This is an optimization exercise on Yosys and OpenROAD, whose aim is small area and a short achievable clock period, not a production implementation.
In this exercise RTL edits were held to simulation tests only and were not proved equivalent to the original.
The series may have gaps, and a smaller design here may also do less where the tests do not look.
Power is estimated from default activity; no workload was simulated.

File: design.v
module PID
# (parameter fast_sim=1)
(
input clk, rst_n, 
input vld, pwr_up, rider_off,
input logic signed [15:0] ptch,
input logic signed [15:0] ptch_rt,
output logic signed [11:0] PID_cntrl,
output logic [7:0] ss_tmr 
);
wire signed [9:0]  ptch_err_sat;
wire signed [12:0] differential_err;
wire signed [14:0] P_term;
wire signed [14:0] I_term;
wire signed [12:0] D_term;
wire signed [15:0] PID_sum;
reg signed [17:0] integrator;
wire signed [17:0] ptch_err_sat_extend;
wire signed [17:0] sum_integrator;
wire signed [17:0] integrator_in;
wire ov;
localparam P_COEFF = 5'h09;
assign ptch_err_sat = (!ptch[15] && |ptch[14:9]) ? 10'h1FF : 
                      (ptch[15] && !( &ptch[14:9])) ? 10'h200 : 
                        ptch[9:0];
assign P_term = ptch_err_sat*$signed(P_COEFF);
assign ptch_err_sat_extend = {{8{ptch_err_sat[9]}},ptch_err_sat[9:0]};
assign sum_integrator = ptch_err_sat_extend[17:0] + integrator[17:0];
assign ov = (integrator[17] ^ ptch_err_sat_extend[17]) ? 0 : integrator[17] ^ sum_integrator[17];
assign integrator_in = rider_off ? 18'h00000 : 
                       (vld & ~(ov)) ? sum_integrator : 
                       integrator;
always_ff @(posedge clk, negedge rst_n) begin
  if (!rst_n)
    integrator <= 18'h00000;
  else
    integrator <= integrator_in;
end
wire signed [14:0] I_term_fast_sim;
assign I_term_fast_sim = (!integrator[17] && |integrator[17:15]) ? 15'h3FFF :
                         (integrator[17] && !(&integrator[17:15])) ? 15'h4000 :
                         integrator[15:1];
generate
    if (fast_sim) begin : USE_FAST
        assign I_term = I_term_fast_sim;
    end else begin : USE_SLOW
        assign I_term = {{3{integrator[17]}}, integrator[17:6]};
    end
endgenerate
assign differential_err={{3{ptch_rt[15]}},ptch_rt[15:6]};
assign D_term = ~differential_err+1'b1;
assign PID_sum = {{1{P_term[14]}},P_term[14:0]} + 
                 {{1{I_term[14]}},I_term[14:0]} +
                 {{3{D_term[12]}},D_term[12:0]};
assign PID_cntrl = (!PID_sum[15] && |PID_sum[14:11]) ? 12'h7FF : 
                    (PID_sum[15] && !( &PID_sum[14:11])) ? 12'h800 : 
                    PID_sum[11:0]; 
reg [26:0] long_tmr;
logic [26:0] add_term;
generate if (fast_sim) begin :USE_FAST_ss
    assign add_term = 27'd256;
end
else begin: USE_SLOW_ss
    assign add_term = 27'd1;
end
endgenerate
always_ff @(posedge clk, negedge rst_n) begin
  if (!rst_n)
    long_tmr <= 27'h0000000;
  else 
    long_tmr <= ~(pwr_up) ? 27'h0000000 :
                &(long_tmr[26:19]) ? long_tmr [26:0] : 
                long_tmr + add_term;
end
assign ss_tmr = long_tmr[26:19];
endmodule
module SegwayMath(
    input logic signed [11:0] PID_cntrl,
    input logic [7:0] ss_tmr,
    input logic [11:0] steer_pot,
    input logic en_steer,
    input logic pwr_up,
    output logic signed [11:0] lft_spd,
    output logic signed [11:0] rght_spd,
    output logic too_fast
);
wire signed [19:0] PID_soft;
wire signed [11:0] PID_ss;
wire signed [12:0] PID_ss_extend;
wire signed [12:0] lft_torque;
wire signed [12:0] rght_torque;
wire [11:0] steer_pot_limit;
wire signed [11:0] steer_pot_sig;
wire signed [11:0] steering_input;
wire signed [12:0] steering_input_extend;
wire signed[12:0] lft_unit;
wire signed [12:0] rght_unit;
localparam MIN_DUTY = 13'h0A8;
localparam LOW_TORQUE_BAND = 7'h2A;
localparam GAIN_MULT = 4'h4;
assign PID_soft = PID_cntrl*($signed({1'b0,ss_tmr}));
assign PID_ss = PID_soft>>>8;
assign steer_pot_limit = (steer_pot > 12'hE00) ? 12'hE00 :
                         (steer_pot < 12'h200) ? 12'h200 :
                         steer_pot;
assign steer_pot_sig= $signed(steer_pot_limit)-$signed(12'h7FF);
assign steering_input= (steer_pot_sig>>>3) + (steer_pot_sig>>>4);  
assign steering_input_extend = {steering_input[11],steering_input};  
assign PID_ss_extend = {PID_ss[11],PID_ss[11:0]};  
assign lft_unit = PID_ss_extend + steering_input_extend ;
assign rght_unit = PID_ss_extend - steering_input_extend ;
assign lft_torque = en_steer ? lft_unit : PID_ss_extend;
assign rght_torque = en_steer ? rght_unit : PID_ss_extend;
wire signed [12:0] left_torque_comp;
wire signed [12:0] right_torque_comp;
wire [12:0] abs_torque_lft;
wire [12:0] abs_torque_rght;
wire signed [12:0] left_torque_inter;
wire signed [12:0] right_torque_inter;
wire signed [12:0] lft_shaped;
wire signed [12:0] rght_shaped;
assign left_torque_comp = lft_torque[12] ? lft_torque - MIN_DUTY : lft_torque + MIN_DUTY;
assign abs_torque_lft = lft_torque[12] ? -lft_torque : lft_torque;                                 
assign left_torque_inter = (abs_torque_lft > LOW_TORQUE_BAND) ? left_torque_comp : lft_torque * $signed(GAIN_MULT);
assign lft_shaped = pwr_up ? left_torque_inter : 13'h0000;
assign right_torque_comp = rght_torque[12] ? rght_torque - MIN_DUTY : rght_torque + MIN_DUTY;
assign abs_torque_rght = rght_torque[12] ? -rght_torque : rght_torque;                                 
assign right_torque_inter = (abs_torque_rght > LOW_TORQUE_BAND) ? right_torque_comp : rght_torque * $signed(GAIN_MULT);
assign rght_shaped = pwr_up ? right_torque_inter : 13'h0000;
assign lft_spd = (~lft_shaped[12] & lft_shaped[11]) ? 12'h7FF : 
                 (lft_shaped[12] & ~lft_shaped[11])  ? 12'h800 : 
                 lft_shaped[11:0];
assign rght_spd = (~rght_shaped[12] & rght_shaped[11]) ? 12'h7FF : 
                 (rght_shaped[12] & ~rght_shaped[11])  ? 12'h800 : 
                 rght_shaped[11:0];
assign too_fast = (lft_spd>$signed(12'd1536)) | (rght_spd>$signed(12'd1536));
endmodule
module balance_cntrl
# (parameter fast_sim=1)
(
input clk, rst_n, 
input vld, pwr_up, rider_off,
input logic signed [15:0] ptch,
input logic signed [15:0] ptch_rt,
input logic [11:0] steer_pot,
input logic en_steer,
output logic signed [11:0] lft_spd,
output logic signed [11:0] rght_spd,
output logic too_fast
);
logic signed [11:0] PID_cntrl;
logic [7:0] ss_tmr;
PID #(.fast_sim(fast_sim)) PID_balance ( .clk (clk), .rst_n(rst_n), .vld(vld), .pwr_up(pwr_up), .rider_off(rider_off),
           .ptch(ptch), .ptch_rt(ptch_rt), .PID_cntrl(PID_cntrl), .ss_tmr(ss_tmr) );
SegwayMath SegwayMath_balance ( .PID_cntrl(PID_cntrl), .ss_tmr(ss_tmr), .steer_pot(steer_pot), .en_steer(en_steer),
                  .pwr_up(pwr_up), .lft_spd(lft_spd), .rght_spd(rght_spd),.too_fast(too_fast));
endmodule
File: run.sh
#!/bin/bash
# synth_recipe.tcl (not shown) runs the flow's synth.tcl, then flattens the netlist and writes it again
# the make line also repeats each setting of config.mk as NAME=value (left out here)
make -C /OpenROAD-flow-scripts/flow DESIGN_CONFIG=/design/flow/config.mk WORK_HOME=/design/flow/orfs CLKGATE_MAP_FILE= SYNTH_SCRIPT=/design/flow/synth_recipe.tcl finish
File: config.mk
export PLATFORM = sky130hd
export DESIGN_NAME = balance_cntrl
export DESIGN_NICKNAME = balance_cntrl
export VERILOG_FILES = /design/flow/design.v
export SDC_FILE = /design/flow/constraint.sdc
export NUM_CORES = 4
export LEC_CHECK = 0
export CAP_MARGIN = 20
export CORE_MARGIN = 2
export CORE_UTILIZATION = 40
export SLEW_MARGIN = 20
File: constraint.sdc
create_clock -name core_clock -period 35.0 [get_ports {clk}]
set_input_delay 7.0000 -clock core_clock [delete_from_list [all_inputs] [get_ports {clk}]]
set_output_delay 7.0000 -clock core_clock [all_outputs]
set_load 0.01 [all_outputs]
==> impl_metrics.csv, run 1 <==
group,metric,value,unit
cts,cts_resized,0,
cts,cts_buffers,5,
yosys,synth_warnings,1,
cells_and_area,drive_above_1_share,3.48,%
setup_path,required,28.00,ns
status,outcome,"timing/DRC/antenna clean",
timing,hold_violations,0,
yosys,synth_area,12100,um^2
timing,worst_slew_pin_slew,1.04,ns
run,drv_cap,0,
cells_and_area,final_common_cell,"inv_1",
placement,dpl.hpwl,24.6,mm
cells_and_area,layout_common_cells,"inv_1 (204), ha_1 (147), nor2_1 (145), nand2_1 (145), a21oi_1 (114)",
setup_path,cpPeakStageDelay,0.90,ns
setup_path,cp-startpoint,"ptch[15]",
grt,met2_usage,31.8,%
placement,io_buffers,68,
drt,wirelength,30.1,mm
min_path,hold_start,"PID_balance.integrator[0]",
cts,cts.htree.levels,2,
grt,grt_usage,19.6,%
yosys,synth_compound_area_share,20.7,%
yosys,synth_mux_area_share,2.34,%
yosys,synth_top_area_share,17.0,%
setup_path,start_kind,"primary input",
yosys,synth_cells,1588,
timing,tns,0,ns
power_and_ir_drop,p_leak,6.39,nW
yosys,synth_area_leaders,"fa_1 (17%), ha_1 (15%), dfrtp_1 (7.7%)",
timing,fin_crit_sh,91.1,%
setup_path,cp_num_cells,61,
yosys,synth-xor-area-share,6.80,%
cts,cts_tree,"done",
grt,met3_usage,0.814,%
timing,slew_headroom,29.0,%
floorplanning,start_util,40.7,%
floorplanning,ios,75,
power_and_ir_drop,p_sw_share,56.2,%
power_and_ir_drop,power_density,39.8,nW/um^2
grt,gr-total-overflow,0,
power_and_ir_drop,seqPwrFrac,10.1,%
power_and_ir_drop,ir_worst_vdd,0.0552,mV
grt,grt_pass1_vias,10500,
cts,clock-sinks,37,
drt,drt_iter0_drc,643,
cts,clk_pin_slew,0.05,ns
cts,cts_setup_buffers,0,
drt,drc,0,
cells_and_area,nets,1912,
timing,clock_skew,0.00395,ns
timing,period_needed,31.89,ns
timing,hold_ws,0.535,ns
timing,grt_setup_unrepaired,"no",
setup_path,cp.arrival,24.89,ns
yosys,synth_top_family_by_area,"adder cells",
yosys,synth.largest_area_cell,"fa_1",
cells_and_area,area_delta_synth_final,9.12,%
grt,busiest_layer,"met2",
setup_path,endpoint_kind,"output pin",
setup_path,crit_buf_inv,9,
timing,max_freq,31.4,MHz
drt,vias,10800,
timing,setup_viol,0,
setup_path,cp_slowest_cell,"clkdlybuf4s50_1",
yosys,ys_async_sr_fraction,100,%
cts,cts.path.max_buffers,2,
yosys,synth-edff-count,0,
grt,grt_max_degree,47,
setup_path,worstSetupEndpoint,"too_fast",
grt,grt_pass1_wl,51.0,mm
cts,insertion_delay,0.28,ns
timing,slew_violations,0,
floorplanning,core,29700,um^2
yosys,synthFlopType,"dfrtp_1",
placement,routabilityCongestion,0.868,
setup_path,reg2reg_from,"PID_balance.integrator[1]",
grt,antenna_found_initial,0,
yosys,synth.ff_latch_count,37,
cts,cts-root-buf,"clkbuf_16",
yosys,synth_adder_area_share,32.3,%
power_and_ir_drop,comb_power_share,82.1,%
setup_path,ff2ff_setup_slack,30.38,ns
cells_and_area,fillers,2982,
yosys,synth.net_count,1888,
grt,met1_usage,29.5,%
power_and_ir_drop,pwr-share-clk,7.8,%
drt,dr.pass1.iters,5,
setup_path,crit_top_cell,"inv_1",
power_and_ir_drop,p_int,0.230,mW
setup_path,worstRegToRegCells,18,
yosys,yosysSeqAreaShare,7.65,%
power_and_ir_drop,power_switching,0.296,mW
setup_path,crit_fanout,19,
floorplanning,fp.dieH,178,um
cells_and_area,diodes,0,
cts,ctsHoldBuffers,0,
setup_path,path_class,"primary input to output pin",
yosys,ys_types,88,
min_path,hp-class,"flip-flop to flip-flop",
drt,ant_nets,0,
drt,vias_per_cell,5.38,
yosys,synth.avg_cell_area,7.62,um^2
floorplanning,die_x,178,um
setup_path,r2r-end,"PID_balance.integrator[8]",
drt,avgRoutedWirePerCell,15.0,um
yosys,yosys.area_share.simple,21.9,%
setup_path,critPathTopFamily,"compound AO/OA/AOI/OAI gates",
==> run 1: through the flow <==
step | power, mW | instance area, um^2 | instances | utilization (%) | worst slack, ns
2_1_floorplan | 0.371 | 12100 | 1588 | - | 7.47
3_3_place_gp | 0.478 | 13100 | 1995 | 44.0 | 3.51
3_5_place_dp | 0.483 | 13100 | 1995 | 44.0 | 3.26
4_1_cts | 0.528 | 13200 | 2001 | 44.4 | 3.19
5_1_grt | 0.588 | 13200 | 2001 | 44.4 | 1.54
6_report | 0.526 | 13200 | 2001 | 44.4 | 3.11
==> run 1: layer usage <==
layer | vias up | wire length [um]
met1 | 5109 | 15500
met3 | 12 | 1080
met2 | 204 | 13400
li1 | 5448 | -
met4 | 0 | 148
met5 | - | 0
==> run 1: synthesized netlist by cell type (all sizes together) (8+ instances only) <==
cell type	instances
a211o	9
a211oi	20
a21boi	17
a21o	27
a21oi	114
a31oi	16
and2	58
and3	18
clkbuf	47
dfrtp	37
fa	103
ha	147
inv	206
mux2i	20
nand2	146
nand2b	24
nand3	38
nand4	15
nor2	147
nor2b	21
nor3	37
nor4	10
o211ai	13
o21a	27
o21ai	79
o21bai	14
or3	8
xnor2	63
xor2	30
==> run 1: worst register-to-register path, delay by kind of cell (launching register included) <==
| kind | cells | cell delay [ns] |
|---|---|---|
| adders and majority gates | 1 | 0.30 |
| muxes | 1 | 0.21 |
| buffers and inverters | 1 | 0.33 |
| DFF | 1 | 0.41 |
| AOI/OAI and AO/OA | 13 | 3.06 |
| and+or+nand+nor | 2 | 0.18 |
==> run 1: area by class of cell <==
| type | instances | area (um^2) | share of cell area [%] |
|---|---|---|---|
| multi-input cells | 1290 | 10200 | 77.2 |
| flip-flops and latches | 37 | 926 | 7.01 |
| inverters | 207 | 777 | 5.89 |
| repair buffers | 71 | 693 | 5.25 |
| well taps | 390 | 488 | 3.70 |
| clock buffers | 5 | 125 | 0.948 |
| clock inverters | 1 | 5.00 | 0.0379 |
==> run 1: power groups by stage <==
stage | Clock [mW] | Combinational [mW] | Sequential (mW)
after floorplan | 0 | 0.321 | 0.0498
after global placement | 0 | 0.424 | 0.0537
after detailed placement | 0 | 0.429 | 0.0539
after CTS | 0.0430 | 0.432 | 0.0531
after global routing | 0.0446 | 0.489 | 0.0541
final | 0.0410 | 0.432 | 0.0531
==> run 1: cells by family (layout without fill, tap and decap cells) <==
family	count (synthesis)	count (layout)
fa+ha+maj	250	250
mux	27	27
buf+inv	261	284
flops	37	37
xor+xnor	93	93
simple gates	542	542
compound gates	378	378
==> run 1: how the worst min path moves through the flow <==
stage | endpoint | cells after the start
final | PID_balance.integrator[0] | 2
after global routing | PID_balance.integrator[0] | 2
after detailed placement | PID_balance.integrator[0] | 2
after global placement | PID_balance.long_tmr[16] | 2
after floorplan | PID_balance.integrator[0] | 2
after CTS | PID_balance.integrator[0] | 2
==> run 1: registers in the layout (all words and copies together), names as in the netlist <==
signal                  count
PID_balance.integrator     18
PID_balance.long_tmr       19
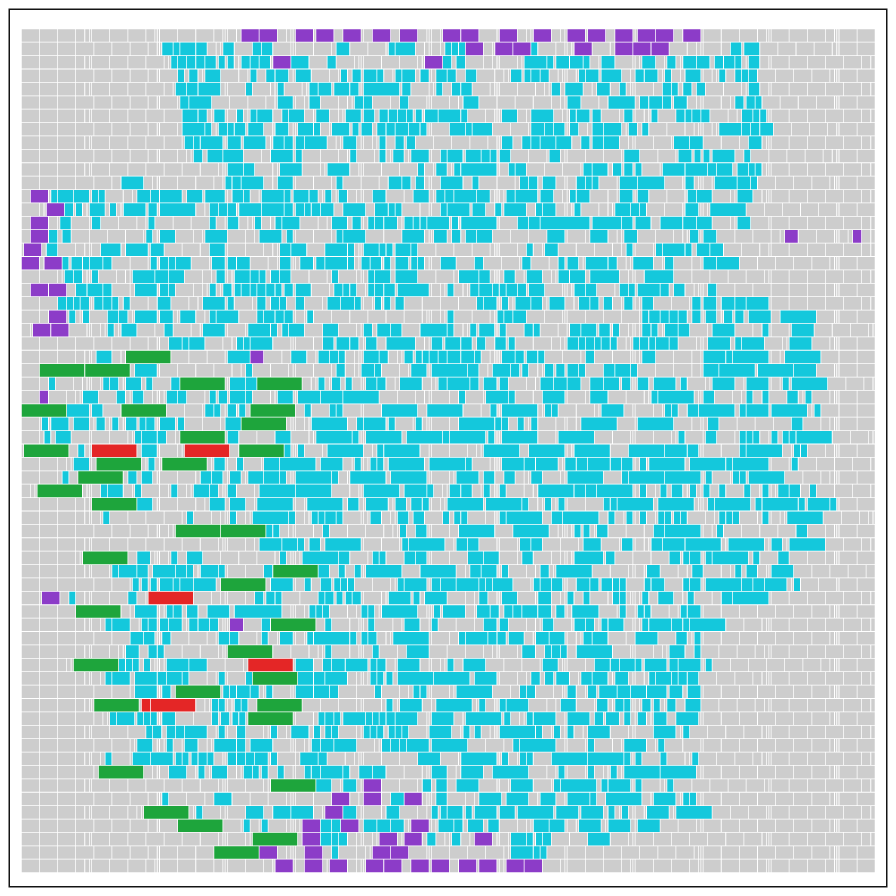
Fig. 1. Placed cells, one colour a class (run 1).
Fill, decap, tap and diode cells in grey.
[clock drivers and dummy loads] red | cells: 6 | share of their area: 1.0%
[combinational and other logic] cyan | cells: 1497 | share of their area: 86%
[sequential cells] green | cells: 37 | share of their area: 7.3%
[remaining buffers and delay cells] purple | cells: 71 | share of their area: 5.5%

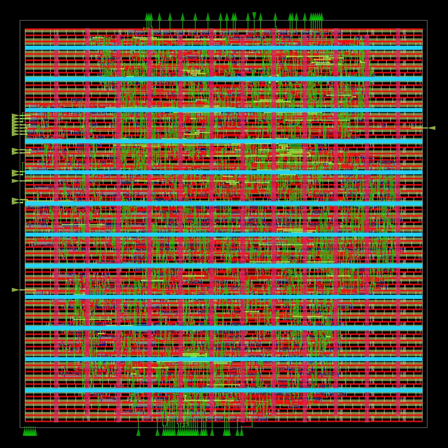
Fig. 2. Finished layout with every layer on (run 1).
Site Rows: 63
final core utilization: 44.4%
DIE AREA: 31600 um^2

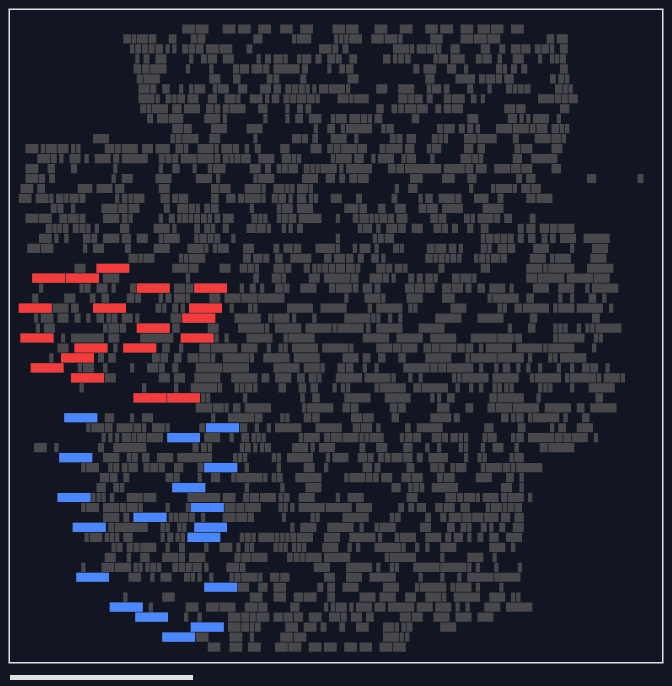
Fig. 3. Where the registers sit (run 1).
Scale bar: 50 um.
[PID_balance.long_tmr] red | sequential cells: 19 | where: west
[PID_balance.integrator] blue | sequential cells: 18 | where: south-west

==> run 2: a larger rewrite; changed files in full <==
removed: run.sh
==> design.v <==
module PID(
input clk, rst_n,
input pwr_up,
input logic [17:0] integrator_in,
output logic signed [17:0] integrator,
output logic [7:0] ss_tmr
);
logic [10:0] pre;
logic [10:0] pre_inc;
logic [7:0] ss_inc;
logic [11:0] pc;
logic [8:0] sc;
always_comb begin
  pc[0] = 1'b1;
  for (int k = 0; k < 11; k++) begin
    pre_inc[k] = pre[k] ^ pc[k];
    pc[k+1] = pc[k] & pre[k];
  end
  sc[0] = pc[11] & !(&ss_tmr);
  for (int k = 0; k < 8; k++) begin
    ss_inc[k] = ss_tmr[k] ^ sc[k];
    sc[k+1] = sc[k] & ss_tmr[k];
  end
end
always_ff @(posedge clk, negedge rst_n) begin
  if (!rst_n)
    integrator <= 18'h00000;
  else
    integrator <= integrator_in;
end
always_ff @(posedge clk, negedge rst_n) begin
  if (!rst_n) begin
    pre <= 11'h000;
    ss_tmr <= 8'h00;
  end else if (!pwr_up) begin
    pre <= 11'h000;
    ss_tmr <= 8'h00;
  end else begin
    pre <= pre_inc;
    ss_tmr <= ss_inc;
  end
end
endmodule
module SegwayMath(
input vld, pwr_up, rider_off,
input logic signed [15:0] ptch,
input logic signed [15:0] ptch_rt,
input logic [11:0] steer_pot,
input logic en_steer,
input logic signed [17:0] integrator,
input logic [7:0] ss_tmr,
output logic [17:0] integrator_in,
output logic signed [11:0] lft_spd,
output logic signed [11:0] rght_spd,
output logic too_fast
);
wire e_pos = !ptch[15] && |ptch[14:9];
wire e_neg = ptch[15] && !(&ptch[14:9]);
wire [9:0] e = e_pos ? 10'h1FF : e_neg ? 10'h200 : ptch[9:0];
wire [17:0] isum;
wire ov = (integrator[17] == e[9]) && (isum[17] != integrator[17]);
assign integrator_in = rider_off ? 18'h00000 : (vld && !ov) ? isum : integrator;
wire i_pos = !integrator[17] && |integrator[16:15];
wire i_neg = integrator[17] && !(&integrator[16:15]);
wire [14:0] I_term = i_pos ? 15'h3FFF : i_neg ? 15'h4000 : integrator[15:1];
wire [9:0] r = ptch_rt[15:6];
wire pot_hi = (&steer_pot[11:9]) && (|steer_pot[8:0]);
wire pot_lo = !(|steer_pot[11:9]);
wire [11:0] lim = pot_hi ? 12'hE00 : pot_lo ? 12'h200 : steer_pot;
wire [9:0] st3;
wire [9:0] st = en_steer ? st3 : 10'h000;
wire [15:0] PID_sum;
wire pos_sat = !PID_sum[15] && |PID_sum[14:11];
wire neg_sat = PID_sum[15] && !(&PID_sum[14:11]);
wire [11:0] X = pos_sat ? 12'h7FF : neg_sat ? 12'h800 : PID_sum[11:0];
wire [12:0] lt, rt;
wire [8:0] lap, lam, rap, ram;
wire l_hi, l_pos, l_sm, l_lo, l_fast, r_hi, r_pos, r_sm, r_lo, r_fast;
wire n1 = integrator[0] ^ e[0];
wire n2 = integrator[0] & e[0];
wire n3 = integrator[1] ^ e[1] ^ n2;
wire n4 = (integrator[1] & e[1]) | (integrator[1] & n2) | (e[1] & n2);
wire n5 = integrator[2] ^ e[2] ^ n4;
wire n6 = (integrator[2] & e[2]) | (integrator[2] & n4) | (e[2] & n4);
wire n7 = integrator[3] ^ e[3] ^ n6;
wire n8 = (integrator[3] & e[3]) | (integrator[3] & n6) | (e[3] & n6);
wire n9 = integrator[4] ^ e[4] ^ n8;
wire n10 = (integrator[4] & e[4]) | (integrator[4] & n8) | (e[4] & n8);
wire n11 = integrator[5] ^ e[5] ^ n10;
wire n12 = (integrator[5] & e[5]) | (integrator[5] & n10) | (e[5] & n10);
wire n13 = integrator[6] ^ e[6] ^ n12;
wire n14 = (integrator[6] & e[6]) | (integrator[6] & n12) | (e[6] & n12);
wire n15 = integrator[7] ^ e[7] ^ n14;
wire n16 = (integrator[7] & e[7]) | (integrator[7] & n14) | (e[7] & n14);
wire n17 = integrator[8] ^ e[8] ^ n16;
wire n18 = (integrator[8] & e[8]) | (integrator[8] & n16) | (e[8] & n16);
wire n19 = integrator[9] ^ e[9] ^ n18;
wire n20 = (integrator[9] & e[9]) | (integrator[9] & n18) | (e[9] & n18);
wire n21 = integrator[10] ^ e[9] ^ n20;
wire n22 = (integrator[10] & e[9]) | (integrator[10] & n20) | (e[9] & n20);
wire n23 = integrator[11] ^ e[9] ^ n22;
wire n24 = (integrator[11] & e[9]) | (integrator[11] & n22) | (e[9] & n22);
wire n25 = integrator[12] ^ e[9] ^ n24;
wire n26 = (integrator[12] & e[9]) | (integrator[12] & n24) | (e[9] & n24);
wire n27 = integrator[13] ^ e[9] ^ n26;
wire n28 = (integrator[13] & e[9]) | (integrator[13] & n26) | (e[9] & n26);
wire n29 = integrator[14] ^ e[9] ^ n28;
wire n30 = (integrator[14] & e[9]) | (integrator[14] & n28) | (e[9] & n28);
wire n31 = integrator[15] ^ e[9] ^ n30;
wire n32 = (integrator[15] & e[9]) | (integrator[15] & n30) | (e[9] & n30);
wire n33 = integrator[16] ^ e[9] ^ n32;
wire n34 = (integrator[16] & e[9]) | (integrator[16] & n32) | (e[9] & n32);
wire n35 = integrator[17] ^ e[9] ^ n34;
wire n36 = (integrator[17] & e[9]) | (integrator[17] & n34) | (e[9] & n34);
wire n37 = I_term[0] ^ e[0];
wire n38 = I_term[0] | e[0];
wire n39 = I_term[1] ^ e[1] ^ n38;
wire n40 = (I_term[1] & e[1]) | (I_term[1] & n38) | (e[1] & n38);
wire n41 = ~r[2];
wire n42 = I_term[2] ^ n41 ^ e[2];
wire n43 = (I_term[2] & n41) | (I_term[2] & e[2]) | (n41 & e[2]);
wire n44 = I_term[3] ^ e[3] ^ e[0];
wire n45 = (I_term[3] & e[3]) | (I_term[3] & e[0]) | (e[3] & e[0]);
wire n46 = ~r[3];
wire n47 = n46 ^ n43 ^ n44;
wire n48 = (n46 & n43) | (n46 & n44) | (n43 & n44);
wire n49 = I_term[4] ^ e[4] ^ e[1];
wire n50 = (I_term[4] & e[4]) | (I_term[4] & e[1]) | (e[4] & e[1]);
wire n51 = ~r[4];
wire n52 = n51 ^ n45 ^ n49;
wire n53 = (n51 & n45) | (n51 & n49) | (n45 & n49);
wire n54 = I_term[5] ^ e[5] ^ e[2];
wire n55 = (I_term[5] & e[5]) | (I_term[5] & e[2]) | (e[5] & e[2]);
wire n56 = ~r[5];
wire n57 = n56 ^ n50 ^ n54;
wire n58 = (n56 & n50) | (n56 & n54) | (n50 & n54);
wire n59 = I_term[6] ^ e[6] ^ e[3];
wire n60 = (I_term[6] & e[6]) | (I_term[6] & e[3]) | (e[6] & e[3]);
wire n61 = ~r[6];
wire n62 = n61 ^ n55 ^ n59;
wire n63 = (n61 & n55) | (n61 & n59) | (n55 & n59);
wire n64 = I_term[7] ^ e[7] ^ e[4];
wire n65 = (I_term[7] & e[7]) | (I_term[7] & e[4]) | (e[7] & e[4]);
wire n66 = ~r[7];
wire n67 = n66 ^ n60 ^ n64;
wire n68 = (n66 & n60) | (n66 & n64) | (n60 & n64);
wire n69 = I_term[8] ^ e[8] ^ e[5];
wire n70 = (I_term[8] & e[8]) | (I_term[8] & e[5]) | (e[8] & e[5]);
wire n71 = ~r[8];
wire n72 = n71 ^ n65 ^ n69;
wire n73 = (n71 & n65) | (n71 & n69) | (n65 & n69);
wire n74 = I_term[9] ^ r[9] ^ e[6];
wire n75 = (I_term[9] & r[9]) | (I_term[9] & e[6]) | (r[9] & e[6]);
wire n76 = ~e[9];
wire n77 = n76 ^ n70 ^ n74;
wire n78 = (n76 & n70) | (n76 & n74) | (n70 & n74);
wire n79 = I_term[10] ^ e[7];
wire n80 = I_term[10] | e[7];
wire n81 = ~n79;
wire n82 = n81 ^ n75 ^ n78;
wire n83 = (n81 & n75) | (n81 & n78) | (n75 & n78);
wire n84 = I_term[11] ^ e[8];
wire n85 = I_term[11] | e[8];
wire n86 = ~n84;
wire n87 = n80 ^ n86 ^ n83;
wire n88 = (n80 & n86) | (n80 & n83) | (n86 & n83);
wire n89 = ~e[9];
wire n90 = I_term[12] ^ n89 ^ n85;
wire n91 = (I_term[12] & n89) | (I_term[12] & n85) | (n89 & n85);
wire n92 = I_term[13] ^ n91;
wire n93 = I_term[13] | n91;
wire n94 = r[0] ^ n37;
wire n95 = ~r[0] & ~n37;
wire n96 = r[1] ^ n39;
wire n97 = ~r[1] & n39;
wire n98 = n40 ^ n42;
wire n99 = n40 & n42;
wire n100 = n48 ^ n52;
wire n101 = n48 & n52;
wire n102 = n53 ^ n57;
wire n103 = n53 & n57;
wire n104 = n58 ^ n62;
wire n105 = n58 & n62;
wire n106 = n63 ^ n67;
wire n107 = n63 & n67;
wire n108 = n68 ^ n72;
wire n109 = n68 & n72;
wire n110 = n73 ^ n77;
wire n111 = n73 & n77;
wire n112 = n88 ^ n90;
wire n113 = n88 & n90;
wire n114 = I_term[14] ^ n93;
wire n115 = ~I_term[14] & n93;
wire n116 = n98 & n97;
wire n117 = n99 | n116;
wire n118 = n98 & ~n96;
wire n119 = n100 & n47;
wire n120 = n104 & n103;
wire n121 = n105 | n120;
wire n122 = n104 & n102;
wire n123 = n108 & n107;
wire n124 = n109 | n123;
wire n125 = n108 & n106;
wire n126 = n82 & n111;
wire n127 = n82 & n110;
wire n128 = n112 & n87;
wire n129 = ~n114 & ~n92;
wire n130 = ~n96 & n95;
wire n131 = n97 | n130;
wire n132 = n118 & n95;
wire n133 = n117 | n132;
wire n134 = n102 & n101;
wire n135 = n103 | n134;
wire n136 = n102 & n119;
wire n137 = n122 & n101;
wire n138 = n121 | n137;
wire n139 = n122 & n119;
wire n140 = n110 & n124;
wire n141 = n111 | n140;
wire n142 = n110 & n125;
wire n143 = n127 & n124;
wire n144 = n126 | n143;
wire n145 = n127 & n125;
wire n146 = ~n92 & n113;
wire n147 = ~n92 & n128;
wire n148 = n129 & n113;
wire n149 = n115 | n148;
wire n150 = n129 & n128;
wire n151 = n47 & n133;
wire n152 = n119 & n133;
wire n153 = n101 | n152;
wire n154 = n136 & n133;
wire n155 = n135 | n154;
wire n156 = n139 & n133;
wire n157 = n138 | n156;
wire n158 = n87 & n144;
wire n159 = n87 & n145;
wire n160 = n128 & n144;
wire n161 = n113 | n160;
wire n162 = n128 & n145;
wire n163 = n147 & n144;
wire n164 = n146 | n163;
wire n165 = n147 & n145;
wire n166 = n150 & n144;
wire n167 = n149 | n166;
wire n168 = n150 & n145;
wire n169 = n106 & n157;
wire n170 = n107 | n169;
wire n171 = n125 & n157;
wire n172 = n124 | n171;
wire n173 = n142 & n157;
wire n174 = n141 | n173;
wire n175 = n145 & n157;
wire n176 = n144 | n175;
wire n177 = n159 & n157;
wire n178 = n158 | n177;
wire n179 = n162 & n157;
wire n180 = n161 | n179;
wire n181 = n165 & n157;
wire n182 = n164 | n181;
wire n183 = n168 & n157;
wire n184 = n167 | n183;
wire n185 = n96 ^ n95;
wire n186 = n98 ^ n131;
wire n187 = n47 ^ n133;
wire n188 = n100 ^ n151;
wire n189 = n102 ^ n153;
wire n190 = n104 ^ n155;
wire n191 = n106 ^ n157;
wire n192 = n108 ^ n170;
wire n193 = n110 ^ n172;
wire n194 = n82 ^ n174;
wire n195 = n87 ^ n176;
wire n196 = n112 ^ n178;
wire n197 = n92 ^ n180;
wire n198 = n114 ^ n182;
wire n199 = ~(ss_tmr[0] & X[0]);
wire n200 = ~(ss_tmr[0] & X[1]);
wire n201 = ~(ss_tmr[0] & X[2]);
wire n202 = ~(ss_tmr[0] & X[3]);
wire n203 = ~(ss_tmr[0] & X[4]);
wire n204 = ~(ss_tmr[0] & X[5]);
wire n205 = ~(ss_tmr[0] & X[6]);
wire n206 = ~(ss_tmr[0] & X[7]);
wire n207 = ~(ss_tmr[0] & X[8]);
wire n208 = ~(ss_tmr[0] & X[9]);
wire n209 = ~(ss_tmr[0] & X[10]);
wire n210 = ~(ss_tmr[0] & X[11]);
wire n211 = ~(ss_tmr[1] & X[0]);
wire n212 = ~(ss_tmr[1] & X[1]);
wire n213 = ~(ss_tmr[1] & X[2]);
wire n214 = ~(ss_tmr[1] & X[3]);
wire n215 = ~(ss_tmr[1] & X[4]);
wire n216 = ~(ss_tmr[1] & X[5]);
wire n217 = ~(ss_tmr[1] & X[6]);
wire n218 = ~(ss_tmr[1] & X[7]);
wire n219 = ~(ss_tmr[1] & X[8]);
wire n220 = ~(ss_tmr[1] & X[9]);
wire n221 = ~(ss_tmr[1] & X[10]);
wire n222 = ~(ss_tmr[1] & X[11]);
wire n223 = ~(ss_tmr[2] & X[0]);
wire n224 = ~(ss_tmr[2] & X[1]);
wire n225 = ~(ss_tmr[2] & X[2]);
wire n226 = ~(ss_tmr[2] & X[3]);
wire n227 = ~(ss_tmr[2] & X[4]);
wire n228 = ~(ss_tmr[2] & X[5]);
wire n229 = ~(ss_tmr[2] & X[6]);
wire n230 = ~(ss_tmr[2] & X[7]);
wire n231 = ~(ss_tmr[2] & X[8]);
wire n232 = ~(ss_tmr[2] & X[9]);
wire n233 = ~(ss_tmr[2] & X[10]);
wire n234 = ~(ss_tmr[2] & X[11]);
wire n235 = ~(ss_tmr[3] & X[0]);
wire n236 = ~(ss_tmr[3] & X[1]);
wire n237 = ~(ss_tmr[3] & X[2]);
wire n238 = ~(ss_tmr[3] & X[3]);
wire n239 = ~(ss_tmr[3] & X[4]);
wire n240 = ~(ss_tmr[3] & X[5]);
wire n241 = ~(ss_tmr[3] & X[6]);
wire n242 = ~(ss_tmr[3] & X[7]);
wire n243 = ~(ss_tmr[3] & X[8]);
wire n244 = ~(ss_tmr[3] & X[9]);
wire n245 = ~(ss_tmr[3] & X[10]);
wire n246 = ~(ss_tmr[3] & X[11]);
wire n247 = ~(ss_tmr[4] & X[0]);
wire n248 = ~(ss_tmr[4] & X[1]);
wire n249 = ~(ss_tmr[4] & X[2]);
wire n250 = ~(ss_tmr[4] & X[3]);
wire n251 = ~(ss_tmr[4] & X[4]);
wire n252 = ~(ss_tmr[4] & X[5]);
wire n253 = ~(ss_tmr[4] & X[6]);
wire n254 = ~(ss_tmr[4] & X[7]);
wire n255 = ~(ss_tmr[4] & X[8]);
wire n256 = ~(ss_tmr[4] & X[9]);
wire n257 = ~(ss_tmr[4] & X[10]);
wire n258 = ~(ss_tmr[4] & X[11]);
wire n259 = ~(ss_tmr[5] & X[0]);
wire n260 = ~(ss_tmr[5] & X[1]);
wire n261 = ~(ss_tmr[5] & X[2]);
wire n262 = ~(ss_tmr[5] & X[3]);
wire n263 = ~(ss_tmr[5] & X[4]);
wire n264 = ~(ss_tmr[5] & X[5]);
wire n265 = ~(ss_tmr[5] & X[6]);
wire n266 = ~(ss_tmr[5] & X[7]);
wire n267 = ~(ss_tmr[5] & X[8]);
wire n268 = ~(ss_tmr[5] & X[9]);
wire n269 = ~(ss_tmr[5] & X[10]);
wire n270 = ~(ss_tmr[5] & X[11]);
wire n271 = ~(ss_tmr[6] & X[0]);
wire n272 = ~(ss_tmr[6] & X[1]);
wire n273 = ~(ss_tmr[6] & X[2]);
wire n274 = ~(ss_tmr[6] & X[3]);
wire n275 = ~(ss_tmr[6] & X[4]);
wire n276 = ~(ss_tmr[6] & X[5]);
wire n277 = ~(ss_tmr[6] & X[6]);
wire n278 = ~(ss_tmr[6] & X[7]);
wire n279 = ~(ss_tmr[6] & X[8]);
wire n280 = ~(ss_tmr[6] & X[9]);
wire n281 = ~(ss_tmr[6] & X[10]);
wire n282 = ~(ss_tmr[6] & X[11]);
wire n283 = ~(ss_tmr[7] & X[0]);
wire n284 = ~(ss_tmr[7] & X[1]);
wire n285 = ~(ss_tmr[7] & X[2]);
wire n286 = ~(ss_tmr[7] & X[3]);
wire n287 = ~(ss_tmr[7] & X[4]);
wire n288 = ~(ss_tmr[7] & X[5]);
wire n289 = ~(ss_tmr[7] & X[6]);
wire n290 = ~(ss_tmr[7] & X[7]);
wire n291 = ~(ss_tmr[7] & X[8]);
wire n292 = ~(ss_tmr[7] & X[9]);
wire n293 = ~(ss_tmr[7] & X[10]);
wire n294 = ~(ss_tmr[7] & X[11]);
wire n295 = n201 ^ n212 ^ n223;
wire n296 = (n201 & n212) | (n201 & n223) | (n212 & n223);
wire n297 = n202 ^ n213 ^ n224;
wire n298 = (n202 & n213) | (n202 & n224) | (n213 & n224);
wire n299 = n235 ^ n296 ^ n297;
wire n300 = (n235 & n296) | (n235 & n297) | (n296 & n297);
wire n301 = n203 ^ n214 ^ n225;
wire n302 = (n203 & n214) | (n203 & n225) | (n214 & n225);
wire n303 = n236 ^ n247 ^ n298;
wire n304 = (n236 & n247) | (n236 & n298) | (n247 & n298);
wire n305 = n301 ^ n300 ^ n303;
wire n306 = (n301 & n300) | (n301 & n303) | (n300 & n303);
wire n307 = n204 ^ n215 ^ n226;
wire n308 = (n204 & n215) | (n204 & n226) | (n215 & n226);
wire n309 = n237 ^ n248 ^ n259;
wire n310 = (n237 & n248) | (n237 & n259) | (n248 & n259);
wire n311 = n302 ^ n307 ^ n309;
wire n312 = (n302 & n307) | (n302 & n309) | (n307 & n309);
wire n313 = n304 ^ n311 ^ n306;
wire n314 = (n304 & n311) | (n304 & n306) | (n311 & n306);
wire n315 = n205 ^ n216 ^ n227;
wire n316 = (n205 & n216) | (n205 & n227) | (n216 & n227);
wire n317 = n238 ^ n249 ^ n260;
wire n318 = (n238 & n249) | (n238 & n260) | (n249 & n260);
wire n319 = n271 ^ n308 ^ n310;
wire n320 = (n271 & n308) | (n271 & n310) | (n308 & n310);
wire n321 = n315 ^ n317 ^ n312;
wire n322 = (n315 & n317) | (n315 & n312) | (n317 & n312);
wire n323 = n319 ^ n321 ^ n314;
wire n324 = (n319 & n321) | (n319 & n314) | (n321 & n314);
wire n325 = n206 ^ n217 ^ n228;
wire n326 = (n206 & n217) | (n206 & n228) | (n217 & n228);
wire n327 = n239 ^ n250 ^ n261;
wire n328 = (n239 & n250) | (n239 & n261) | (n250 & n261);
wire n329 = n272 ^ n283 ^ n316;
wire n330 = (n272 & n283) | (n272 & n316) | (n283 & n316);
wire n331 = n318 ^ n325 ^ n327;
wire n332 = (n318 & n325) | (n318 & n327) | (n325 & n327);
wire n333 = n320 ^ n329 ^ n331;
wire n334 = (n320 & n329) | (n320 & n331) | (n329 & n331);
wire n335 = n322 ^ n333 ^ n324;
wire n336 = (n322 & n333) | (n322 & n324) | (n333 & n324);
wire n337 = n200 ^ n211;
wire n338 = ~n200 & ~n211;
wire n339 = ~n295 & n338;
wire n340 = ~n295 & n337;
wire n341 = ~n305 & ~n299;
wire n342 = ~n323 & ~n313;
wire n343 = n342 & n341;
wire n344 = n343 & n339;
wire n345 = ~n335 & n344;
wire n346 = lim[1] & lim[0];
wire n347 = lim[2] & n346;
wire n348 = lim[3] & n347;
wire n349 = lim[4] & n348;
wire n350 = lim[5] & n349;
wire n351 = lim[6] & n350;
wire n352 = lim[7] & n351;
wire n353 = lim[8] & n352;
wire n354 = lim[9] & n353;
wire n355 = lim[10] & n354;
wire n356 = lim[11] & n355;
wire n357 = lim[1] ^ lim[0];
wire n358 = lim[2] ^ n346;
wire n359 = lim[3] ^ n347;
wire n360 = lim[4] ^ n348;
wire n361 = lim[5] ^ n349;
wire n362 = lim[6] ^ n350;
wire n363 = lim[7] ^ n351;
wire n364 = lim[8] ^ n352;
wire n365 = lim[9] ^ n353;
wire n366 = lim[10] ^ n354;
wire n367 = lim[11] ^ n355;
wire n368 = n359 ^ n360;
wire n369 = n359 & n360;
wire n370 = n360 ^ n361;
wire n371 = n360 & n361;
wire n372 = n361 ^ n362;
wire n373 = n361 & n362;
wire n374 = n362 ^ n363;
wire n375 = n362 & n363;
wire n376 = n363 ^ n364;
wire n377 = n363 & n364;
wire n378 = n364 ^ n365;
wire n379 = n364 & n365;
wire n380 = n365 ^ n366;
wire n381 = n365 & n366;
wire n382 = n366 ^ n367;
wire n383 = n366 & ~n367;
wire n384 = n367 ^ n367;
wire n385 = ~n367 & ~n367;
wire n386 = n367 ^ n367;
wire n387 = ~n367 & ~n367;
wire n388 = n370 & n369;
wire n389 = n371 | n388;
wire n390 = n372 & n389;
wire n391 = n373 | n390;
wire n392 = n374 & n391;
wire n393 = n375 | n392;
wire n394 = n376 & n393;
wire n395 = n377 | n394;
wire n396 = n378 & n395;
wire n397 = n379 | n396;
wire n398 = n380 & n397;
wire n399 = n381 | n398;
wire n400 = ~n382 & n399;
wire n401 = n383 | n400;
wire n402 = n384 & n401;
wire n403 = n385 | n402;
wire n404 = n386 & n403;
wire n405 = n387 | n404;
wire n406 = n370 ^ n369;
wire n407 = n372 ^ n389;
wire n408 = n374 ^ n391;
wire n409 = n376 ^ n393;
wire n410 = n378 ^ n395;
wire n411 = n380 ^ n397;
wire n412 = n382 ^ n399;
wire n413 = n384 ^ n401;
wire n414 = n386 ^ n403;
wire n415 = n207 ^ n218 ^ n229;
wire n416 = (n207 & n218) | (n207 & n229) | (n218 & n229);
wire n417 = n240 ^ n251 ^ n262;
wire n418 = (n240 & n251) | (n240 & n262) | (n251 & n262);
wire n419 = n273 ^ n284 ^ n326;
wire n420 = (n273 & n284) | (n273 & n326) | (n284 & n326);
wire n421 = ~st[0];
wire n422 = n421 ^ n328 ^ n415;
wire n423 = (n421 & n328) | (n421 & n415) | (n328 & n415);
wire n424 = n417 ^ n330 ^ n332;
wire n425 = (n417 & n330) | (n417 & n332) | (n330 & n332);
wire n426 = n419 ^ n422 ^ n334;
wire n427 = (n419 & n422) | (n419 & n334) | (n422 & n334);
wire n428 = n424 ^ n426 ^ n336;
wire n429 = (n424 & n426) | (n424 & n336) | (n426 & n336);
wire n430 = n208 ^ n219 ^ n230;
wire n431 = (n208 & n219) | (n208 & n230) | (n219 & n230);
wire n432 = n241 ^ n252 ^ n263;
wire n433 = (n241 & n252) | (n241 & n263) | (n252 & n263);
wire n434 = n274 ^ n285 ^ n416;
wire n435 = (n274 & n285) | (n274 & n416) | (n285 & n416);
wire n436 = ~st[1];
wire n437 = n436 ^ n418 ^ n430;
wire n438 = (n436 & n418) | (n436 & n430) | (n418 & n430);
wire n439 = n432 ^ n420 ^ n423;
wire n440 = (n432 & n420) | (n432 & n423) | (n420 & n423);
wire n441 = n434 ^ n437 ^ n425;
wire n442 = (n434 & n437) | (n434 & n425) | (n437 & n425);
wire n443 = n439 ^ n427 ^ n441;
wire n444 = (n439 & n427) | (n439 & n441) | (n427 & n441);
wire n445 = n209 ^ n220 ^ n231;
wire n446 = (n209 & n220) | (n209 & n231) | (n220 & n231);
wire n447 = n242 ^ n253 ^ n264;
wire n448 = (n242 & n253) | (n242 & n264) | (n253 & n264);
wire n449 = n275 ^ n286 ^ n431;
wire n450 = (n275 & n286) | (n275 & n431) | (n286 & n431);
wire n451 = ~st[2];
wire n452 = n451 ^ n433 ^ n445;
wire n453 = (n451 & n433) | (n451 & n445) | (n433 & n445);
wire n454 = n447 ^ n435 ^ n438;
wire n455 = (n447 & n435) | (n447 & n438) | (n435 & n438);
wire n456 = n449 ^ n452 ^ n440;
wire n457 = (n449 & n452) | (n449 & n440) | (n452 & n440);
wire n458 = n454 ^ n442 ^ n456;
wire n459 = (n454 & n442) | (n454 & n456) | (n442 & n456);
wire n460 = n210 ^ n221;
wire n461 = n210 | ~n221;
wire n462 = n232 ^ n243 ^ n254;
wire n463 = (n232 & n243) | (n232 & n254) | (n243 & n254);
wire n464 = n265 ^ n276 ^ n287;
wire n465 = (n265 & n276) | (n265 & n287) | (n276 & n287);
wire n466 = ~n446;
wire n467 = n460 ^ st[3] ^ n466;
wire n468 = (n460 & st[3]) | (n460 & n466) | (st[3] & n466);
wire n469 = n448 ^ n462 ^ n464;
wire n470 = (n448 & n462) | (n448 & n464) | (n462 & n464);
wire n471 = n450 ^ n453 ^ n469;
wire n472 = (n450 & n453) | (n450 & n469) | (n453 & n469);
wire n473 = ~n467;
wire n474 = n473 ^ n455 ^ n471;
wire n475 = (n473 & n455) | (n473 & n471) | (n455 & n471);
wire n476 = n457 ^ n474 ^ n459;
wire n477 = (n457 & n474) | (n457 & n459) | (n474 & n459);
wire n478 = ~n222;
wire n479 = n478 ^ n233 ^ n244;
wire n480 = (n478 & n233) | (n478 & n244) | (n233 & n244);
wire n481 = n255 ^ n266 ^ n277;
wire n482 = (n255 & n266) | (n255 & n277) | (n266 & n277);
wire n483 = n288 ^ n463 ^ n465;
wire n484 = (n288 & n463) | (n288 & n465) | (n463 & n465);
wire n485 = ~n481;
wire n486 = n461 ^ st[4] ^ n485;
wire n487 = (n461 & st[4]) | (n461 & n485) | (st[4] & n485);
wire n488 = n479 ^ n470 ^ n483;
wire n489 = (n479 & n470) | (n479 & n483) | (n470 & n483);
wire n490 = ~n472;
wire n491 = n468 ^ n486 ^ n490;
wire n492 = (n468 & n486) | (n468 & n490) | (n486 & n490);
wire n493 = ~n491;
wire n494 = n488 ^ n475 ^ n493;
wire n495 = (n488 & n475) | (n488 & n493) | (n475 & n493);
wire n496 = ~n234;
wire n497 = n496 ^ n245 ^ n256;
wire n498 = (n496 & n245) | (n496 & n256) | (n245 & n256);
wire n499 = n267 ^ n278 ^ n289;
wire n500 = (n267 & n278) | (n267 & n289) | (n278 & n289);
wire n501 = ~st[5];
wire n502 = n501 ^ n482 ^ n499;
wire n503 = (n501 & n482) | (n501 & n499) | (n482 & n499);
wire n504 = n480 ^ n497 ^ n484;
wire n505 = (n480 & n497) | (n480 & n484) | (n497 & n484);
wire n506 = n502 ^ n489 ^ n504;
wire n507 = (n502 & n489) | (n502 & n504) | (n489 & n504);
wire n508 = ~n506;
wire n509 = n487 ^ n508 ^ n492;
wire n510 = (n487 & n508) | (n487 & n492) | (n508 & n492);
wire n511 = ~n246;
wire n512 = n511 ^ n257 ^ n268;
wire n513 = (n511 & n257) | (n511 & n268) | (n257 & n268);
wire n514 = n279 ^ n290 ^ n500;
wire n515 = (n279 & n290) | (n279 & n500) | (n290 & n500);
wire n516 = ~st[6];
wire n517 = n516 ^ n498 ^ n512;
wire n518 = (n516 & n498) | (n516 & n512) | (n498 & n512);
wire n519 = n503 ^ n514 ^ n517;
wire n520 = (n503 & n514) | (n503 & n517) | (n514 & n517);
wire n521 = n505 ^ n519 ^ n507;
wire n522 = (n505 & n519) | (n505 & n507) | (n519 & n507);
wire n523 = ~n258;
wire n524 = n523 ^ n269 ^ n280;
wire n525 = (n523 & n269) | (n523 & n280) | (n269 & n280);
wire n526 = n291 ^ n513 ^ n524;
wire n527 = (n291 & n513) | (n291 & n524) | (n513 & n524);
wire n528 = ~st[7];
wire n529 = n528 ^ n515 ^ n518;
wire n530 = (n528 & n515) | (n528 & n518) | (n515 & n518);
wire n531 = n526 ^ n520 ^ n529;
wire n532 = (n526 & n520) | (n526 & n529) | (n520 & n529);
wire n533 = ~n270;
wire n534 = n533 ^ n281 ^ n292;
wire n535 = (n533 & n281) | (n533 & n292) | (n281 & n292);
wire n536 = ~st[8];
wire n537 = n536 ^ n525 ^ n534;
wire n538 = (n536 & n525) | (n536 & n534) | (n525 & n534);
wire n539 = n527 ^ n537 ^ n530;
wire n540 = (n527 & n537) | (n527 & n530) | (n537 & n530);
wire n541 = n282 ^ n293;
wire n542 = n282 | ~n293;
wire n543 = ~n541;
wire n544 = n543 ^ st[9] ^ n535;
wire n545 = (n543 & st[9]) | (n543 & n535) | (st[9] & n535);
wire n546 = n538 ^ n544 ^ n540;
wire n547 = (n538 & n544) | (n538 & n540) | (n544 & n540);
wire n548 = n294 ^ n542;
wire n549 = n294 | n542;
wire n550 = n548 ^ n545 ^ n547;
wire n551 = (n548 & n545) | (n548 & n547) | (n545 & n547);
wire n552 = n345 ^ n428;
wire n553 = n345 & ~n428;
wire n554 = n429 ^ n443;
wire n555 = ~n429 & ~n443;
wire n556 = n444 ^ n458;
wire n557 = ~n444 & ~n458;
wire n558 = n477 ^ n494;
wire n559 = ~n477 & ~n494;
wire n560 = n495 ^ n509;
wire n561 = ~n495 & n509;
wire n562 = n510 ^ n521;
wire n563 = n510 & ~n521;
wire n564 = n522 ^ n531;
wire n565 = ~n522 & ~n531;
wire n566 = n532 ^ n539;
wire n567 = ~n532 & ~n539;
wire n568 = n549 ^ n551;
wire n569 = n549 & ~n551;
wire n570 = n554 & n553;
wire n571 = n555 | n570;
wire n572 = n556 & n571;
wire n573 = n557 | n572;
wire n574 = ~n476 & n573;
wire n575 = n558 & n574;
wire n576 = n559 | n575;
wire n577 = ~n560 & n576;
wire n578 = n561 | n577;
wire n579 = ~n562 & n578;
wire n580 = n563 | n579;
wire n581 = n564 & n580;
wire n582 = n565 | n581;
wire n583 = n566 & n582;
wire n584 = n567 | n583;
wire n585 = ~n546 & n584;
wire n586 = ~n550 & n585;
wire n587 = ~n568 & n586;
wire n588 = n569 | n587;
wire n589 = n554 ^ n553;
wire n590 = n556 ^ n571;
wire n591 = n476 ^ n573;
wire n592 = n558 ^ n574;
wire n593 = n560 ^ n576;
wire n594 = n562 ^ n578;
wire n595 = n564 ^ n580;
wire n596 = n566 ^ n582;
wire n597 = n546 ^ n584;
wire n598 = n550 ^ n585;
wire n599 = n568 ^ n586;
wire n600 = lt[4] & lt[3];
wire n601 = ~lt[5] & n600;
wire n602 = lt[5] | n601;
wire n603 = lt[6] & n602;
wire n604 = ~lt[7] & n603;
wire n605 = lt[7] | n604;
wire n606 = lt[8] & n605;
wire n607 = lt[9] & n606;
wire n608 = lt[10] & n607;
wire n609 = lt[11] & n608;
wire n610 = lt[4] ^ lt[3];
wire n611 = lt[5] ^ n600;
wire n612 = lt[6] ^ n602;
wire n613 = lt[7] ^ n603;
wire n614 = lt[8] ^ n605;
wire n615 = lt[9] ^ n606;
wire n616 = lt[10] ^ n607;
wire n617 = lt[11] ^ n608;
wire n618 = ~lt[4] & lt[3];
wire n619 = lt[4] | n618;
wire n620 = lt[5] & n619;
wire n621 = ~lt[6] & n620;
wire n622 = lt[6] | n621;
wire n623 = lt[7] & n622;
wire n624 = ~lt[8] & n623;
wire n625 = lt[8] | n624;
wire n626 = ~lt[9] & n625;
wire n627 = lt[9] | n626;
wire n628 = ~lt[10] & n627;
wire n629 = lt[10] | n628;
wire n630 = ~lt[11] & n629;
wire n631 = lt[11] | n630;
wire n632 = lt[4] ^ lt[3];
wire n633 = lt[5] ^ n619;
wire n634 = lt[6] ^ n620;
wire n635 = lt[7] ^ n622;
wire n636 = lt[8] ^ n623;
wire n637 = lt[9] ^ n625;
wire n638 = lt[10] ^ n627;
wire n639 = lt[11] ^ n629;
wire n640 = (lt[9] & (lt[8] & (lt[7] | (lt[6] & (lt[5] | (lt[4] & lt[3]))))));
wire n641 = (lt[6] | (lt[5] & (lt[4] | (lt[3] & (lt[2] | (lt[1] & lt[0]))))));
wire n642 = (lt[7] & (lt[6] & (lt[5] | (lt[4] & (lt[3] | (lt[2] & lt[1]))))));
wire n643 = (lt[9] | (lt[8] | (lt[7] & (lt[6] | (lt[5] & (lt[4] | lt[3]))))));
wire n644 = (lt[6] & (lt[5] | (lt[4] & (lt[3] & (lt[2] | (lt[1] | lt[0]))))));
wire n645 = n207 ^ n218;
wire n646 = ~n207 | ~n218;
wire n647 = n229 ^ n240 ^ n251;
wire n648 = (n229 & n240) | (n229 & n251) | (n240 & n251);
wire n649 = n262 ^ n273 ^ n284;
wire n650 = (n262 & n273) | (n262 & n284) | (n273 & n284);
wire n651 = n645 ^ st[0] ^ n326;
wire n652 = (n645 & st[0]) | (n645 & n326) | (st[0] & n326);
wire n653 = n328 ^ n647 ^ n649;
wire n654 = (n328 & n647) | (n328 & n649) | (n647 & n649);
wire n655 = n330 ^ n332 ^ n651;
wire n656 = (n330 & n332) | (n330 & n651) | (n332 & n651);
wire n657 = n653 ^ n334 ^ n655;
wire n658 = (n653 & n334) | (n653 & n655) | (n334 & n655);
wire n659 = ~n345;
wire n660 = n657 ^ n336 ^ n659;
wire n661 = (n657 & n336) | (n657 & n659) | (n336 & n659);
wire n662 = n208 ^ n219 ^ n230;
wire n663 = (n208 & n219) | (n208 & n230) | (n219 & n230);
wire n664 = n241 ^ n252 ^ n263;
wire n665 = (n241 & n252) | (n241 & n263) | (n252 & n263);
wire n666 = n274 ^ n285 ^ st[1];
wire n667 = (n274 & n285) | (n274 & st[1]) | (n285 & st[1]);
wire n668 = ~n646;
wire n669 = n668 ^ n648 ^ n650;
wire n670 = (n668 & n648) | (n668 & n650) | (n648 & n650);
wire n671 = n662 ^ n664 ^ n666;
wire n672 = (n662 & n664) | (n662 & n666) | (n664 & n666);
wire n673 = n652 ^ n654 ^ n669;
wire n674 = (n652 & n654) | (n652 & n669) | (n654 & n669);
wire n675 = n671 ^ n656 ^ n673;
wire n676 = (n671 & n656) | (n671 & n673) | (n656 & n673);
wire n677 = n658 ^ n675 ^ n661;
wire n678 = (n658 & n675) | (n658 & n661) | (n675 & n661);
wire n679 = n209 ^ n220 ^ n231;
wire n680 = (n209 & n220) | (n209 & n231) | (n220 & n231);
wire n681 = n242 ^ n253 ^ n264;
wire n682 = (n242 & n253) | (n242 & n264) | (n253 & n264);
wire n683 = n275 ^ n286 ^ st[2];
wire n684 = (n275 & n286) | (n275 & st[2]) | (n286 & st[2]);
wire n685 = n663 ^ n665 ^ n679;
wire n686 = (n663 & n665) | (n663 & n679) | (n665 & n679);
wire n687 = n681 ^ n667 ^ n683;
wire n688 = (n681 & n667) | (n681 & n683) | (n667 & n683);
wire n689 = n670 ^ n685 ^ n672;
wire n690 = (n670 & n685) | (n670 & n672) | (n685 & n672);
wire n691 = n687 ^ n674 ^ n689;
wire n692 = (n687 & n674) | (n687 & n689) | (n674 & n689);
wire n693 = n676 ^ n691 ^ n678;
wire n694 = (n676 & n691) | (n676 & n678) | (n691 & n678);
wire n695 = n210 ^ n221;
wire n696 = n210 | ~n221;
wire n697 = n232 ^ n243 ^ n254;
wire n698 = (n232 & n243) | (n232 & n254) | (n243 & n254);
wire n699 = n265 ^ n276 ^ n287;
wire n700 = (n265 & n276) | (n265 & n287) | (n276 & n287);
wire n701 = ~n695;
wire n702 = n701 ^ st[3] ^ n680;
wire n703 = (n701 & st[3]) | (n701 & n680) | (st[3] & n680);
wire n704 = n682 ^ n697 ^ n699;
wire n705 = (n682 & n697) | (n682 & n699) | (n697 & n699);
wire n706 = n684 ^ n686 ^ n702;
wire n707 = (n684 & n686) | (n684 & n702) | (n686 & n702);
wire n708 = n704 ^ n688 ^ n706;
wire n709 = (n704 & n688) | (n704 & n706) | (n688 & n706);
wire n710 = n690 ^ n708 ^ n692;
wire n711 = (n690 & n708) | (n690 & n692) | (n708 & n692);
wire n712 = ~n222;
wire n713 = n712 ^ n233 ^ n244;
wire n714 = (n712 & n233) | (n712 & n244) | (n233 & n244);
wire n715 = n255 ^ n266 ^ n277;
wire n716 = (n255 & n266) | (n255 & n277) | (n266 & n277);
wire n717 = n288 ^ st[4] ^ n698;
wire n718 = (n288 & st[4]) | (n288 & n698) | (st[4] & n698);
wire n719 = ~n696;
wire n720 = n719 ^ n700 ^ n715;
wire n721 = (n719 & n700) | (n719 & n715) | (n700 & n715);
wire n722 = n713 ^ n703 ^ n705;
wire n723 = (n713 & n703) | (n713 & n705) | (n703 & n705);
wire n724 = n717 ^ n720 ^ n707;
wire n725 = (n717 & n720) | (n717 & n707) | (n720 & n707);
wire n726 = n722 ^ n709 ^ n724;
wire n727 = (n722 & n709) | (n722 & n724) | (n709 & n724);
wire n728 = ~n234;
wire n729 = n728 ^ n245 ^ n256;
wire n730 = (n728 & n245) | (n728 & n256) | (n245 & n256);
wire n731 = n267 ^ n278 ^ n289;
wire n732 = (n267 & n278) | (n267 & n289) | (n278 & n289);
wire n733 = st[5] ^ n716 ^ n731;
wire n734 = (st[5] & n716) | (st[5] & n731) | (n716 & n731);
wire n735 = n714 ^ n729 ^ n718;
wire n736 = (n714 & n729) | (n714 & n718) | (n729 & n718);
wire n737 = n721 ^ n733 ^ n723;
wire n738 = (n721 & n733) | (n721 & n723) | (n733 & n723);
wire n739 = n735 ^ n725 ^ n737;
wire n740 = (n735 & n725) | (n735 & n737) | (n725 & n737);
wire n741 = ~n246;
wire n742 = n741 ^ n257 ^ n268;
wire n743 = (n741 & n257) | (n741 & n268) | (n257 & n268);
wire n744 = n279 ^ n290 ^ st[6];
wire n745 = (n279 & n290) | (n279 & st[6]) | (n290 & st[6]);
wire n746 = n732 ^ n730 ^ n742;
wire n747 = (n732 & n730) | (n732 & n742) | (n730 & n742);
wire n748 = n744 ^ n734 ^ n746;
wire n749 = (n744 & n734) | (n744 & n746) | (n734 & n746);
wire n750 = n736 ^ n748 ^ n738;
wire n751 = (n736 & n748) | (n736 & n738) | (n748 & n738);
wire n752 = ~n258;
wire n753 = n752 ^ n269 ^ n280;
wire n754 = (n752 & n269) | (n752 & n280) | (n269 & n280);
wire n755 = n291 ^ st[7] ^ n743;
wire n756 = (n291 & st[7]) | (n291 & n743) | (st[7] & n743);
wire n757 = n753 ^ n745 ^ n747;
wire n758 = (n753 & n745) | (n753 & n747) | (n745 & n747);
wire n759 = n755 ^ n749 ^ n757;
wire n760 = (n755 & n749) | (n755 & n757) | (n749 & n757);
wire n761 = ~n270;
wire n762 = n761 ^ n281 ^ n292;
wire n763 = (n761 & n281) | (n761 & n292) | (n281 & n292);
wire n764 = st[8] ^ n754 ^ n762;
wire n765 = (st[8] & n754) | (st[8] & n762) | (n754 & n762);
wire n766 = n756 ^ n764 ^ n758;
wire n767 = (n756 & n764) | (n756 & n758) | (n764 & n758);
wire n768 = n282 ^ n293;
wire n769 = n282 | ~n293;
wire n770 = ~n763;
wire n771 = n768 ^ st[9] ^ n770;
wire n772 = (n768 & st[9]) | (n768 & n770) | (st[9] & n770);
wire n773 = ~n771;
wire n774 = n765 ^ n773 ^ n767;
wire n775 = (n765 & n773) | (n765 & n767) | (n773 & n767);
wire n776 = n294 ^ n769;
wire n777 = n294 | n769;
wire n778 = ~n772;
wire n779 = n776 ^ n778 ^ n775;
wire n780 = (n776 & n778) | (n776 & n775) | (n778 & n775);
wire n781 = n694 ^ n710;
wire n782 = ~n694 & ~n710;
wire n783 = n711 ^ n726;
wire n784 = ~n711 & ~n726;
wire n785 = n727 ^ n739;
wire n786 = ~n727 & ~n739;
wire n787 = n740 ^ n750;
wire n788 = ~n740 & ~n750;
wire n789 = n751 ^ n759;
wire n790 = ~n751 & ~n759;
wire n791 = n760 ^ n766;
wire n792 = ~n760 & ~n766;
wire n793 = n777 ^ n780;
wire n794 = n777 & ~n780;
wire n795 = n783 & n782;
wire n796 = n784 | n795;
wire n797 = n785 & n796;
wire n798 = n786 | n797;
wire n799 = n787 & n798;
wire n800 = n788 | n799;
wire n801 = n789 & n800;
wire n802 = n790 | n801;
wire n803 = n791 & n802;
wire n804 = n792 | n803;
wire n805 = ~n774 & n804;
wire n806 = ~n779 & n805;
wire n807 = ~n793 & n806;
wire n808 = n794 | n807;
wire n809 = n783 ^ n782;
wire n810 = n785 ^ n796;
wire n811 = n787 ^ n798;
wire n812 = n789 ^ n800;
wire n813 = n791 ^ n802;
wire n814 = n774 ^ n804;
wire n815 = n779 ^ n805;
wire n816 = n793 ^ n806;
wire n817 = rt[4] & rt[3];
wire n818 = ~rt[5] & n817;
wire n819 = rt[5] | n818;
wire n820 = rt[6] & n819;
wire n821 = ~rt[7] & n820;
wire n822 = rt[7] | n821;
wire n823 = rt[8] & n822;
wire n824 = rt[9] & n823;
wire n825 = rt[10] & n824;
wire n826 = rt[11] & n825;
wire n827 = rt[4] ^ rt[3];
wire n828 = rt[5] ^ n817;
wire n829 = rt[6] ^ n819;
wire n830 = rt[7] ^ n820;
wire n831 = rt[8] ^ n822;
wire n832 = rt[9] ^ n823;
wire n833 = rt[10] ^ n824;
wire n834 = rt[11] ^ n825;
wire n835 = ~rt[4] & rt[3];
wire n836 = rt[4] | n835;
wire n837 = rt[5] & n836;
wire n838 = ~rt[6] & n837;
wire n839 = rt[6] | n838;
wire n840 = rt[7] & n839;
wire n841 = ~rt[8] & n840;
wire n842 = rt[8] | n841;
wire n843 = ~rt[9] & n842;
wire n844 = rt[9] | n843;
wire n845 = ~rt[10] & n844;
wire n846 = rt[10] | n845;
wire n847 = ~rt[11] & n846;
wire n848 = rt[11] | n847;
wire n849 = rt[4] ^ rt[3];
wire n850 = rt[5] ^ n836;
wire n851 = rt[6] ^ n837;
wire n852 = rt[7] ^ n839;
wire n853 = rt[8] ^ n840;
wire n854 = rt[9] ^ n842;
wire n855 = rt[10] ^ n844;
wire n856 = rt[11] ^ n846;
wire n857 = (rt[9] & (rt[8] & (rt[7] | (rt[6] & (rt[5] | (rt[4] & rt[3]))))));
wire n858 = (rt[6] | (rt[5] & (rt[4] | (rt[3] & (rt[2] | (rt[1] & rt[0]))))));
wire n859 = (rt[7] & (rt[6] & (rt[5] | (rt[4] & (rt[3] | (rt[2] & rt[1]))))));
wire n860 = (rt[9] | (rt[8] | (rt[7] & (rt[6] | (rt[5] & (rt[4] | rt[3]))))));
wire n861 = (rt[6] & (rt[5] | (rt[4] & (rt[3] & (rt[2] | (rt[1] | rt[0]))))));
assign isum[0] = n1;
assign isum[1] = n3;
assign isum[2] = n5;
assign isum[3] = n7;
assign isum[4] = n9;
assign isum[5] = n11;
assign isum[6] = n13;
assign isum[7] = n15;
assign isum[8] = n17;
assign isum[9] = n19;
assign isum[10] = n21;
assign isum[11] = n23;
assign isum[12] = n25;
assign isum[13] = n27;
assign isum[14] = n29;
assign isum[15] = n31;
assign isum[16] = n33;
assign isum[17] = n35;
assign PID_sum[0] = n94;
assign PID_sum[1] = ~n185;
assign PID_sum[2] = n186;
assign PID_sum[3] = n187;
assign PID_sum[4] = n188;
assign PID_sum[5] = n189;
assign PID_sum[6] = n190;
assign PID_sum[7] = n191;
assign PID_sum[8] = n192;
assign PID_sum[9] = n193;
assign PID_sum[10] = n194;
assign PID_sum[11] = n195;
assign PID_sum[12] = n196;
assign PID_sum[13] = ~n197;
assign PID_sum[14] = ~n198;
assign PID_sum[15] = ~n184;
assign st3[0] = n368;
assign st3[1] = n406;
assign st3[2] = n407;
assign st3[3] = n408;
assign st3[4] = n409;
assign st3[5] = n410;
assign st3[6] = n411;
assign st3[7] = ~n412;
assign st3[8] = n413;
assign st3[9] = n414;
assign lt[0] = ~n552;
assign lt[1] = n589;
assign lt[2] = n590;
assign lt[3] = ~n591;
assign lt[4] = n592;
assign lt[5] = ~n593;
assign lt[6] = ~n594;
assign lt[7] = n595;
assign lt[8] = n596;
assign lt[9] = ~n597;
assign lt[10] = ~n598;
assign lt[11] = ~n599;
assign lt[12] = ~n588;
assign lap[0] = ~lt[3];
assign lam[0] = ~lt[3];
assign lap[1] = n610;
assign lam[1] = ~n632;
assign lap[2] = ~n611;
assign lam[2] = n633;
assign lap[3] = n612;
assign lam[3] = ~n634;
assign lap[4] = ~n613;
assign lam[4] = n635;
assign lap[5] = n614;
assign lam[5] = ~n636;
assign lap[6] = n615;
assign lam[6] = ~n637;
assign lap[7] = n616;
assign lam[7] = ~n638;
assign lap[8] = n617;
assign lam[8] = ~n639;
assign l_hi = (lt[11] | (lt[10] & n640));
assign l_pos = (lt[11] | (lt[10] | (lt[9] | (lt[8] | (lt[7] | n641)))));
assign l_sm = (lt[11] & (lt[10] & (lt[9] & (lt[8] & n642))));
assign l_lo = (lt[11] & (lt[10] | n643));
assign l_fast = (lt[11] | (lt[10] & (lt[9] | (lt[8] & (lt[7] | n644)))));
assign rt[0] = ~n660;
assign rt[1] = ~n677;
assign rt[2] = ~n693;
assign rt[3] = n781;
assign rt[4] = n809;
assign rt[5] = n810;
assign rt[6] = n811;
assign rt[7] = n812;
assign rt[8] = n813;
assign rt[9] = ~n814;
assign rt[10] = ~n815;
assign rt[11] = ~n816;
assign rt[12] = ~n808;
assign rap[0] = ~rt[3];
assign ram[0] = ~rt[3];
assign rap[1] = n827;
assign ram[1] = ~n849;
assign rap[2] = ~n828;
assign ram[2] = n850;
assign rap[3] = n829;
assign ram[3] = ~n851;
assign rap[4] = ~n830;
assign ram[4] = n852;
assign rap[5] = n831;
assign ram[5] = ~n853;
assign rap[6] = n832;
assign ram[6] = ~n854;
assign rap[7] = n833;
assign ram[7] = ~n855;
assign rap[8] = n834;
assign ram[8] = ~n856;
assign r_hi = (rt[11] | (rt[10] & n857));
assign r_pos = (rt[11] | (rt[10] | (rt[9] | (rt[8] | (rt[7] | n858)))));
assign r_sm = (rt[11] & (rt[10] & (rt[9] & (rt[8] & n859))));
assign r_lo = (rt[11] & (rt[10] | n860));
assign r_fast = (rt[11] | (rt[10] & (rt[9] | (rt[8] & (rt[7] | n861)))));
wire [11:0] l_y = !lt[12] ? (l_hi ? 12'h7FF : l_pos ? {lap, lt[2:0]} : {lt[9:0], 2'b00})
                          : (l_sm ? {lt[9:0], 2'b00} : l_lo ? {lam, lt[2:0]} : 12'h800);
wire [11:0] r_y = !rt[12] ? (r_hi ? 12'h7FF : r_pos ? {rap, rt[2:0]} : {rt[9:0], 2'b00})
                          : (r_sm ? {rt[9:0], 2'b00} : r_lo ? {ram, rt[2:0]} : 12'h800);
assign lft_spd = pwr_up ? l_y : 12'h000;
assign rght_spd = pwr_up ? r_y : 12'h000;
assign too_fast = pwr_up && ((!lt[12] && l_fast) || (!rt[12] && r_fast));
endmodule
module balance_cntrl
# (parameter fast_sim=1)
(
input clk, rst_n,
input vld, pwr_up, rider_off,
input logic signed [15:0] ptch,
input logic signed [15:0] ptch_rt,
input logic [11:0] steer_pot,
input logic en_steer,
output logic signed [11:0] lft_spd,
output logic signed [11:0] rght_spd,
output logic too_fast
);
logic signed [17:0] integrator;
logic [17:0] integrator_in;
logic [7:0] ss_tmr;
PID PID_balance (.clk(clk), .rst_n(rst_n), .pwr_up(pwr_up), .integrator_in(integrator_in),
                 .integrator(integrator), .ss_tmr(ss_tmr));
SegwayMath SegwayMath_balance (.vld(vld), .pwr_up(pwr_up), .rider_off(rider_off), .ptch(ptch),
                 .ptch_rt(ptch_rt), .steer_pot(steer_pot), .en_steer(en_steer),
                 .integrator(integrator), .ss_tmr(ss_tmr), .integrator_in(integrator_in),
                 .lft_spd(lft_spd), .rght_spd(rght_spd), .too_fast(too_fast));
endmodule
==> flow/run.sh <==
#!/bin/bash
# Standard layout with a larger setup-repair target (repair_timing -setup_margin).
bash standard.sh SETUP_SLACK_MARGIN=14 finish > standard.log 2>&1
==> standard.sh <==
#!/bin/bash
# synth_recipe.tcl (not shown) runs the flow's synth.tcl, then flattens the netlist and writes it again
# the make line also repeats each setting of config.mk as NAME=value (left out here)
make -C /OpenROAD-flow-scripts/flow DESIGN_CONFIG=/design/flow/config.mk WORK_HOME=/design/flow/orfs CLKGATE_MAP_FILE= SYNTH_SCRIPT=/design/flow/synth_recipe.tcl "${@:-finish}"
==> config.mk <==
export PLATFORM = sky130hd
export DESIGN_NAME = balance_cntrl
export DESIGN_NICKNAME = balance_cntrl
export VERILOG_FILES = /design/flow/design.v
export SDC_FILE = /design/flow/constraint.sdc
export NUM_CORES = 4
export LEC_CHECK = 0
export ABC_AREA = 1
export CAP_MARGIN = 20
export CORE_MARGIN = 2
export CORE_UTILIZATION = 40
export SLEW_MARGIN = 20
==> run 2 against run 1 <==
Against the previous run: still clean on timing, DRC and antenna; critical path type unchanged; largest cell class unchanged; sequential power decreased by 8.7%; total power rose by 36%; fmax grew 28%; global-route usage rose by 0.26 points; critical endpoint is now rght_spd[4]; register-to-register slack worse by 2.8 ns; non-clock buffer count is 51 higher.
==> impl_metrics.csv, run 2 <==
group,metric,value,unit
status,outcome,"timing/DRC/antenna clean",
cells_and_area,final_common_cell,"inv_1",
timing,fin_crit_sh,71.0,%
setup_path,crit_fanout,7,
drt,dr.pass1.iters,5,
yosys,yosysSeqAreaShare,10.1,%
yosys,synth_top_area_share,38.1,%
yosys,synth_warnings,1,
cts,cts.path.max_buffers,2,
drt,ant_nets,0,
drt,wirelength,22.4,mm
grt,antenna_found_initial,0,
setup_path,cp_slowest_cell,"fa_1",
setup_path,start_kind,"primary input",
drt,vias_per_cell,4.90,
yosys,ys_top_cells_by_count,"inv_1 (330), nand2_1 (180), fa_1 (175), ha_1 (82), nor2_1 (62)",
floorplanning,fp.dieH,156,um
placement,dpl.hpwl,18.1,mm
timing,period_needed,24.85,ns
timing,hold_violations,0,
grt,met1_usage,28.0,%
yosys,synth_most_common_cell,"inv_1",
cells_and_area,largest-register,"PID_balance.integrator",
grt,met2_usage,34.2,%
setup_path,ff2ff_setup_slack,27.59,ns
setup_path,cpPeakStageDelay,0.57,ns
yosys,synth_area_leaders,"fa_1 (38%), inv_1 (13%), ha_1 (11%)",
setup_path,required,28.00,ns
cts,cts.htree.levels,2,
grt,grt_max_degree,38,
yosys,synth_area,9190,um^2
yosys,synth.ff_latch_count,37,
cells_and_area,diodes,0,
setup_path,worstRegToRegCells,28,
min_path,holdPathEnd,"PID_balance.pre[0]",
drt,drt_iter0_drc,376,
cells_and_area,layout_common_cells,"inv_1 (300), nand2_1 (158), fa_1 (146)",
drt,vias,7526,
drt,drc,0,
setup_path,crit_top_cell,"fa_2",
min_path,hold_start,"PID_balance.pre[0]",
setup_path,path_class,"primary input to output pin",
cells_and_area,area_delta_synth_final,24.5,%
cells_and_area,drive_above_1_share,23.9,%
run,drv_cap,0,
cells_and_area,nets,1556,
yosys,synth.avg_cell_area,8.05,um^2
cells_and_area,reg.largest.list,"PID_balance.integrator: 18 flops, PID_balance.pre: 11 flops, PID_balance.ss_tmr: 8 flops",
grt,grt_pass1_wl,38.9,mm
cts,cts_buffers,5,
timing,slew_headroom,38.8,%
setup_path,r2r-end,"PID_balance.integrator[1]",
placement,postPlaceCellArea,10500,um^2
cells_and_area,utilization,50.7,%
min_path,hp-class,"flip-flop to flip-flop",
floorplanning,die_x,156,um
grt,grt_usage,19.8,%
setup_path,endpoint_kind,"output pin",
setup_path,cp.arrival,17.85,ns
floorplanning,start_util,40.7,%
timing,clock_skew,0.00261,ns
cts,cts-root-buf,"clkbuf_16",
yosys,synth-edff-count,0,
placement,routabilityCongestion,0.883,
timing,slew_violations,0,
drt,avgRoutedWirePerCell,14.6,um
yosys,synth.net_count,1448,
timing,grt_setup_unrepaired,"yes",
yosys,ys_async_sr_fraction,100,%
yosys,synthFlopType,"dfrtp_1",
power_and_ir_drop,ir_worst_vdd,0.0349,mV
grt,gr-total-overflow,0,
timing,setup_viol,0,
setup_path,critPathTopFamily,"adder cells",
yosys,synth.largest_area_cell,"fa_1",
cts,insertion_delay,0.28,ns
floorplanning,dieArea,24200,um^2
timing,worst_slew_pin_slew,0.912,ns
power_and_ir_drop,power_density,62.6,nW/um^2
cells_and_area,largest_reg_flops,18,
floorplanning,ios,75,
cts,clk_pin_slew,0.06,ns
setup_path,crit_buf_inv,19,
min_path,worst_hold_path.num_cells,1,
placement,io_buffers,68,
cts,clock-sinks,37,
grt,grt_pass1_vias,8114,
power_and_ir_drop,p_leak,5.76,nW
cts,cts_tree,"done",
setup_path,reg2reg_from,"PID_balance.integrator[0]",
yosys,synth_cells,1141,
grt,busiest_layer,"met2",
yosys,ys_types,43,
timing,max_freq,40.2,MHz
grt,met3_usage,1.97,%
-- run 2: cell count changes in the layout (fill, tap and decap cells not counted), sizes merged, moves of 60 or more --
cell   previous run  this run
ha              147        82
nor2            147        65
a21oi           114        52
inv             206       332
buf               5        86
fa              103       175
xnor2            63         3
-- run 2: repair_timing --
| item | CTS | global route |
|---|---|---|
| gates resized for setup | 235 | 41 |
| pin swaps | 59 | 24 |
| setup endpoints to repair | 25 | 25 |
| hold buffers | 0 | 0 |
| gates cloned | 1 | 1 |
| setup buffers | 43 | 9 |
-- run 2: cell type report --
cell class / count / area [um^2]
Fill cell: 2186 / 11100
Multi-Input combinational cell: 747 / 7700
Inverter: 336 / 1290
Timing Repair Buffer: 122 / 1020
Sequential cell: 37 / 926
Tap cell: 285 / 357
Clock buffer: 5 / 125
Clock inverter: 3 / 17.5
-- run 2: per-layer routing --
metal	share of wire, %	wire [um]
met4	0.66	148
met1	47	10600
met5	0	0
met3	3.7	827
met2	49	10900
-- run 2: worst max-delay path by stage --
stage	end	cells past startpoint	slack [ns]	from
6_report	rght_spd[4]	63	10.15	ptch[13]
5_1_grt	rght_spd[4]	62	9.70	ptch[13]
4_1_cts	lft_spd[4]	59	10.15	ptch[14]
3_5_place_dp	lft_spd[3]	58	7.57	ptch[15]
3_3_place_gp	lft_spd[3]	56	7.64	ptch[15]
2_1_floorplan	rght_spd[4]	58	10.81	ptch[14]
-- run 2: cell families after synthesis --
family	Yosys count	share of synthesized area (%)
compound gates	151	9.29
fa+ha+maj	257	49.3
simple gates	329	15.6
buf+inv	358	14.9
xor+xnor	9	0.858
flops	37	10.1
-- run 2: where the power goes --
| group | switching, mW | internal [mW] | total (mW) |
|---|---|---|---|
| clock | 0.0177 | 0.0261 | 0.0438 |
| sequential | 0.00204 | 0.0464 | 0.0485 |
| combinational | 0.375 | 0.249 | 0.624 |
-- run 2: stage by stage --
| step | worst slack, ns | total power, mW | std cells | hold WS (ns) |
|---|---|---|---|---|
| finish | 10.15 | 0.716 | 1535 | 0.435 |
| global route | 9.70 | 0.789 | 1535 | 0.478 |
| CTS | 10.15 | 0.677 | 1525 | 0.443 |
| detailed placement | 7.57 | 0.548 | 1473 | 0.434 |
| global placement | 7.64 | 0.543 | 1473 | 0.424 |
| floorplan | 10.81 | 0.423 | 1141 | 0.410 |
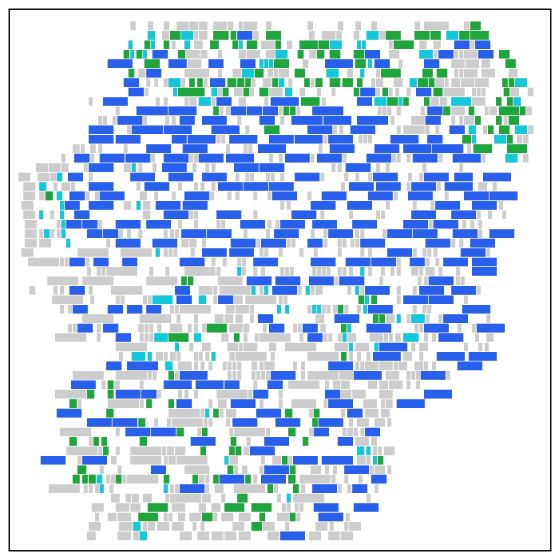
Fig. 4. Gate-type map (run 2).
[fa/ha/maj cells] blue | cells: 257
[nor cells] cyan | cells: 91 | where: widely spread
[aoi and oai cells] green | cells: 147 | where: widely spread

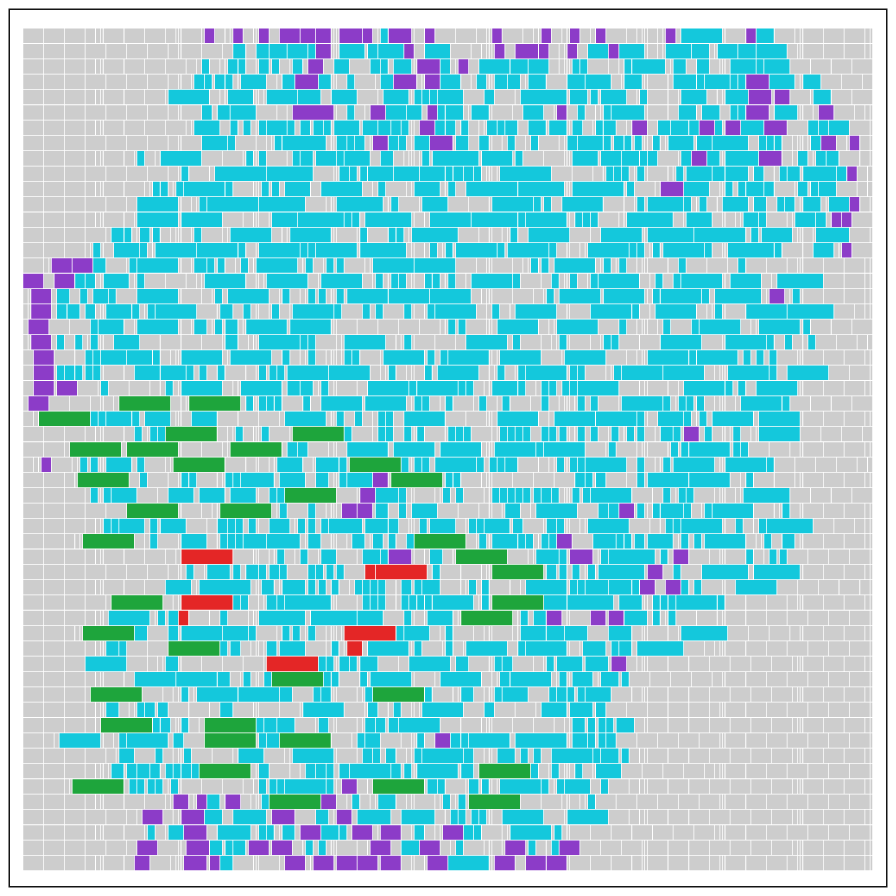
Fig. 5. Placed cells, one colour a class (run 2).
Fill, decap, tap and diode cells in grey.
Site Rows: 55
total core area: 22600 um^2
Final Cell Area: 11400 um^2

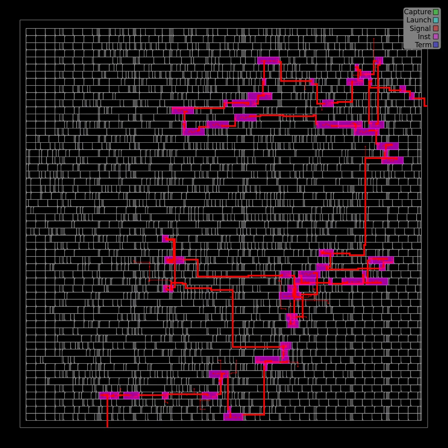
Fig. 6. Critical path on the layout (run 2).
Final Instance Count excl. Fillers: 1535
final setup TNS: 0 ns

==> run 2 -> run 3 <==
==> flow/run.sh (replaced) <==
#!/bin/bash
# Standard layout with a larger setup-repair target (repair_timing -setup_margin).
bash standard.sh SETUP_SLACK_MARGIN=10 finish > standard.log 2>&1
==> run 3 against run 2 <==
Against the previous run: critical path depth fell by 5; first-iteration DRC count down 9.6%; sequential share of layout area about the same; fmax fell by 0.68%; sequential cell count did not move; worst hold slack gained 0.0056 ns; critical endpoint is now lft_spd[2]; largest power group unchanged.
==> impl_metrics.csv, run 3 <==
group,metric,value,unit
power_and_ir_drop,p_leak,5.79,nW
cts,cts.htree.levels,2,
timing,grt_setup_unrepaired,"yes",
power_and_ir_drop,power_density,65.5,nW/um^2
timing,setup_viol,0,
cts,cts.path.max_buffers,2,
cts,cts_buffers,5,
setup_path,crit_buf_inv,17,
setup_path,cp-startpoint,"ptch[13]",
yosys,synth_area_leaders,"fa_1 (38%), inv_1 (13%), ha_1 (11%)",
yosys,ys_async_sr_fraction,100,%
yosys,ys_types,43,
floorplanning,ios,75,
yosys,synth_warnings,1,
cells_and_area,nets,1562,
drt,vias_per_cell,4.88,
placement,dpl.hpwl,17.5,mm
yosys,yosysSeqAreaShare,10.1,%
yosys,synth.avg_cell_area,8.05,um^2
run,drv_cap,0,
drt,wirelength,22.0,mm
cts,cts-root-buf,"clkbuf_16",
placement,io_buffers,68,
setup_path,crit_top_cell,"fa_2",
timing,clock_skew,0.00556,ns
setup_path,required,28.00,ns
yosys,synth_cells,1141,
cts,cts_tree,"done",
yosys,synth_area,9190,um^2
grt,grt_max_degree,38,
cells_and_area,reg.largest.list,"PID_balance.integrator: 18 flops, PID_balance.pre: 11 flops, PID_balance.ss_tmr: 8 flops",
timing,worst_slew_pin_slew,0.869,ns
drt,drc,0,
timing,max_freq,40.0,MHz
placement,pre_cts_slack,6.97,ns
drt,vias,7517,
floorplanning,core,22600,um^2
timing,slew_violations,0,
timing,hold_violations,0,
cts,clk_pin_slew,0.06,ns
yosys,ys_top_cells_by_count,"inv_1 (330), nand2_1 (180), fa_1 (175), ha_1 (82), nor2_1 (62)",
floorplanning,start_util,40.7,%
yosys,synth_most_common_cell,"inv_1",
placement,dpl.cell_count,1473,
grt,gr-total-overflow,0,
setup_path,critPathTopFamily,"adder cells",
yosys,synth-xor-area-share,0.858,%
yosys,synth-edff-count,0,
setup_path,path_class,"primary input to output pin",
grt,antenna_found_initial,0,
cells_and_area,largest_reg_flops,18,
drt,dr.pass1.iters,5,
min_path,hold_start,"PID_balance.pre[0]",
cts,clock-sinks,37,
setup_path,cp.arrival,18.02,ns
timing,tns,0,ns
yosys,synth_compound_area_share,9.29,%
yosys,synth.ff_latch_count,37,
setup_path,reg2reg_from,"PID_balance.integrator[0]",
timing,fin_ws,9.98,ns
cells_and_area,largest-register,"PID_balance.integrator",
placement,routabilityCongestion,0.860,
cts,insertion_delay,0.28,ns
yosys,synthFlopType,"dfrtp_1",
yosys,synth_adder_area_share,49.3,%
power_and_ir_drop,ir_worst_vdd,0.0557,mV
drt,drt_iter0_drc,340,
setup_path,endpoint_kind,"output pin",
setup_path,cp_slowest_cell,"fa_1",
setup_path,cpPeakStageDelay,0.54,ns
cells_and_area,utilization,50.9,%
setup_path,start_kind,"primary input",
yosys,synth_mux_area_share,0,%
cells_and_area,area_delta_synth_final,25.1,%
status,outcome,"timing/DRC/antenna clean",
drt,ant_nets,0,
cells_and_area,diodes,0,
min_path,hp-class,"flip-flop to flip-flop",
grt,grt_usage,19.1,%
cells_and_area,drive_above_1_share,23.3,%
yosys,synth_top_family_by_area,"adder cells",
cells_and_area,fillers,2143,
yosys,synth_top_area_share,38.1,%
timing,slew_headroom,42.0,%
yosys,synth.largest_area_cell,"fa_1",
yosys,synth.net_count,1448,
timing,fin_crit_sh,71.5,%
cells_and_area,layout_common_cells,"inv_1 (300), nand2_1 (151), fa_1 (146)",
grt,grt_pass1_vias,7953,
drt,avgRoutedWirePerCell,14.3,um
grt,grt_pass1_wl,37.7,mm
timing,period_needed,25.02,ns
floorplanning,rows,55,
setup_path,crit_fanout,5,
floorplanning,dieArea,24200,um^2
yosys,yosys.area_share.simple,15.6,%
cells_and_area,instances_no_fill,1541,
==> run 3: cell counts after synthesis <==
No cell type changed its count.
==> run 3: report_power, final <==
part           internal [mW]  switching, mW  leakage (nW)
Clock                 0.0283         0.0175        0.0768
Combinational          0.278          0.380          5.21
Sequential            0.0464        0.00202         0.504
Total                  0.353          0.400          5.79
==> run 3: path summary, 6_finish.rpt <==
| path | endpoint | slack [ns] | cells after the start |
|---|---|---|---|
| max in group asynchronous | PID_balance.integrator[6] | 27.62 | 1 |
| max reg2reg | PID_balance.integrator[12] | 27.60 | 28 |
| min in group asynchronous | PID_balance.pre[3] | 6.83 | 1 |
| max | lft_spd[2] | 9.98 | 58 |
| min reg2reg | PID_balance.pre[0] | 0.44 | 1 |
| min | PID_balance.pre[0] | 0.44 | 1 |
==> run 3: per-layer routing <==
metal / vias to the layer above / wire length [um] / share of wire (%) / track usage (%)
met5: - / 0 / 0 / 0
met4: 0 / 188 / 0.85 / 2.49
met3: 17 / 758 / 3.4 / 1.69
met2: 148 / 10900 / 49 / 33.9
met1: 3699 / 10200 / 46 / 26.2
li1: 3653 / - / - / -
==> run 3: layout make-up <==
type                            count  area (um^2)  area share, %
Multi-Input combinational cell    747         7650           66.6
Inverter                          336         1280           11.1
Timing Repair Buffer              128         1120           9.79
Sequential cell                    37          926           8.06
Tap cell                          285          357           3.10
Clock buffer                        6          139           1.21
Clock inverter                      2         13.8          0.120
==> run 3: stage by stage <==
| step | cell area (um^2) | power, mW | hold slack, ns |
|---|---|---|---|
| detailed placement | 10100 | 0.510 | 0.434 |
| finish | 11500 | 0.753 | 0.440 |
| CTS | 11100 | 0.688 | 0.446 |
| global placement | 10100 | 0.506 | 0.423 |
| floorplan | 9190 | 0.388 | 0.410 |
| global route | 11500 | 0.827 | 0.461 |
==> run 3: repair_timing <==
action	in CTS	in global routing
setup endpoints to repair	25	25
cloned	2	0
resized for setup	254	127
setup buffers	46	12
hold buffers	0	0
pin swaps	70	72
==> run 3: kinds of logic (layout without fill, tap and decap cells) <==
kind of cell	count (synthesis)	in the layout
flip-flops	37	37
buffers and inverters	358	472
adder cells (fa/ha/maj)	257	257
XOR/XNOR	9	9
AND/OR/NAND/NOR	329	330
AO/OA/AOI/OAI	151	151
==> run 3: worst register-to-register path: cells and delay by family, from the launching register on <==
| family | cells | cell delay (ns) |
|---|---|---|
| AND/OR/NAND/NOR | 5 | 0.78 |
| flip-flops | 1 | 0.35 |
| buffers and inverters | 5 | 0.52 |
| adder cells (fa/ha/maj) | 15 | 5.19 |
| AO/OA/AOI/OAI | 3 | 0.46 |
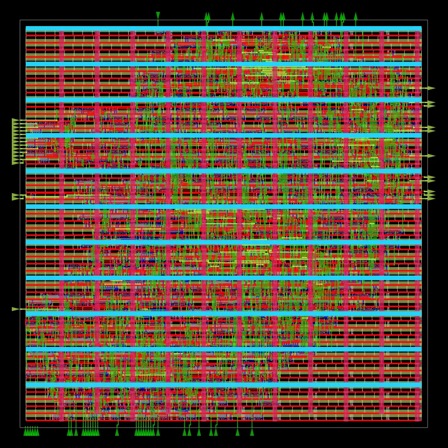
Fig. 7. Finished layout with every layer on (run 3).
Die W: 156 um
Die Y: 156 um

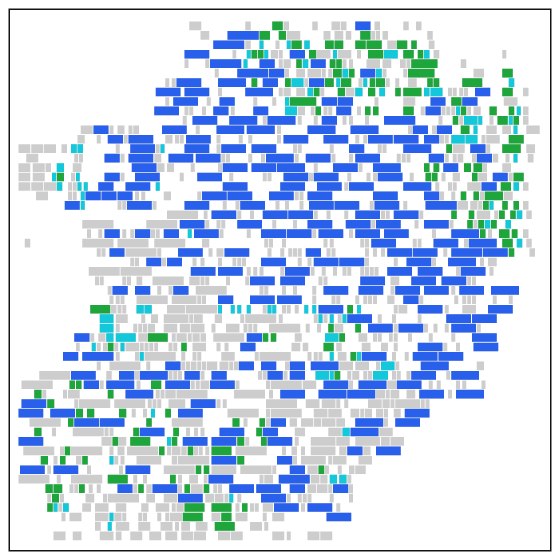
Fig. 8. Gate-type map (run 3).
most common cell after layout, fill and taps aside: inv_1
multi-input combinational area share: 66.6%

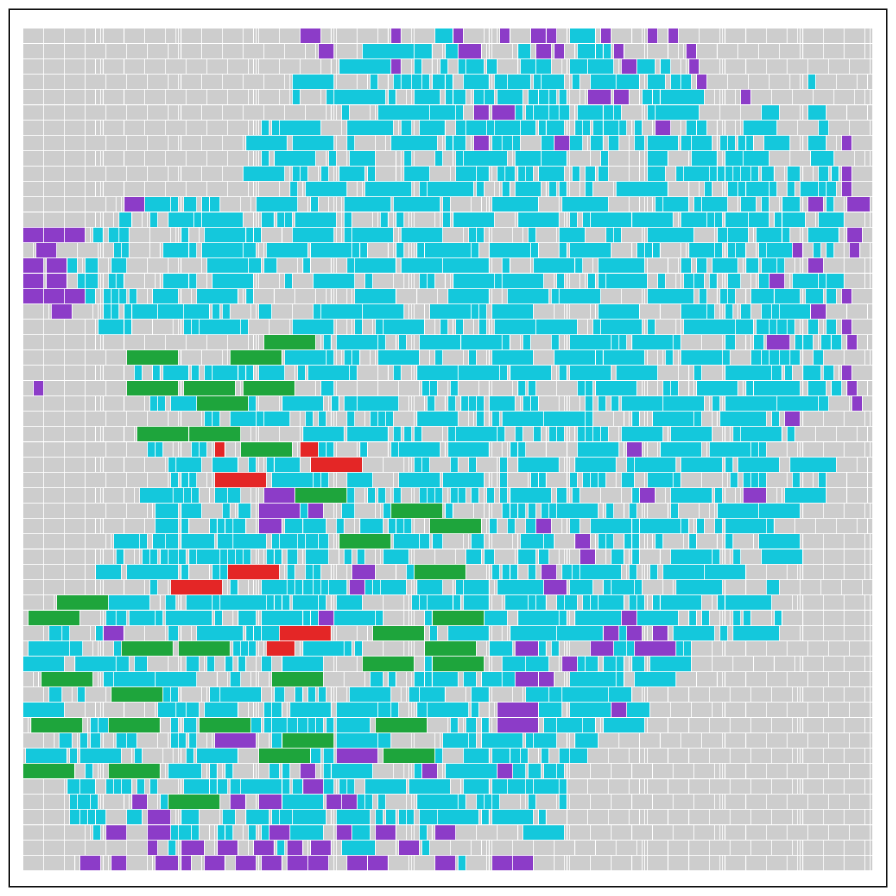
Fig. 9. Placed cells, one colour a class (run 3).
Fill, decap, tap and diode cells in grey.
[combinational and other logic] cyan | cells: 1083 | share of their area: 80%
[sequential cells] green | cells: 37 | share of their area: 8.3%
[clock drivers and dummy loads] red | cells: 8 | share of their area: 1.4%
[remaining buffers and delay cells] purple | cells: 128 | share of their area: 10%

==> run 3 -> run 4 <==
==> run.sh (new file) <==
#!/bin/bash
# synth_recipe.tcl (not shown) runs the flow's synth.tcl, then flattens the netlist and writes it again
# the make line also repeats each setting of config.mk as NAME=value (left out here)
make -C /OpenROAD-flow-scripts/flow DESIGN_CONFIG=/design/flow/config.mk WORK_HOME=/design/flow/orfs CLKGATE_MAP_FILE= SYNTH_SCRIPT=/design/flow/synth_recipe.tcl finish
removed: flow/run.sh
removed: standard.sh
==> run 4 against run 3 <==
Against the previous run: wire length down 7.5%; register-to-register slack about the same; highest routed layer unchanged; via count down 5.2%; total power down 26%.
==> impl_metrics.csv, run 4 <==
group,metric,value,unit
timing,slew_violations,0,
yosys,synth.net_count,1448,
power_and_ir_drop,p_sw_share,56.1,%
grt,antenna_found_initial,0,
drt,avgRoutedWirePerCell,13.7,um
yosys,ys_top_cells_by_count,"inv_1 (330), nand2_1 (180), fa_1 (175), ha_1 (82), nor2_1 (62)",
yosys,ys_async_sr_fraction,100,%
setup_path,crit_fanout,13,
setup_path,cp.arrival,20.91,ns
grt,grt_pass1_vias,7512,
timing,slew_headroom,41.8,%
yosys,synth-edff-count,0,
placement,dpl.hpwl,17.5,mm
setup_path,required,28.00,ns
timing,setup_viol,0,
grt,grt_usage,18.0,%
cells_and_area,layout_common_cells,"inv_1 (330), nand2_1 (180), fa_1 (175)",
run,drv_cap,0,
grt,grt_max_degree,38,
power_and_ir_drop,p_leak,5.35,nW
setup_path,path_class,"primary input to output pin",
cts,cts-root-buf,"clkbuf_16",
cts,ctsHoldBuffers,0,
status,outcome,"timing/DRC/antenna clean",
timing,max_freq,35.8,MHz
yosys,synth_area_leaders,"fa_1 (38%), inv_1 (13%), ha_1 (11%)",
placement,routabilityCongestion,0.860,
cells_and_area,final_common_cell,"inv_1",
power_and_ir_drop,seqPwrFrac,8.7,%
cells_and_area,area_delta_synth_final,11.8,%
setup_path,endpoint_kind,"output pin",
yosys,synth.avg_cell_area,8.05,um^2
timing,grt_setup_unrepaired,"no",
cts,cts.htree.levels,2,
placement,postPlaceCellArea,10100,um^2
cts,cts_resized,0,
power_and_ir_drop,power_density,54.2,nW/um^2
yosys,synthFlopType,"dfrtp_1",
floorplanning,start_util,40.7,%
timing,clock_skew,0.00674,ns
yosys,synth_top_area_share,38.1,%
yosys,yosysSeqAreaShare,10.1,%
setup_path,cpPeakStageDelay,0.75,ns
cells_and_area,fillers,2263,
floorplanning,core,22600,um^2
timing,worst_slew_pin_slew,0.873,ns
yosys,synth.ff_latch_count,37,
power_and_ir_drop,power_switching,0.312,mW
cts,cts.path.max_buffers,2,
drt,dr.pass1.iters,5,
drt,drt_iter0_drc,433,
floorplanning,fp.dieH,156,um
cts,insertion_delay,0.28,ns
grt,grt_pass1_wl,35.6,mm
yosys,ys_types,43,
drt,ant_nets,0,
floorplanning,rows,55,
yosys,synth_warnings,1,
setup_path,start_kind,"primary input",
drt,vias_per_cell,4.81,
timing,hold_violations,0,
cts,clk_pin_slew,0.06,ns
drt,drc,0,
drt,vias,7129,
yosys,synth_cells,1141,
yosys,synth.largest_area_cell,"fa_1",
cts,cts_setup_buffers,0,
cts,cts_buffers,5,
power_and_ir_drop,pwr-share-clk,8.2,%
cells_and_area,drive_above_1_share,4.18,%
setup_path,crit_top_cell,"fa_1",
yosys,synth_area,9190,um^2
grt,gr-total-overflow,0,
yosys,synth_most_common_cell,"inv_1",
cells_and_area,largest_reg_flops,18,
cells_and_area,nets,1502,
cts,clock-sinks,37,
power_and_ir_drop,p_int,0.245,mW
min_path,hp-class,"flip-flop to flip-flop",
power_and_ir_drop,total_power,0.557,mW
timing,tns,0,ns
cells_and_area,reg.largest.list,"PID_balance.integrator: 18 flops, PID_balance.pre: 11 flops, PID_balance.ss_tmr: 8 flops",
cells_and_area,diodes,0,
setup_path,critPathTopFamily,"adder cells",
setup_path,crit_buf_inv,15,
-- run 4: cell counts after synthesis --
No cell type changed its count.
-- run 4: logic make-up after synthesis --
kind of cell,count (synthesis),synth area share [%]
buf+inv,358,14.9
compound gates,151,9.29
xor+xnor,9,0.858
simple gates,329,15.6
fa+ha+maj,257,49.3
flops,37,10.1
-- run 4: final timing paths --
kind,from,endpoint,slack [ns],depth (start not counted)
worst min register to register,PID_balance.pre[0],PID_balance.pre[0],0.44,1
worst min-delay path,PID_balance.pre[0],PID_balance.pre[0],0.44,1
worst max-delay path,ptch[15],lft_spd[3],7.09,56
worst max register to register,PID_balance.integrator[0],PID_balance.integrator[12],27.59,28
min in group asynchronous,rst_n,PID_balance.integrator[12],6.84,1
max in group asynchronous,rst_n,PID_balance.integrator[3],27.62,1
-- run 4: power groups by stage --
stage	Combinational, mW	Clock, mW	Sequential [mW]
after floorplan	0.340	0	0.0487
after global routing	0.529	0.0487	0.0490
after detailed placement	0.460	0	0.0493
after CTS	0.464	0.0470	0.0485
after global placement	0.456	0	0.0491
final	0.463	0.0458	0.0484
-- run 4: cell type report --
class / instances / area (um^2) / area share, %
tap: 285 / 357 / 3.47
clock buffer: 6 / 139 / 1.35
clock inverter: 2 / 13.8 / 0.134
multi-input combinational: 746 / 6890 / 67.1
timing repair buffer: 69 / 683 / 6.65
sequential: 37 / 926 / 9.01
inverter: 336 / 1260 / 12.3
-- run 4: per-layer routing --
layer	up-vias	GRT usage (%)	wire (um)
li1	3521	-	-
met1	3452	24.9	9570
met2	150	32.2	9910
met3	6	1.44	766
met4	0	1.62	82
met5	-	0	0
-- run 4: per-stage QoR --
stage | worst slack (ns) | hold WS [ns] | instances
6_report | 7.09 | 0.441 | 1481
5_1_grt | 6.01 | 0.461 | 1481
4_1_cts | 6.97 | 0.446 | 1481
3_5_place_dp | 6.97 | 0.434 | 1473
3_3_place_gp | 7.05 | 0.423 | 1473
2_1_floorplan | 10.09 | 0.410 | 1141
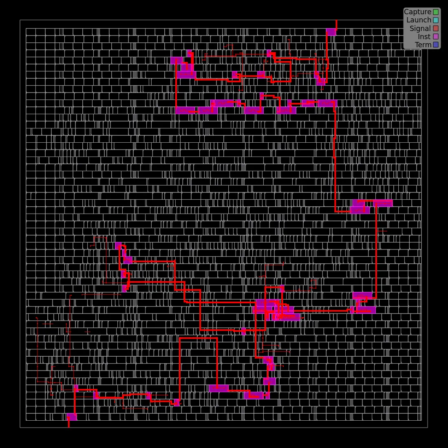
Fig. 10. Critical path on the layout (run 4).
final core utilization: 45.5%
Tmin final: 27.91 ns
Final Instance Count excl. Fillers: 1481

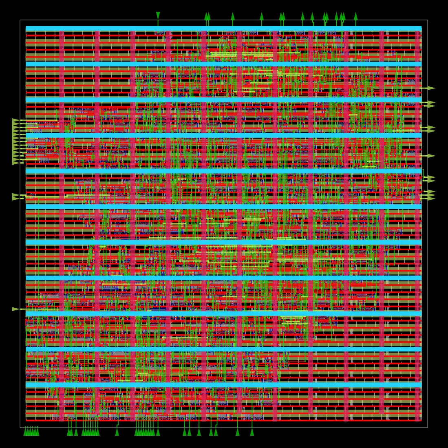
Fig. 11. Finished layout with every layer on (run 4).
num ports: 75
Final Cell Area: 10300 um^2
Post-Route WL: 20.3 mm
DIE AREA: 24200 um^2

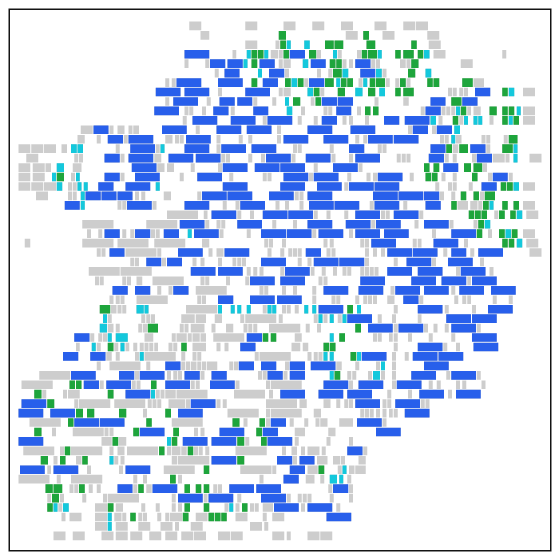
Fig. 12. Gate-type map (run 4).
[nor cells] cyan | cells: 91 | where: widely spread
[aoi and oai cells] green | cells: 147 | where: widely spread
[fa/ha/maj cells] blue | cells: 257

==> run 5: too many edits to list; what changed since run 4 <==
design.v: 1086 -> 983 lines; modules unchanged: 2
  SegwayMath: edited, 1020 -> 917 lines
==> run 5 against run 4 <==
Against the previous run: final cell count down 6.1%; highest routed layer unchanged; synthesized cell count decreased by 7.0%; first-iteration DRC count shrank 30%; sequential power increased by 6.8%; register-to-register slack got worse by 0.28 ns; worst setup slack got worse by 0.0044 ns; still clean; global-route usage decreased by 0.10 points.
==> impl_metrics.csv, run 5 <==
group,metric,value,unit
floorplanning,die_x,149,um
setup_path,start_kind,"primary input",
min_path,hp-class,"flip-flop to flip-flop",
cts,cts_tree,"done",
setup_path,crit_top_cell,"fa_1",
drt,avgRoutedWirePerCell,13.3,um
status,outcome,"timing/DRC/antenna clean",
yosys,synth_top_area_share,34.2,%
yosys,ys_top_cells_by_count,"inv_1 (272), nand2_1 (171), fa_1 (144), ha_1 (84), nor2_1 (70)",
timing,slew_violations,0,
cts,clk_pin_slew,0.06,ns
timing,tns,0,ns
cells_and_area,diodes,0,
yosys,ys_types,39,
timing,grt_setup_unrepaired,"no",
cts,cts_buffers,5,
timing,fin_crit_sh,79.7,%
setup_path,required,28.00,ns
power_and_ir_drop,power_density,66.9,nW/um^2
yosys,synth_most_common_cell,"inv_1",
timing,period_needed,27.91,ns
timing,max_freq,35.8,MHz
setup_path,critPathTopFamily,"adder cells",
grt,grt_pass1_vias,6851,
grt,grt_pass1_wl,32.3,mm
cells_and_area,fillers,2150,
cells_and_area,final_common_cell,"inv_1",
cts,insertion_delay,0.28,ns
drt,drt_iter0_drc,303,
power_and_ir_drop,total_power,0.637,mW
drt,vias_per_cell,4.88,
run,drv_cap,0,
grt,grt_max_degree,43,
cells_and_area,area_delta_synth_final,12.9,%
placement,postPlaceCellArea,9360,um^2
yosys,synth.avg_cell_area,7.95,um^2
setup_path,cp_slowest_cell,"clkdlybuf4s50_1",
setup_path,crit_fanout,13,
cells_and_area,largest-register,"PID_balance.integrator",
drt,dr.pass1.iters,5,
placement,routabilityCongestion,0.878,
floorplanning,start_util,40.4,%
cells_and_area,layout_common_cells,"inv_1 (272), nand2_1 (171), fa_1 (144)",
power_and_ir_drop,ir_worst_vdd,0.0448,mV
cells_and_area,largest_reg_flops,18,
cts,cts.htree.levels,2,
cts,cts.path.max_buffers,2,
timing,setup_viol,0,
setup_path,cpPeakStageDelay,0.72,ns
floorplanning,dieArea,22300,um^2
placement,dpl.cell_count,1383,
drt,vias,6785,
floorplanning,ios,75,
placement,io_buffers,68,
power_and_ir_drop,p_leak,4.72,nW
cts,cts_resized,0,
yosys,synth.ff_latch_count,37,
yosys,synth-edff-count,0,
timing,slew_headroom,42.0,%
yosys,synth_cells,1061,
setup_path,cp.arrival,20.91,ns
yosys,synth_area,8430,um^2
cts,cts_setup_buffers,0,
yosys,synth_area_leaders,"fa_1 (34%), ha_1 (12%), inv_1 (12%)",
yosys,synth.largest_area_cell,"fa_1",
timing,hold_violations,0,
yosys,ys_async_sr_fraction,100,%
floorplanning,rows,53,
cts,clock-sinks,37,
timing,worst_slew_pin_slew,0.870,ns
drt,wirelength,18.5,mm
setup_path,endpoint_kind,"output pin",
drt,ant_nets,0,
yosys,yosysSeqAreaShare,11.0,%
floorplanning,core,20900,um^2
timing,clock_skew,0.00930,ns
floorplanning,fp.dieH,149,um
drt,drc,0,
cells_and_area,nets,1393,
cells_and_area,fin_area,9520,um^2
grt,gr-total-overflow,0,
cells_and_area,reg.largest.list,"PID_balance.integrator: 18 flops, PID_balance.pre: 11 flops, PID_balance.ss_tmr: 8 flops",
yosys,synth.net_count,1339,
cells_and_area,instances_no_fill,1391,
yosys,synth_warnings,1,
cts,cts-root-buf,"clkbuf_16",
placement,dpl.hpwl,15.6,mm
grt,grt_usage,17.9,%
grt,antenna_found_initial,0,
setup_path,crit_buf_inv,16,
yosys,synthFlopType,"dfrtp_1",
cells_and_area,drive_above_1_share,3.76,%
cts,ctsHoldBuffers,0,
setup_path,path_class,"primary input to output pin",
## run 5: changes by cell type in the layout (fill, tap and decap cells not counted), sizes merged, moves of 3 or more
cell    previous run  this run
inv              333       273
fa               175       144
nand3             21        36
a21oi             52        65
o21ai             56        45
nor3              23        14
a31oi             11         5
nand2            196       190
nor2              65        70
nor3b              0         5
clkinv             5         1
or2               12         8
o211ai             2         5
## run 5: worst paths after layout
check,start,end,slack (ns),cells past startpoint
max in group asynchronous,rst_n,PID_balance.ss_tmr[0],27.62,1
min in group asynchronous,rst_n,PID_balance.integrator[17],6.83,1
worst max-delay path,ptch[15],rght_spd[6],7.09,59
worst max register to register,PID_balance.integrator[0],PID_balance.integrator[8],27.31,30
worst min-delay path,PID_balance.pre[0],PID_balance.pre[0],0.44,1
worst min register to register,PID_balance.pre[0],PID_balance.pre[0],0.44,1
## run 5: cell type report
cell class | instances | area, um^2 | share of cell area (%)
Clock buffer | 7 | 153 | 1.60
Clock inverter | 1 | 8.76 | 0.0920
Inverter | 273 | 1020 | 10.8
Multi-Input combinational cell | 728 | 6370 | 67.0
Sequential cell | 37 | 926 | 9.72
Tap cell | 275 | 344 | 3.61
Timing Repair Buffer | 70 | 691 | 7.25
## run 5: cell families after synthesis
group / after synthesis / share of synthesized area, %
compound gates: 151 / 10.2
xor+xnor: 13 / 1.35
fa+ha+maj: 228 / 46.6
buf+inv: 296 / 13.4
flops: 37 / 11.0
simple gates: 336 / 17.4
## run 5: worst register-to-register path: cells and delay by family, from the launching register on
family	cells	cell delay, ns
adder cells (fa/ha/maj)	15	5.24
AND/OR/NAND/NOR	10	1.39
AO/OA/AOI/OAI	2	0.45
flip-flops	1	0.35
buffers and inverters	3	0.22
## run 5: layer usage
metal	GRT usage (%)	vias up	share of wire [%]
met5	0	-	0
met4	4.24	0	1.8
met3	1.22	20	3.8
met1	23.3	3245	45
met2	32.6	159	50
li1	-	3361	-
## run 5: power by group
part	switching [mW]	total (mW)	internal [mW]
Clock	0.0179	0.0484	0.0305
Sequential	0.00323	0.0517	0.0485
Combinational	0.358	0.537	0.179
Total	0.379	0.637	0.258
## run 5: per-stage QoR
| step | hold slack [ns] | worst slack (ns) | utilization [%] |
|---|---|---|---|
| after detailed placement | 0.440 | 7.07 | 44.8 |
| after global placement | 0.423 | 7.17 | 44.8 |
| after floorplan | 0.410 | 9.73 | - |
| final | 0.441 | 7.09 | 45.6 |
| after CTS | 0.448 | 7.04 | 45.6 |
| after global routing | 0.470 | 5.99 | 45.6 |
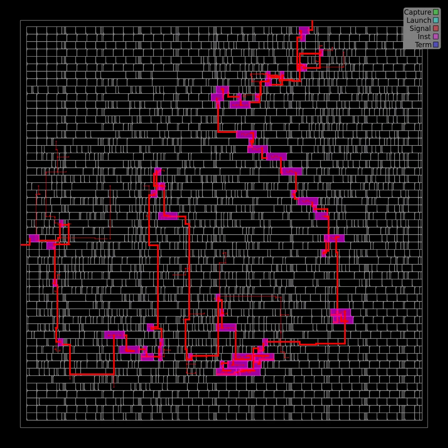
Fig. 13. Critical path on the layout (run 5).
final core utilization: 45.6%
final setup margin: 7.09 ns

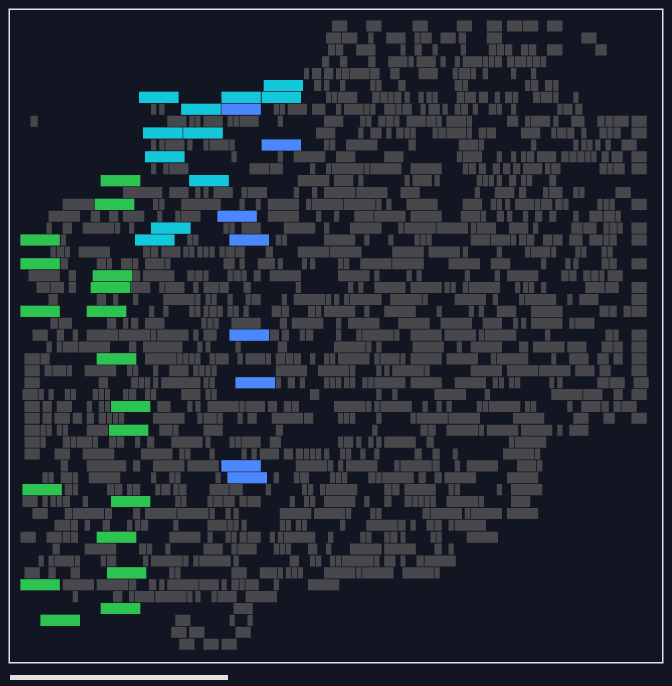
Fig. 14. Where the registers sit (run 5).
Scale bar: 50 um.
[PID_balance.pre] cyan | sequential cells: 11
[PID_balance.integrator] green | sequential cells: 18
[PID_balance.ss_tmr] blue | sequential cells: 8

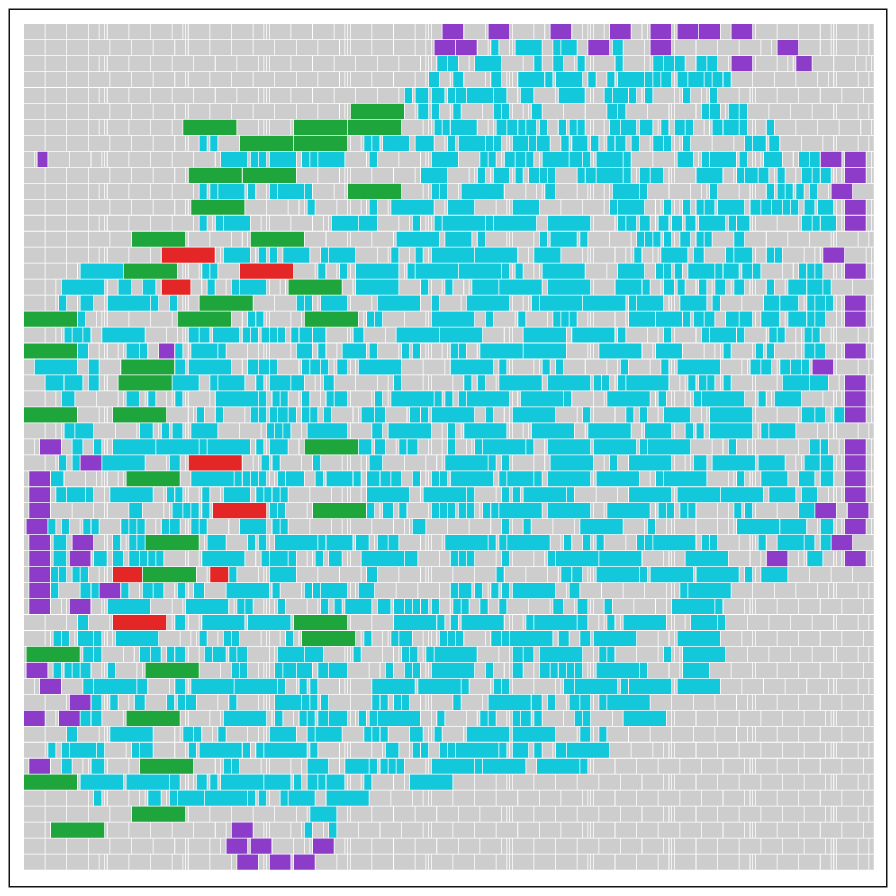
Fig. 15. Placed cells, one colour a class (run 5).
Fill, decap, tap and diode cells in grey.
[remaining buffers and delay cells] purple | cells: 70 | share of their area: 7.5%
[combinational and other logic] cyan | cells: 1001 | share of their area: 81%
[sequential cells] green | cells: 37 | share of their area: 10%
[clock drivers and dummy loads] red | cells: 8 | share of their area: 1.8%

==> run 5 -> run 6 <==
==> flow/run.sh (new file) <==
#!/bin/bash
# Layout flow: the standard synthesis, then an inverter clean-up around the
# full-adder cells (polarity.py) and a re-map of the remaining gates
# (remap.tcl, ABC area script), then the standard layout steps.
set -euo pipefail
MARGIN=8
R=orfs/results/sky130hd/balance_cntrl/base
bash standard.sh synth > 1_standard_synth.log 2>&1
cp $R/1_2_yosys.v std_1_2_yosys.v
python3 flow/polarity.py std_1_2_yosys.v pol.v > 2_polarity.log 2>&1
export REMAP_IN=pol.v REMAP_OUT=remap.v
export REMAP_LIB=$FLOW_HOME/platforms/sky130hd/lib/sky130_fd_sc_hd__tt_025C_1v80.lib
export REMAP_ABC_SCRIPT=$FLOW_HOME/scripts/abc_area.script
export REMAP_DONT_USE="$(sed -n '/DONT_USE_CELLS += /,/^$/p' $FLOW_HOME/platforms/sky130hd/config.mk | grep -o 'sky130_fd_sc_hd__[a-z0-9_]*' | tr '\n' ' ')"
yosys -c flow/remap.tcl > 3_remap.log 2>&1
cp remap.v $R/1_2_yosys.v
rm -f $R/1_synth.odb $R/1_synth.sdc
if [ "$MARGIN" = "none" ]; then
  bash standard.sh finish > 4_standard_finish.log 2>&1
else
  bash standard.sh SETUP_SLACK_MARGIN=$MARGIN finish > 4_standard_finish.log 2>&1
fi
==> flow/polarity.py (new file) <==
#!/usr/bin/env python3
"""Inverter clean-up around full adders in a flat sky130 gate netlist.

A full adder is self-dual: FA(~a, ~b, ~c) = (~sum, ~cout).  Each fa cell may
therefore run in inverted polarity.  This pass picks a polarity per fa cell
that needs the fewest inverters, removes the design's free inverters and adds
back one inverter per net whose complement some pin still needs.
Usage: polarity.py in.v out.v"""
import re, sys, collections

src = open(sys.argv[1]).read()
INV = re.compile(r'sky130_fd_sc_hd__(inv|clkinv)_\d+$')
FA = re.compile(r'sky130_fd_sc_hd__fa_\d+$')
OUTP = {'X', 'Y', 'Q', 'Q_N', 'SUM', 'COUT', 'HI', 'LO'}

m = re.search(r'\bmodule\s+(\w+)\s*\((.*?)\);(.*)\bendmodule', src, re.S)
top, portlist, body = m.group(1), m.group(2), m.group(3)
stmts = [s.strip() for s in body.split(';')]
cells = []      # [typ, name, {pin: net}]
other = []      # non-cell statements, kept verbatim
cre = re.compile(r'^(sky130_fd_sc_hd__\w+)\s+(\S+)\s*\((.*)\)$', re.S)
for s in stmts:
    if not s:
        continue
    mm = cre.match(s)
    if mm:
        pins = {p: n.strip() for p, n in re.findall(r'\.(\w+)\(([^()]*)\)', mm.group(3))}
        cells.append([mm.group(1), mm.group(2), pins])
    else:
        other.append(s)

# nets used by non-cell statements (assigns, ports) stay fixed
fixed_nets = set()
for s in other:
    if s.startswith('assign'):
        for tok in re.findall(r'\\\S+|[A-Za-z_][\w$]*(?:\[\d+\])?', s[len('assign'):]):
            fixed_nets.add(tok)
ports = set()
for s in other:
    mm = re.match(r'^(input|output|inout)\s*(\[(\d+):(\d+)\])?\s*(.*)$', s, re.S)
    if mm:
        names = [x.strip() for x in mm.group(5).split(',')]
        for n in names:
            if mm.group(2):
                a, b = int(mm.group(3)), int(mm.group(4))
                for i in range(min(a, b), max(a, b) + 1):
                    ports.add('%s[%d]' % (n, i))
            ports.add(n)
fixed_nets |= ports

driver = {}
for c in cells:
    for p, n in c[2].items():
        if p in OUTP:
            driver[n] = c

def is_free_inv(c):
    return INV.match(c[0]) and c[2]['Y'] not in fixed_nets

def root(n):
    par = 0
    seen = 0
    while n in driver and is_free_inv(driver[n]) and seen < 100:
        n = driver[n][2]['A']
        par ^= 1
        seen += 1
    return n, par

fas = [c for c in cells if FA.match(c[0])]
fa_idx = {c[1]: i for i, c in enumerate(fas)}
out_of = {}    # net -> fa index (physical driver)
for i, c in enumerate(fas):
    out_of[c[2]['SUM']] = i
    out_of[c[2]['COUT']] = i

# consumers: (cell, pin, root, parity, fa_index or None)
cons = []
for c in cells:
    if is_free_inv(c):
        continue
    for p, n in c[2].items():
        if p in OUTP:
            continue
        r, k = root(n)
        cons.append((c, p, r, k, fa_idx.get(c[1]) if FA.match(c[0]) else None))

f = [0] * len(fas)
def need(ci):
    c, p, r, k, w = cons[ci]
    ph = f[out_of[r]] if r in out_of else 0
    return k ^ ph ^ (f[w] if w is not None else 0)

by_root = collections.defaultdict(list)
for i, cc in enumerate(cons):
    by_root[cc[2]].append(i)
touch = collections.defaultdict(set)
for i, cc in enumerate(cons):
    if cc[4] is not None:
        touch[cc[4]].add(cc[2])
for i, c in enumerate(fas):
    touch[i].add(c[2]['SUM'])
    touch[i].add(c[2]['COUT'])

def cost_root(r):
    return 1 if any(need(i) for i in by_root[r]) else 0

def total():
    return sum(cost_root(r) for r in by_root)

before = total()
improved = True
it = 0
while improved and it < 50:
    improved = False
    it += 1
    for i in range(len(fas)):
        rs = touch[i]
        c0 = sum(cost_root(r) for r in rs)
        f[i] ^= 1
        c1 = sum(cost_root(r) for r in rs)
        if c1 < c0:
            improved = True
        else:
            f[i] ^= 1
after = total()

# rebuild
new_cells = [c for c in cells if not is_free_inv(c)]
old_inv = len(cells) - len(new_cells)
inv_net = {}
extra = []
wires = []
k = 0
for i, cc in enumerate(cons):
    c, p, r, par, w = cc
    if need(i):
        if r not in inv_net:
            k += 1
            nn = 'polinv_%d' % k
            inv_net[r] = nn
            wires.append(nn)
            extra.append(['sky130_fd_sc_hd__inv_1', 'polinv_cell_%d' % k, {'A': r, 'Y': nn}])
        c[2][p] = inv_net[r]
    else:
        c[2][p] = r

def emit(c):
    pins = ',\n'.join('    .%s(%s)' % (p, n + (' ' if n.startswith('\\') else '')) for p, n in c[2].items())
    return '  %s %s (\n%s\n  );' % (c[0], c[1], pins)

out = ['module %s(%s);' % (top, portlist)]
for s in other:
    out.append('  ' + s + ' ;')
for w_ in wires:
    out.append('  wire %s;' % w_)
for c in new_cells + extra:
    out.append(emit(c))
out.append('endmodule')
head = src[:m.start()]
open(sys.argv[2], 'w').write(head + '\n'.join(out) + '\n')
sys.stderr.write('polarity: %d fa cells, %d flipped, inverters %d -> %d (cost %d -> %d)\n'
                 % (len(fas), sum(f), old_inv, len(extra), before, after))
==> flow/remap.tcl (new file) <==
# Re-map the random logic around the kept adder cells and flip-flops.
# env: REMAP_IN, REMAP_OUT, REMAP_LIB, REMAP_ABC_SCRIPT, REMAP_DONT_USE
yosys -import
set L $::env(REMAP_LIB)
read_liberty -ignore_miss_func -ignore_buses $L
read_verilog -defer $::env(REMAP_IN)
hierarchy -top balance_cntrl
foreach c {fa_1 fa_2 fa_4 dfrtp_1 dfrtp_2 dfrtp_4 dfxtp_1 conb_1} {
  catch { blackbox sky130_fd_sc_hd__$c }
}
flatten
opt_clean -purge
techmap
opt -fast
set dont_use {}
foreach c $::env(REMAP_DONT_USE) { lappend dont_use -dont_use $c }
abc -script $::env(REMAP_ABC_SCRIPT) -liberty $L {*}$dont_use
opt_clean -purge

stat -liberty $L
write_verilog -noattr -noexpr -nohex -nodec -selected $::env(REMAP_OUT)
==> standard.sh (new file) <==
#!/bin/bash
# synth_recipe.tcl (not shown) runs the flow's synth.tcl, then flattens the netlist and writes it again
# the make line also repeats each setting of config.mk as NAME=value (left out here)
make -C /OpenROAD-flow-scripts/flow DESIGN_CONFIG=/design/flow/config.mk WORK_HOME=/design/flow/orfs CLKGATE_MAP_FILE= SYNTH_SCRIPT=/design/flow/synth_recipe.tcl "${@:-finish}"
removed: run.sh
==> run 6 against run 5 <==
Against the previous run: via count is 0.97% higher; largest cell class unchanged; total power is 9.1% lower; still clean on timing, DRC and antenna; global-route usage is 2.4 points higher.
==> impl_metrics.csv, run 6 <==
group,metric,value,unit
status,outcome,"timing/DRC/antenna clean",
yosys,synth_cells,1025,
timing,fin_crit_sh,75.2,%
setup_path,crit_fanout,5,
power_and_ir_drop,ir_worst_vdd,0.0406,mV
setup_path,cpPeakStageDelay,0.57,ns
cells_and_area,diodes,0,
floorplanning,fp.dieH,143,um
cells_and_area,nets,1312,
grt,grt_usage,20.3,%
drt,dr.pass1.iters,7,
grt,antenna_found_initial,0,
setup_path,start_kind,"primary input",
power_and_ir_drop,p_leak,3.96,nW
min_path,hp-class,"flip-flop to flip-flop",
cts,cts_buffers,5,
setup_path,path_class,"primary input to output pin",
drt,vias,6851,
cts,ctsHoldBuffers,0,
timing,worst_slew_pin_slew,0.968,ns
grt,grt_pass1_vias,6980,
drt,avgRoutedWirePerCell,14.1,um
yosys,synth.avg_cell_area,7.57,um^2
cells_and_area,area_delta_synth_final,19.1,%
cts,insertion_delay,0.29,ns
setup_path,required,28.00,ns
floorplanning,die_x,143,um
cells_and_area,drive_above_1_share,12.2,%
cts,cts_tree,"done",
timing,slew_headroom,34.8,%
grt,grt_pass1_wl,33.4,mm
placement,postPlaceCellArea,8720,um^2
yosys,synth_warnings,1,
timing,grt_setup_unrepaired,"yes",
setup_path,endpoint_kind,"output pin",
placement,io_buffers,68,
power_and_ir_drop,comb_power_share,83.0,%
placement,dpl.hpwl,16.1,mm
timing,clock_skew,0.00755,ns
power_and_ir_drop,total_power,0.579,mW
cts,cts.htree.levels,2,
cts,clk_pin_slew,0.06,ns
grt,gr-total-overflow,0,
timing,hold_violations,0,
run,drv_cap,0,
setup_path,cp_slowest_cell,"clkdlybuf4s50_1",
power_and_ir_drop,power_switching,0.326,mW
timing,setup_viol,0,
cells_and_area,fin_area,9250,um^2
grt,grt_max_degree,38,
cells_and_area,reg.largest.list,"PID_balance.integrator: 18 flops, PID_balance.pre: 11 flops, PID_balance.ss_tmr: 8 flops",
floorplanning,start_util,41.1,%
cts,cts.path.max_buffers,2,
cells_and_area,largest-register,"PID_balance.integrator",
[run 6: final cells by class]
cell class              instances  area (um^2)
fillers                      1943         9650
multi-input cells             782         6210
flip-flops and latches         37          926
repair buffers                 93          876
inverters                     199          758
well taps                     260          325
clock buffers                   5          125
clock inverters                 3         21.3
[run 6: path summary, 6_finish.rpt]
kind,end,cells after the start,start,slack (ns)
min in group asynchronous,PID_balance.integrator[15],1,rst_n,6.83
max in group asynchronous,PID_balance.ss_tmr[0],1,rst_n,27.62
setup / recovery,lft_spd[8],57,ptch[11],8.68
hold / removal,PID_balance.pre[6],1,PID_balance.pre[6],0.46
hold reg to reg,PID_balance.pre[6],1,PID_balance.pre[6],0.46
setup reg to reg,PID_balance.integrator[5],28,PID_balance.integrator[0],27.21
[run 6: power groups by stage]
stage	Combinational (mW)	Clock [mW]	Sequential [mW]
finish	0.481	0.0464	0.0518
global route	0.544	0.0490	0.0526
CTS	0.450	0.0475	0.0519
detailed placement	0.430	0	0.0526
global placement	0.427	0	0.0524
floorplan	0.336	0	0.0517
[run 6: worst max-delay path: cells and delay by family]
kind | cells | cell delay, ns
AND/OR/NAND/NOR | 27 | 2.80
adder cells (fa/ha/maj) | 19 | 7.63
buffers and inverters | 9 | 1.65
AO/OA/AOI/OAI | 2 | 0.21
[run 6: routing by layer]
metal / vias up / global-route usage, % / routed length, um / share of wire, %
met5: - / 0 / 0 / 0
met4: 0 / 3.61 / 143 / 0.74
met3: 11 / 2.80 / 1110 / 5.7
met2: 167 / 32.0 / 8790 / 45
met1: 3284 / 30.3 / 9390 / 48
li1: 3389 / - / - / -
[run 6: metrics by stage]
stage                     utilization (%)  instances
after floorplan                         -       1025
after global placement               46.2       1347
after detailed placement             46.2       1347
after CTS                            47.7       1366
after global routing                 48.9       1379
final                                48.9       1379
[run 6: repair_timing]
action,4_1_cts,5_1_grt
setup buffers,11,13
hold endpoints to repair,0,0
pin swaps,4,17
resized for setup,22,52
setup endpoints to repair,24,23
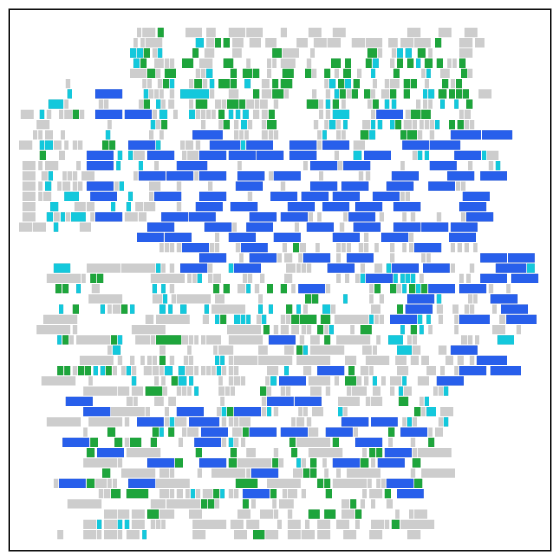
Fig. 16. Gate-type map (run 6).
most common cell after layout, fill and taps aside: nand2_1
multi-input combinational area share: 67.2%

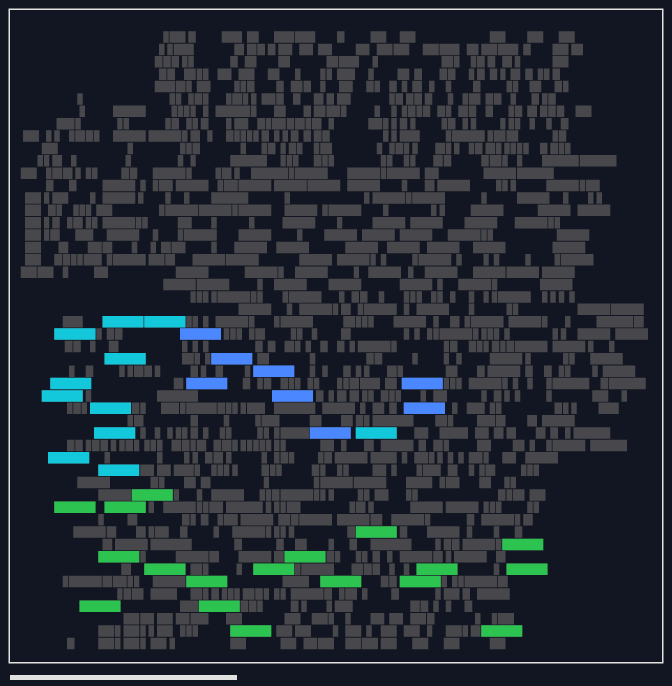
Fig. 17. Where the registers sit (run 6).
Scale bar: 50 um.
[PID_balance.pre] cyan | sequential cells: 11 | where: west
[PID_balance.ss_tmr] blue | sequential cells: 8
[PID_balance.integrator] green | sequential cells: 18

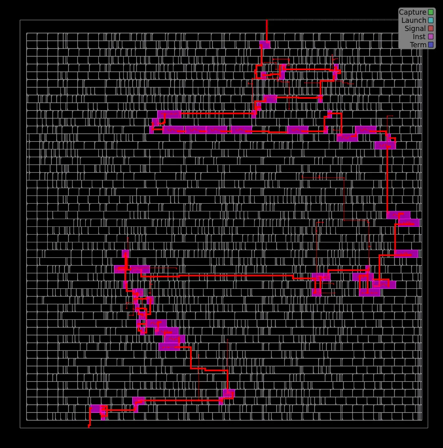
Fig. 18. Critical path on the layout (run 6).
Tmin final: 26.32 ns
final setup margin: 8.68 ns
Final Instance Count excl. Fillers: 1379
final core utilization: 48.9%


==> gallery <==
Cells by drive strength.
shot_01.png
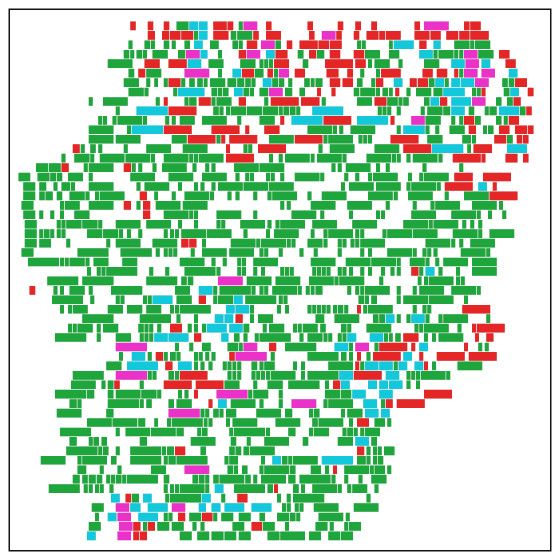
shot_02.png
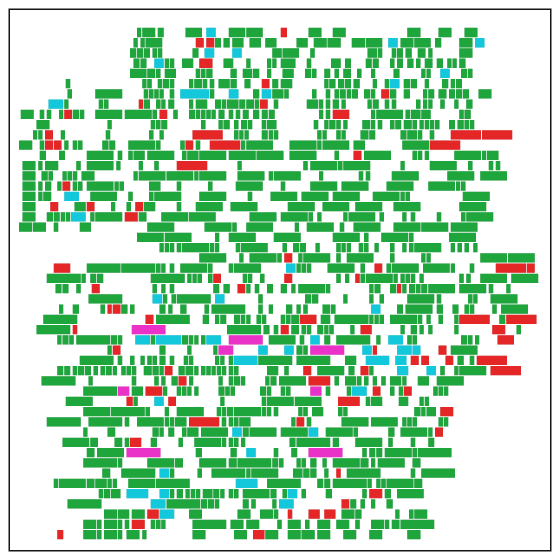
shot_03.png
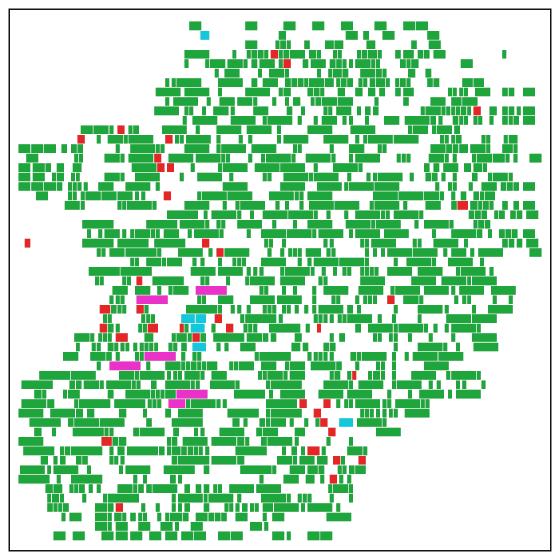
shot_04.png
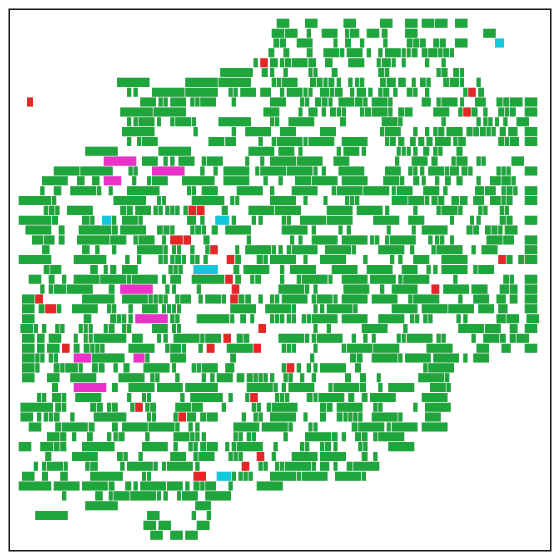
shot_05.png
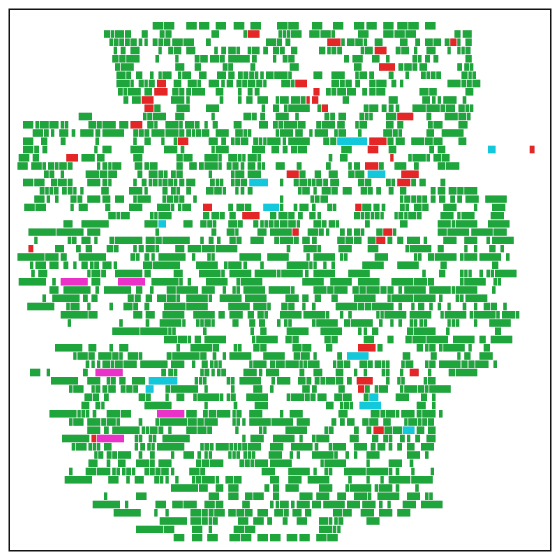
run 4: shot_03.png
run 6: shot_02.png
run 2: shot_01.png
run 5: shot_04.png
run 1: shot_05.png
The one with the most cells is shot_05.png.

Key to shot_03.png:
[_6 and larger] magenta | cells: 6 | share: 0.50%
[_0 and _1 cells] green | cells: 1146 | share: 96%
[_3 and _4 cells] cyan | cells: 6 | share: 0.50%
[_2 cells] red | cells: 38 | share: 3.2%


==> layout pictures side by side <==
Finished layout with every layer on.
image #1
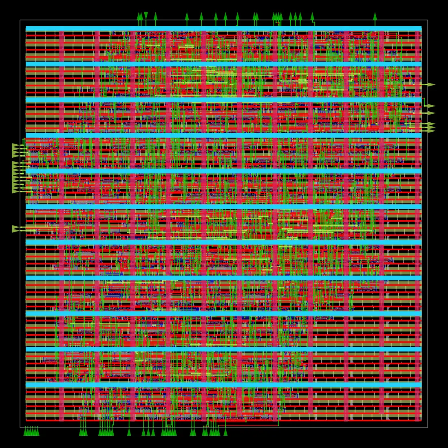
image #2
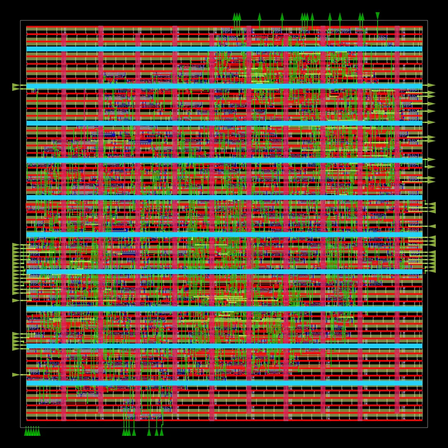
image #1: run 2
image #2: run 5

==> what the ideal ports hide <==
Ports are ideal in the flow. The routed layouts listed here were re-timed in OpenROAD.
Step 1: set_driving_cell puts a clkbuf_16 on clk and a buf_2 on each other input, an assumption about the parent block.
Step 2 times the ports against the registers' clock, not the clock port: input delays grow and output delays shrink by t, the midpoint of the rising clock arrivals with the driver on.
a / b / c = no drivers / after step 1 / after step 2; a / b = the first two.
run	t, ns	setup WS [ns]	worst register clock-pin slew, ns	pins driven straight from the clock port
run 1	0.308	3.113 / 3.089 / 3.089	0.05 / 0.05	1
run 2	0.312	10.147 / 10.112 / 10.112	0.06 / 0.06	1
run 3	0.310	9.976 / 9.943 / 9.943	0.06 / 0.06	1
run 4	0.309	7.094 / 7.072 / 7.072	0.06 / 0.06	1
run 5	0.314	7.089 / 7.066 / 7.066	0.06 / 0.06	1
run 6	0.328	8.675 / 8.649 / 8.649	0.06 / 0.06	1
After both steps setup and hold are still met in every run listed. For run 2, which loses most, drivers alone change the setup slack by -0.035 ns; drivers and shift together by -0.035 ns.
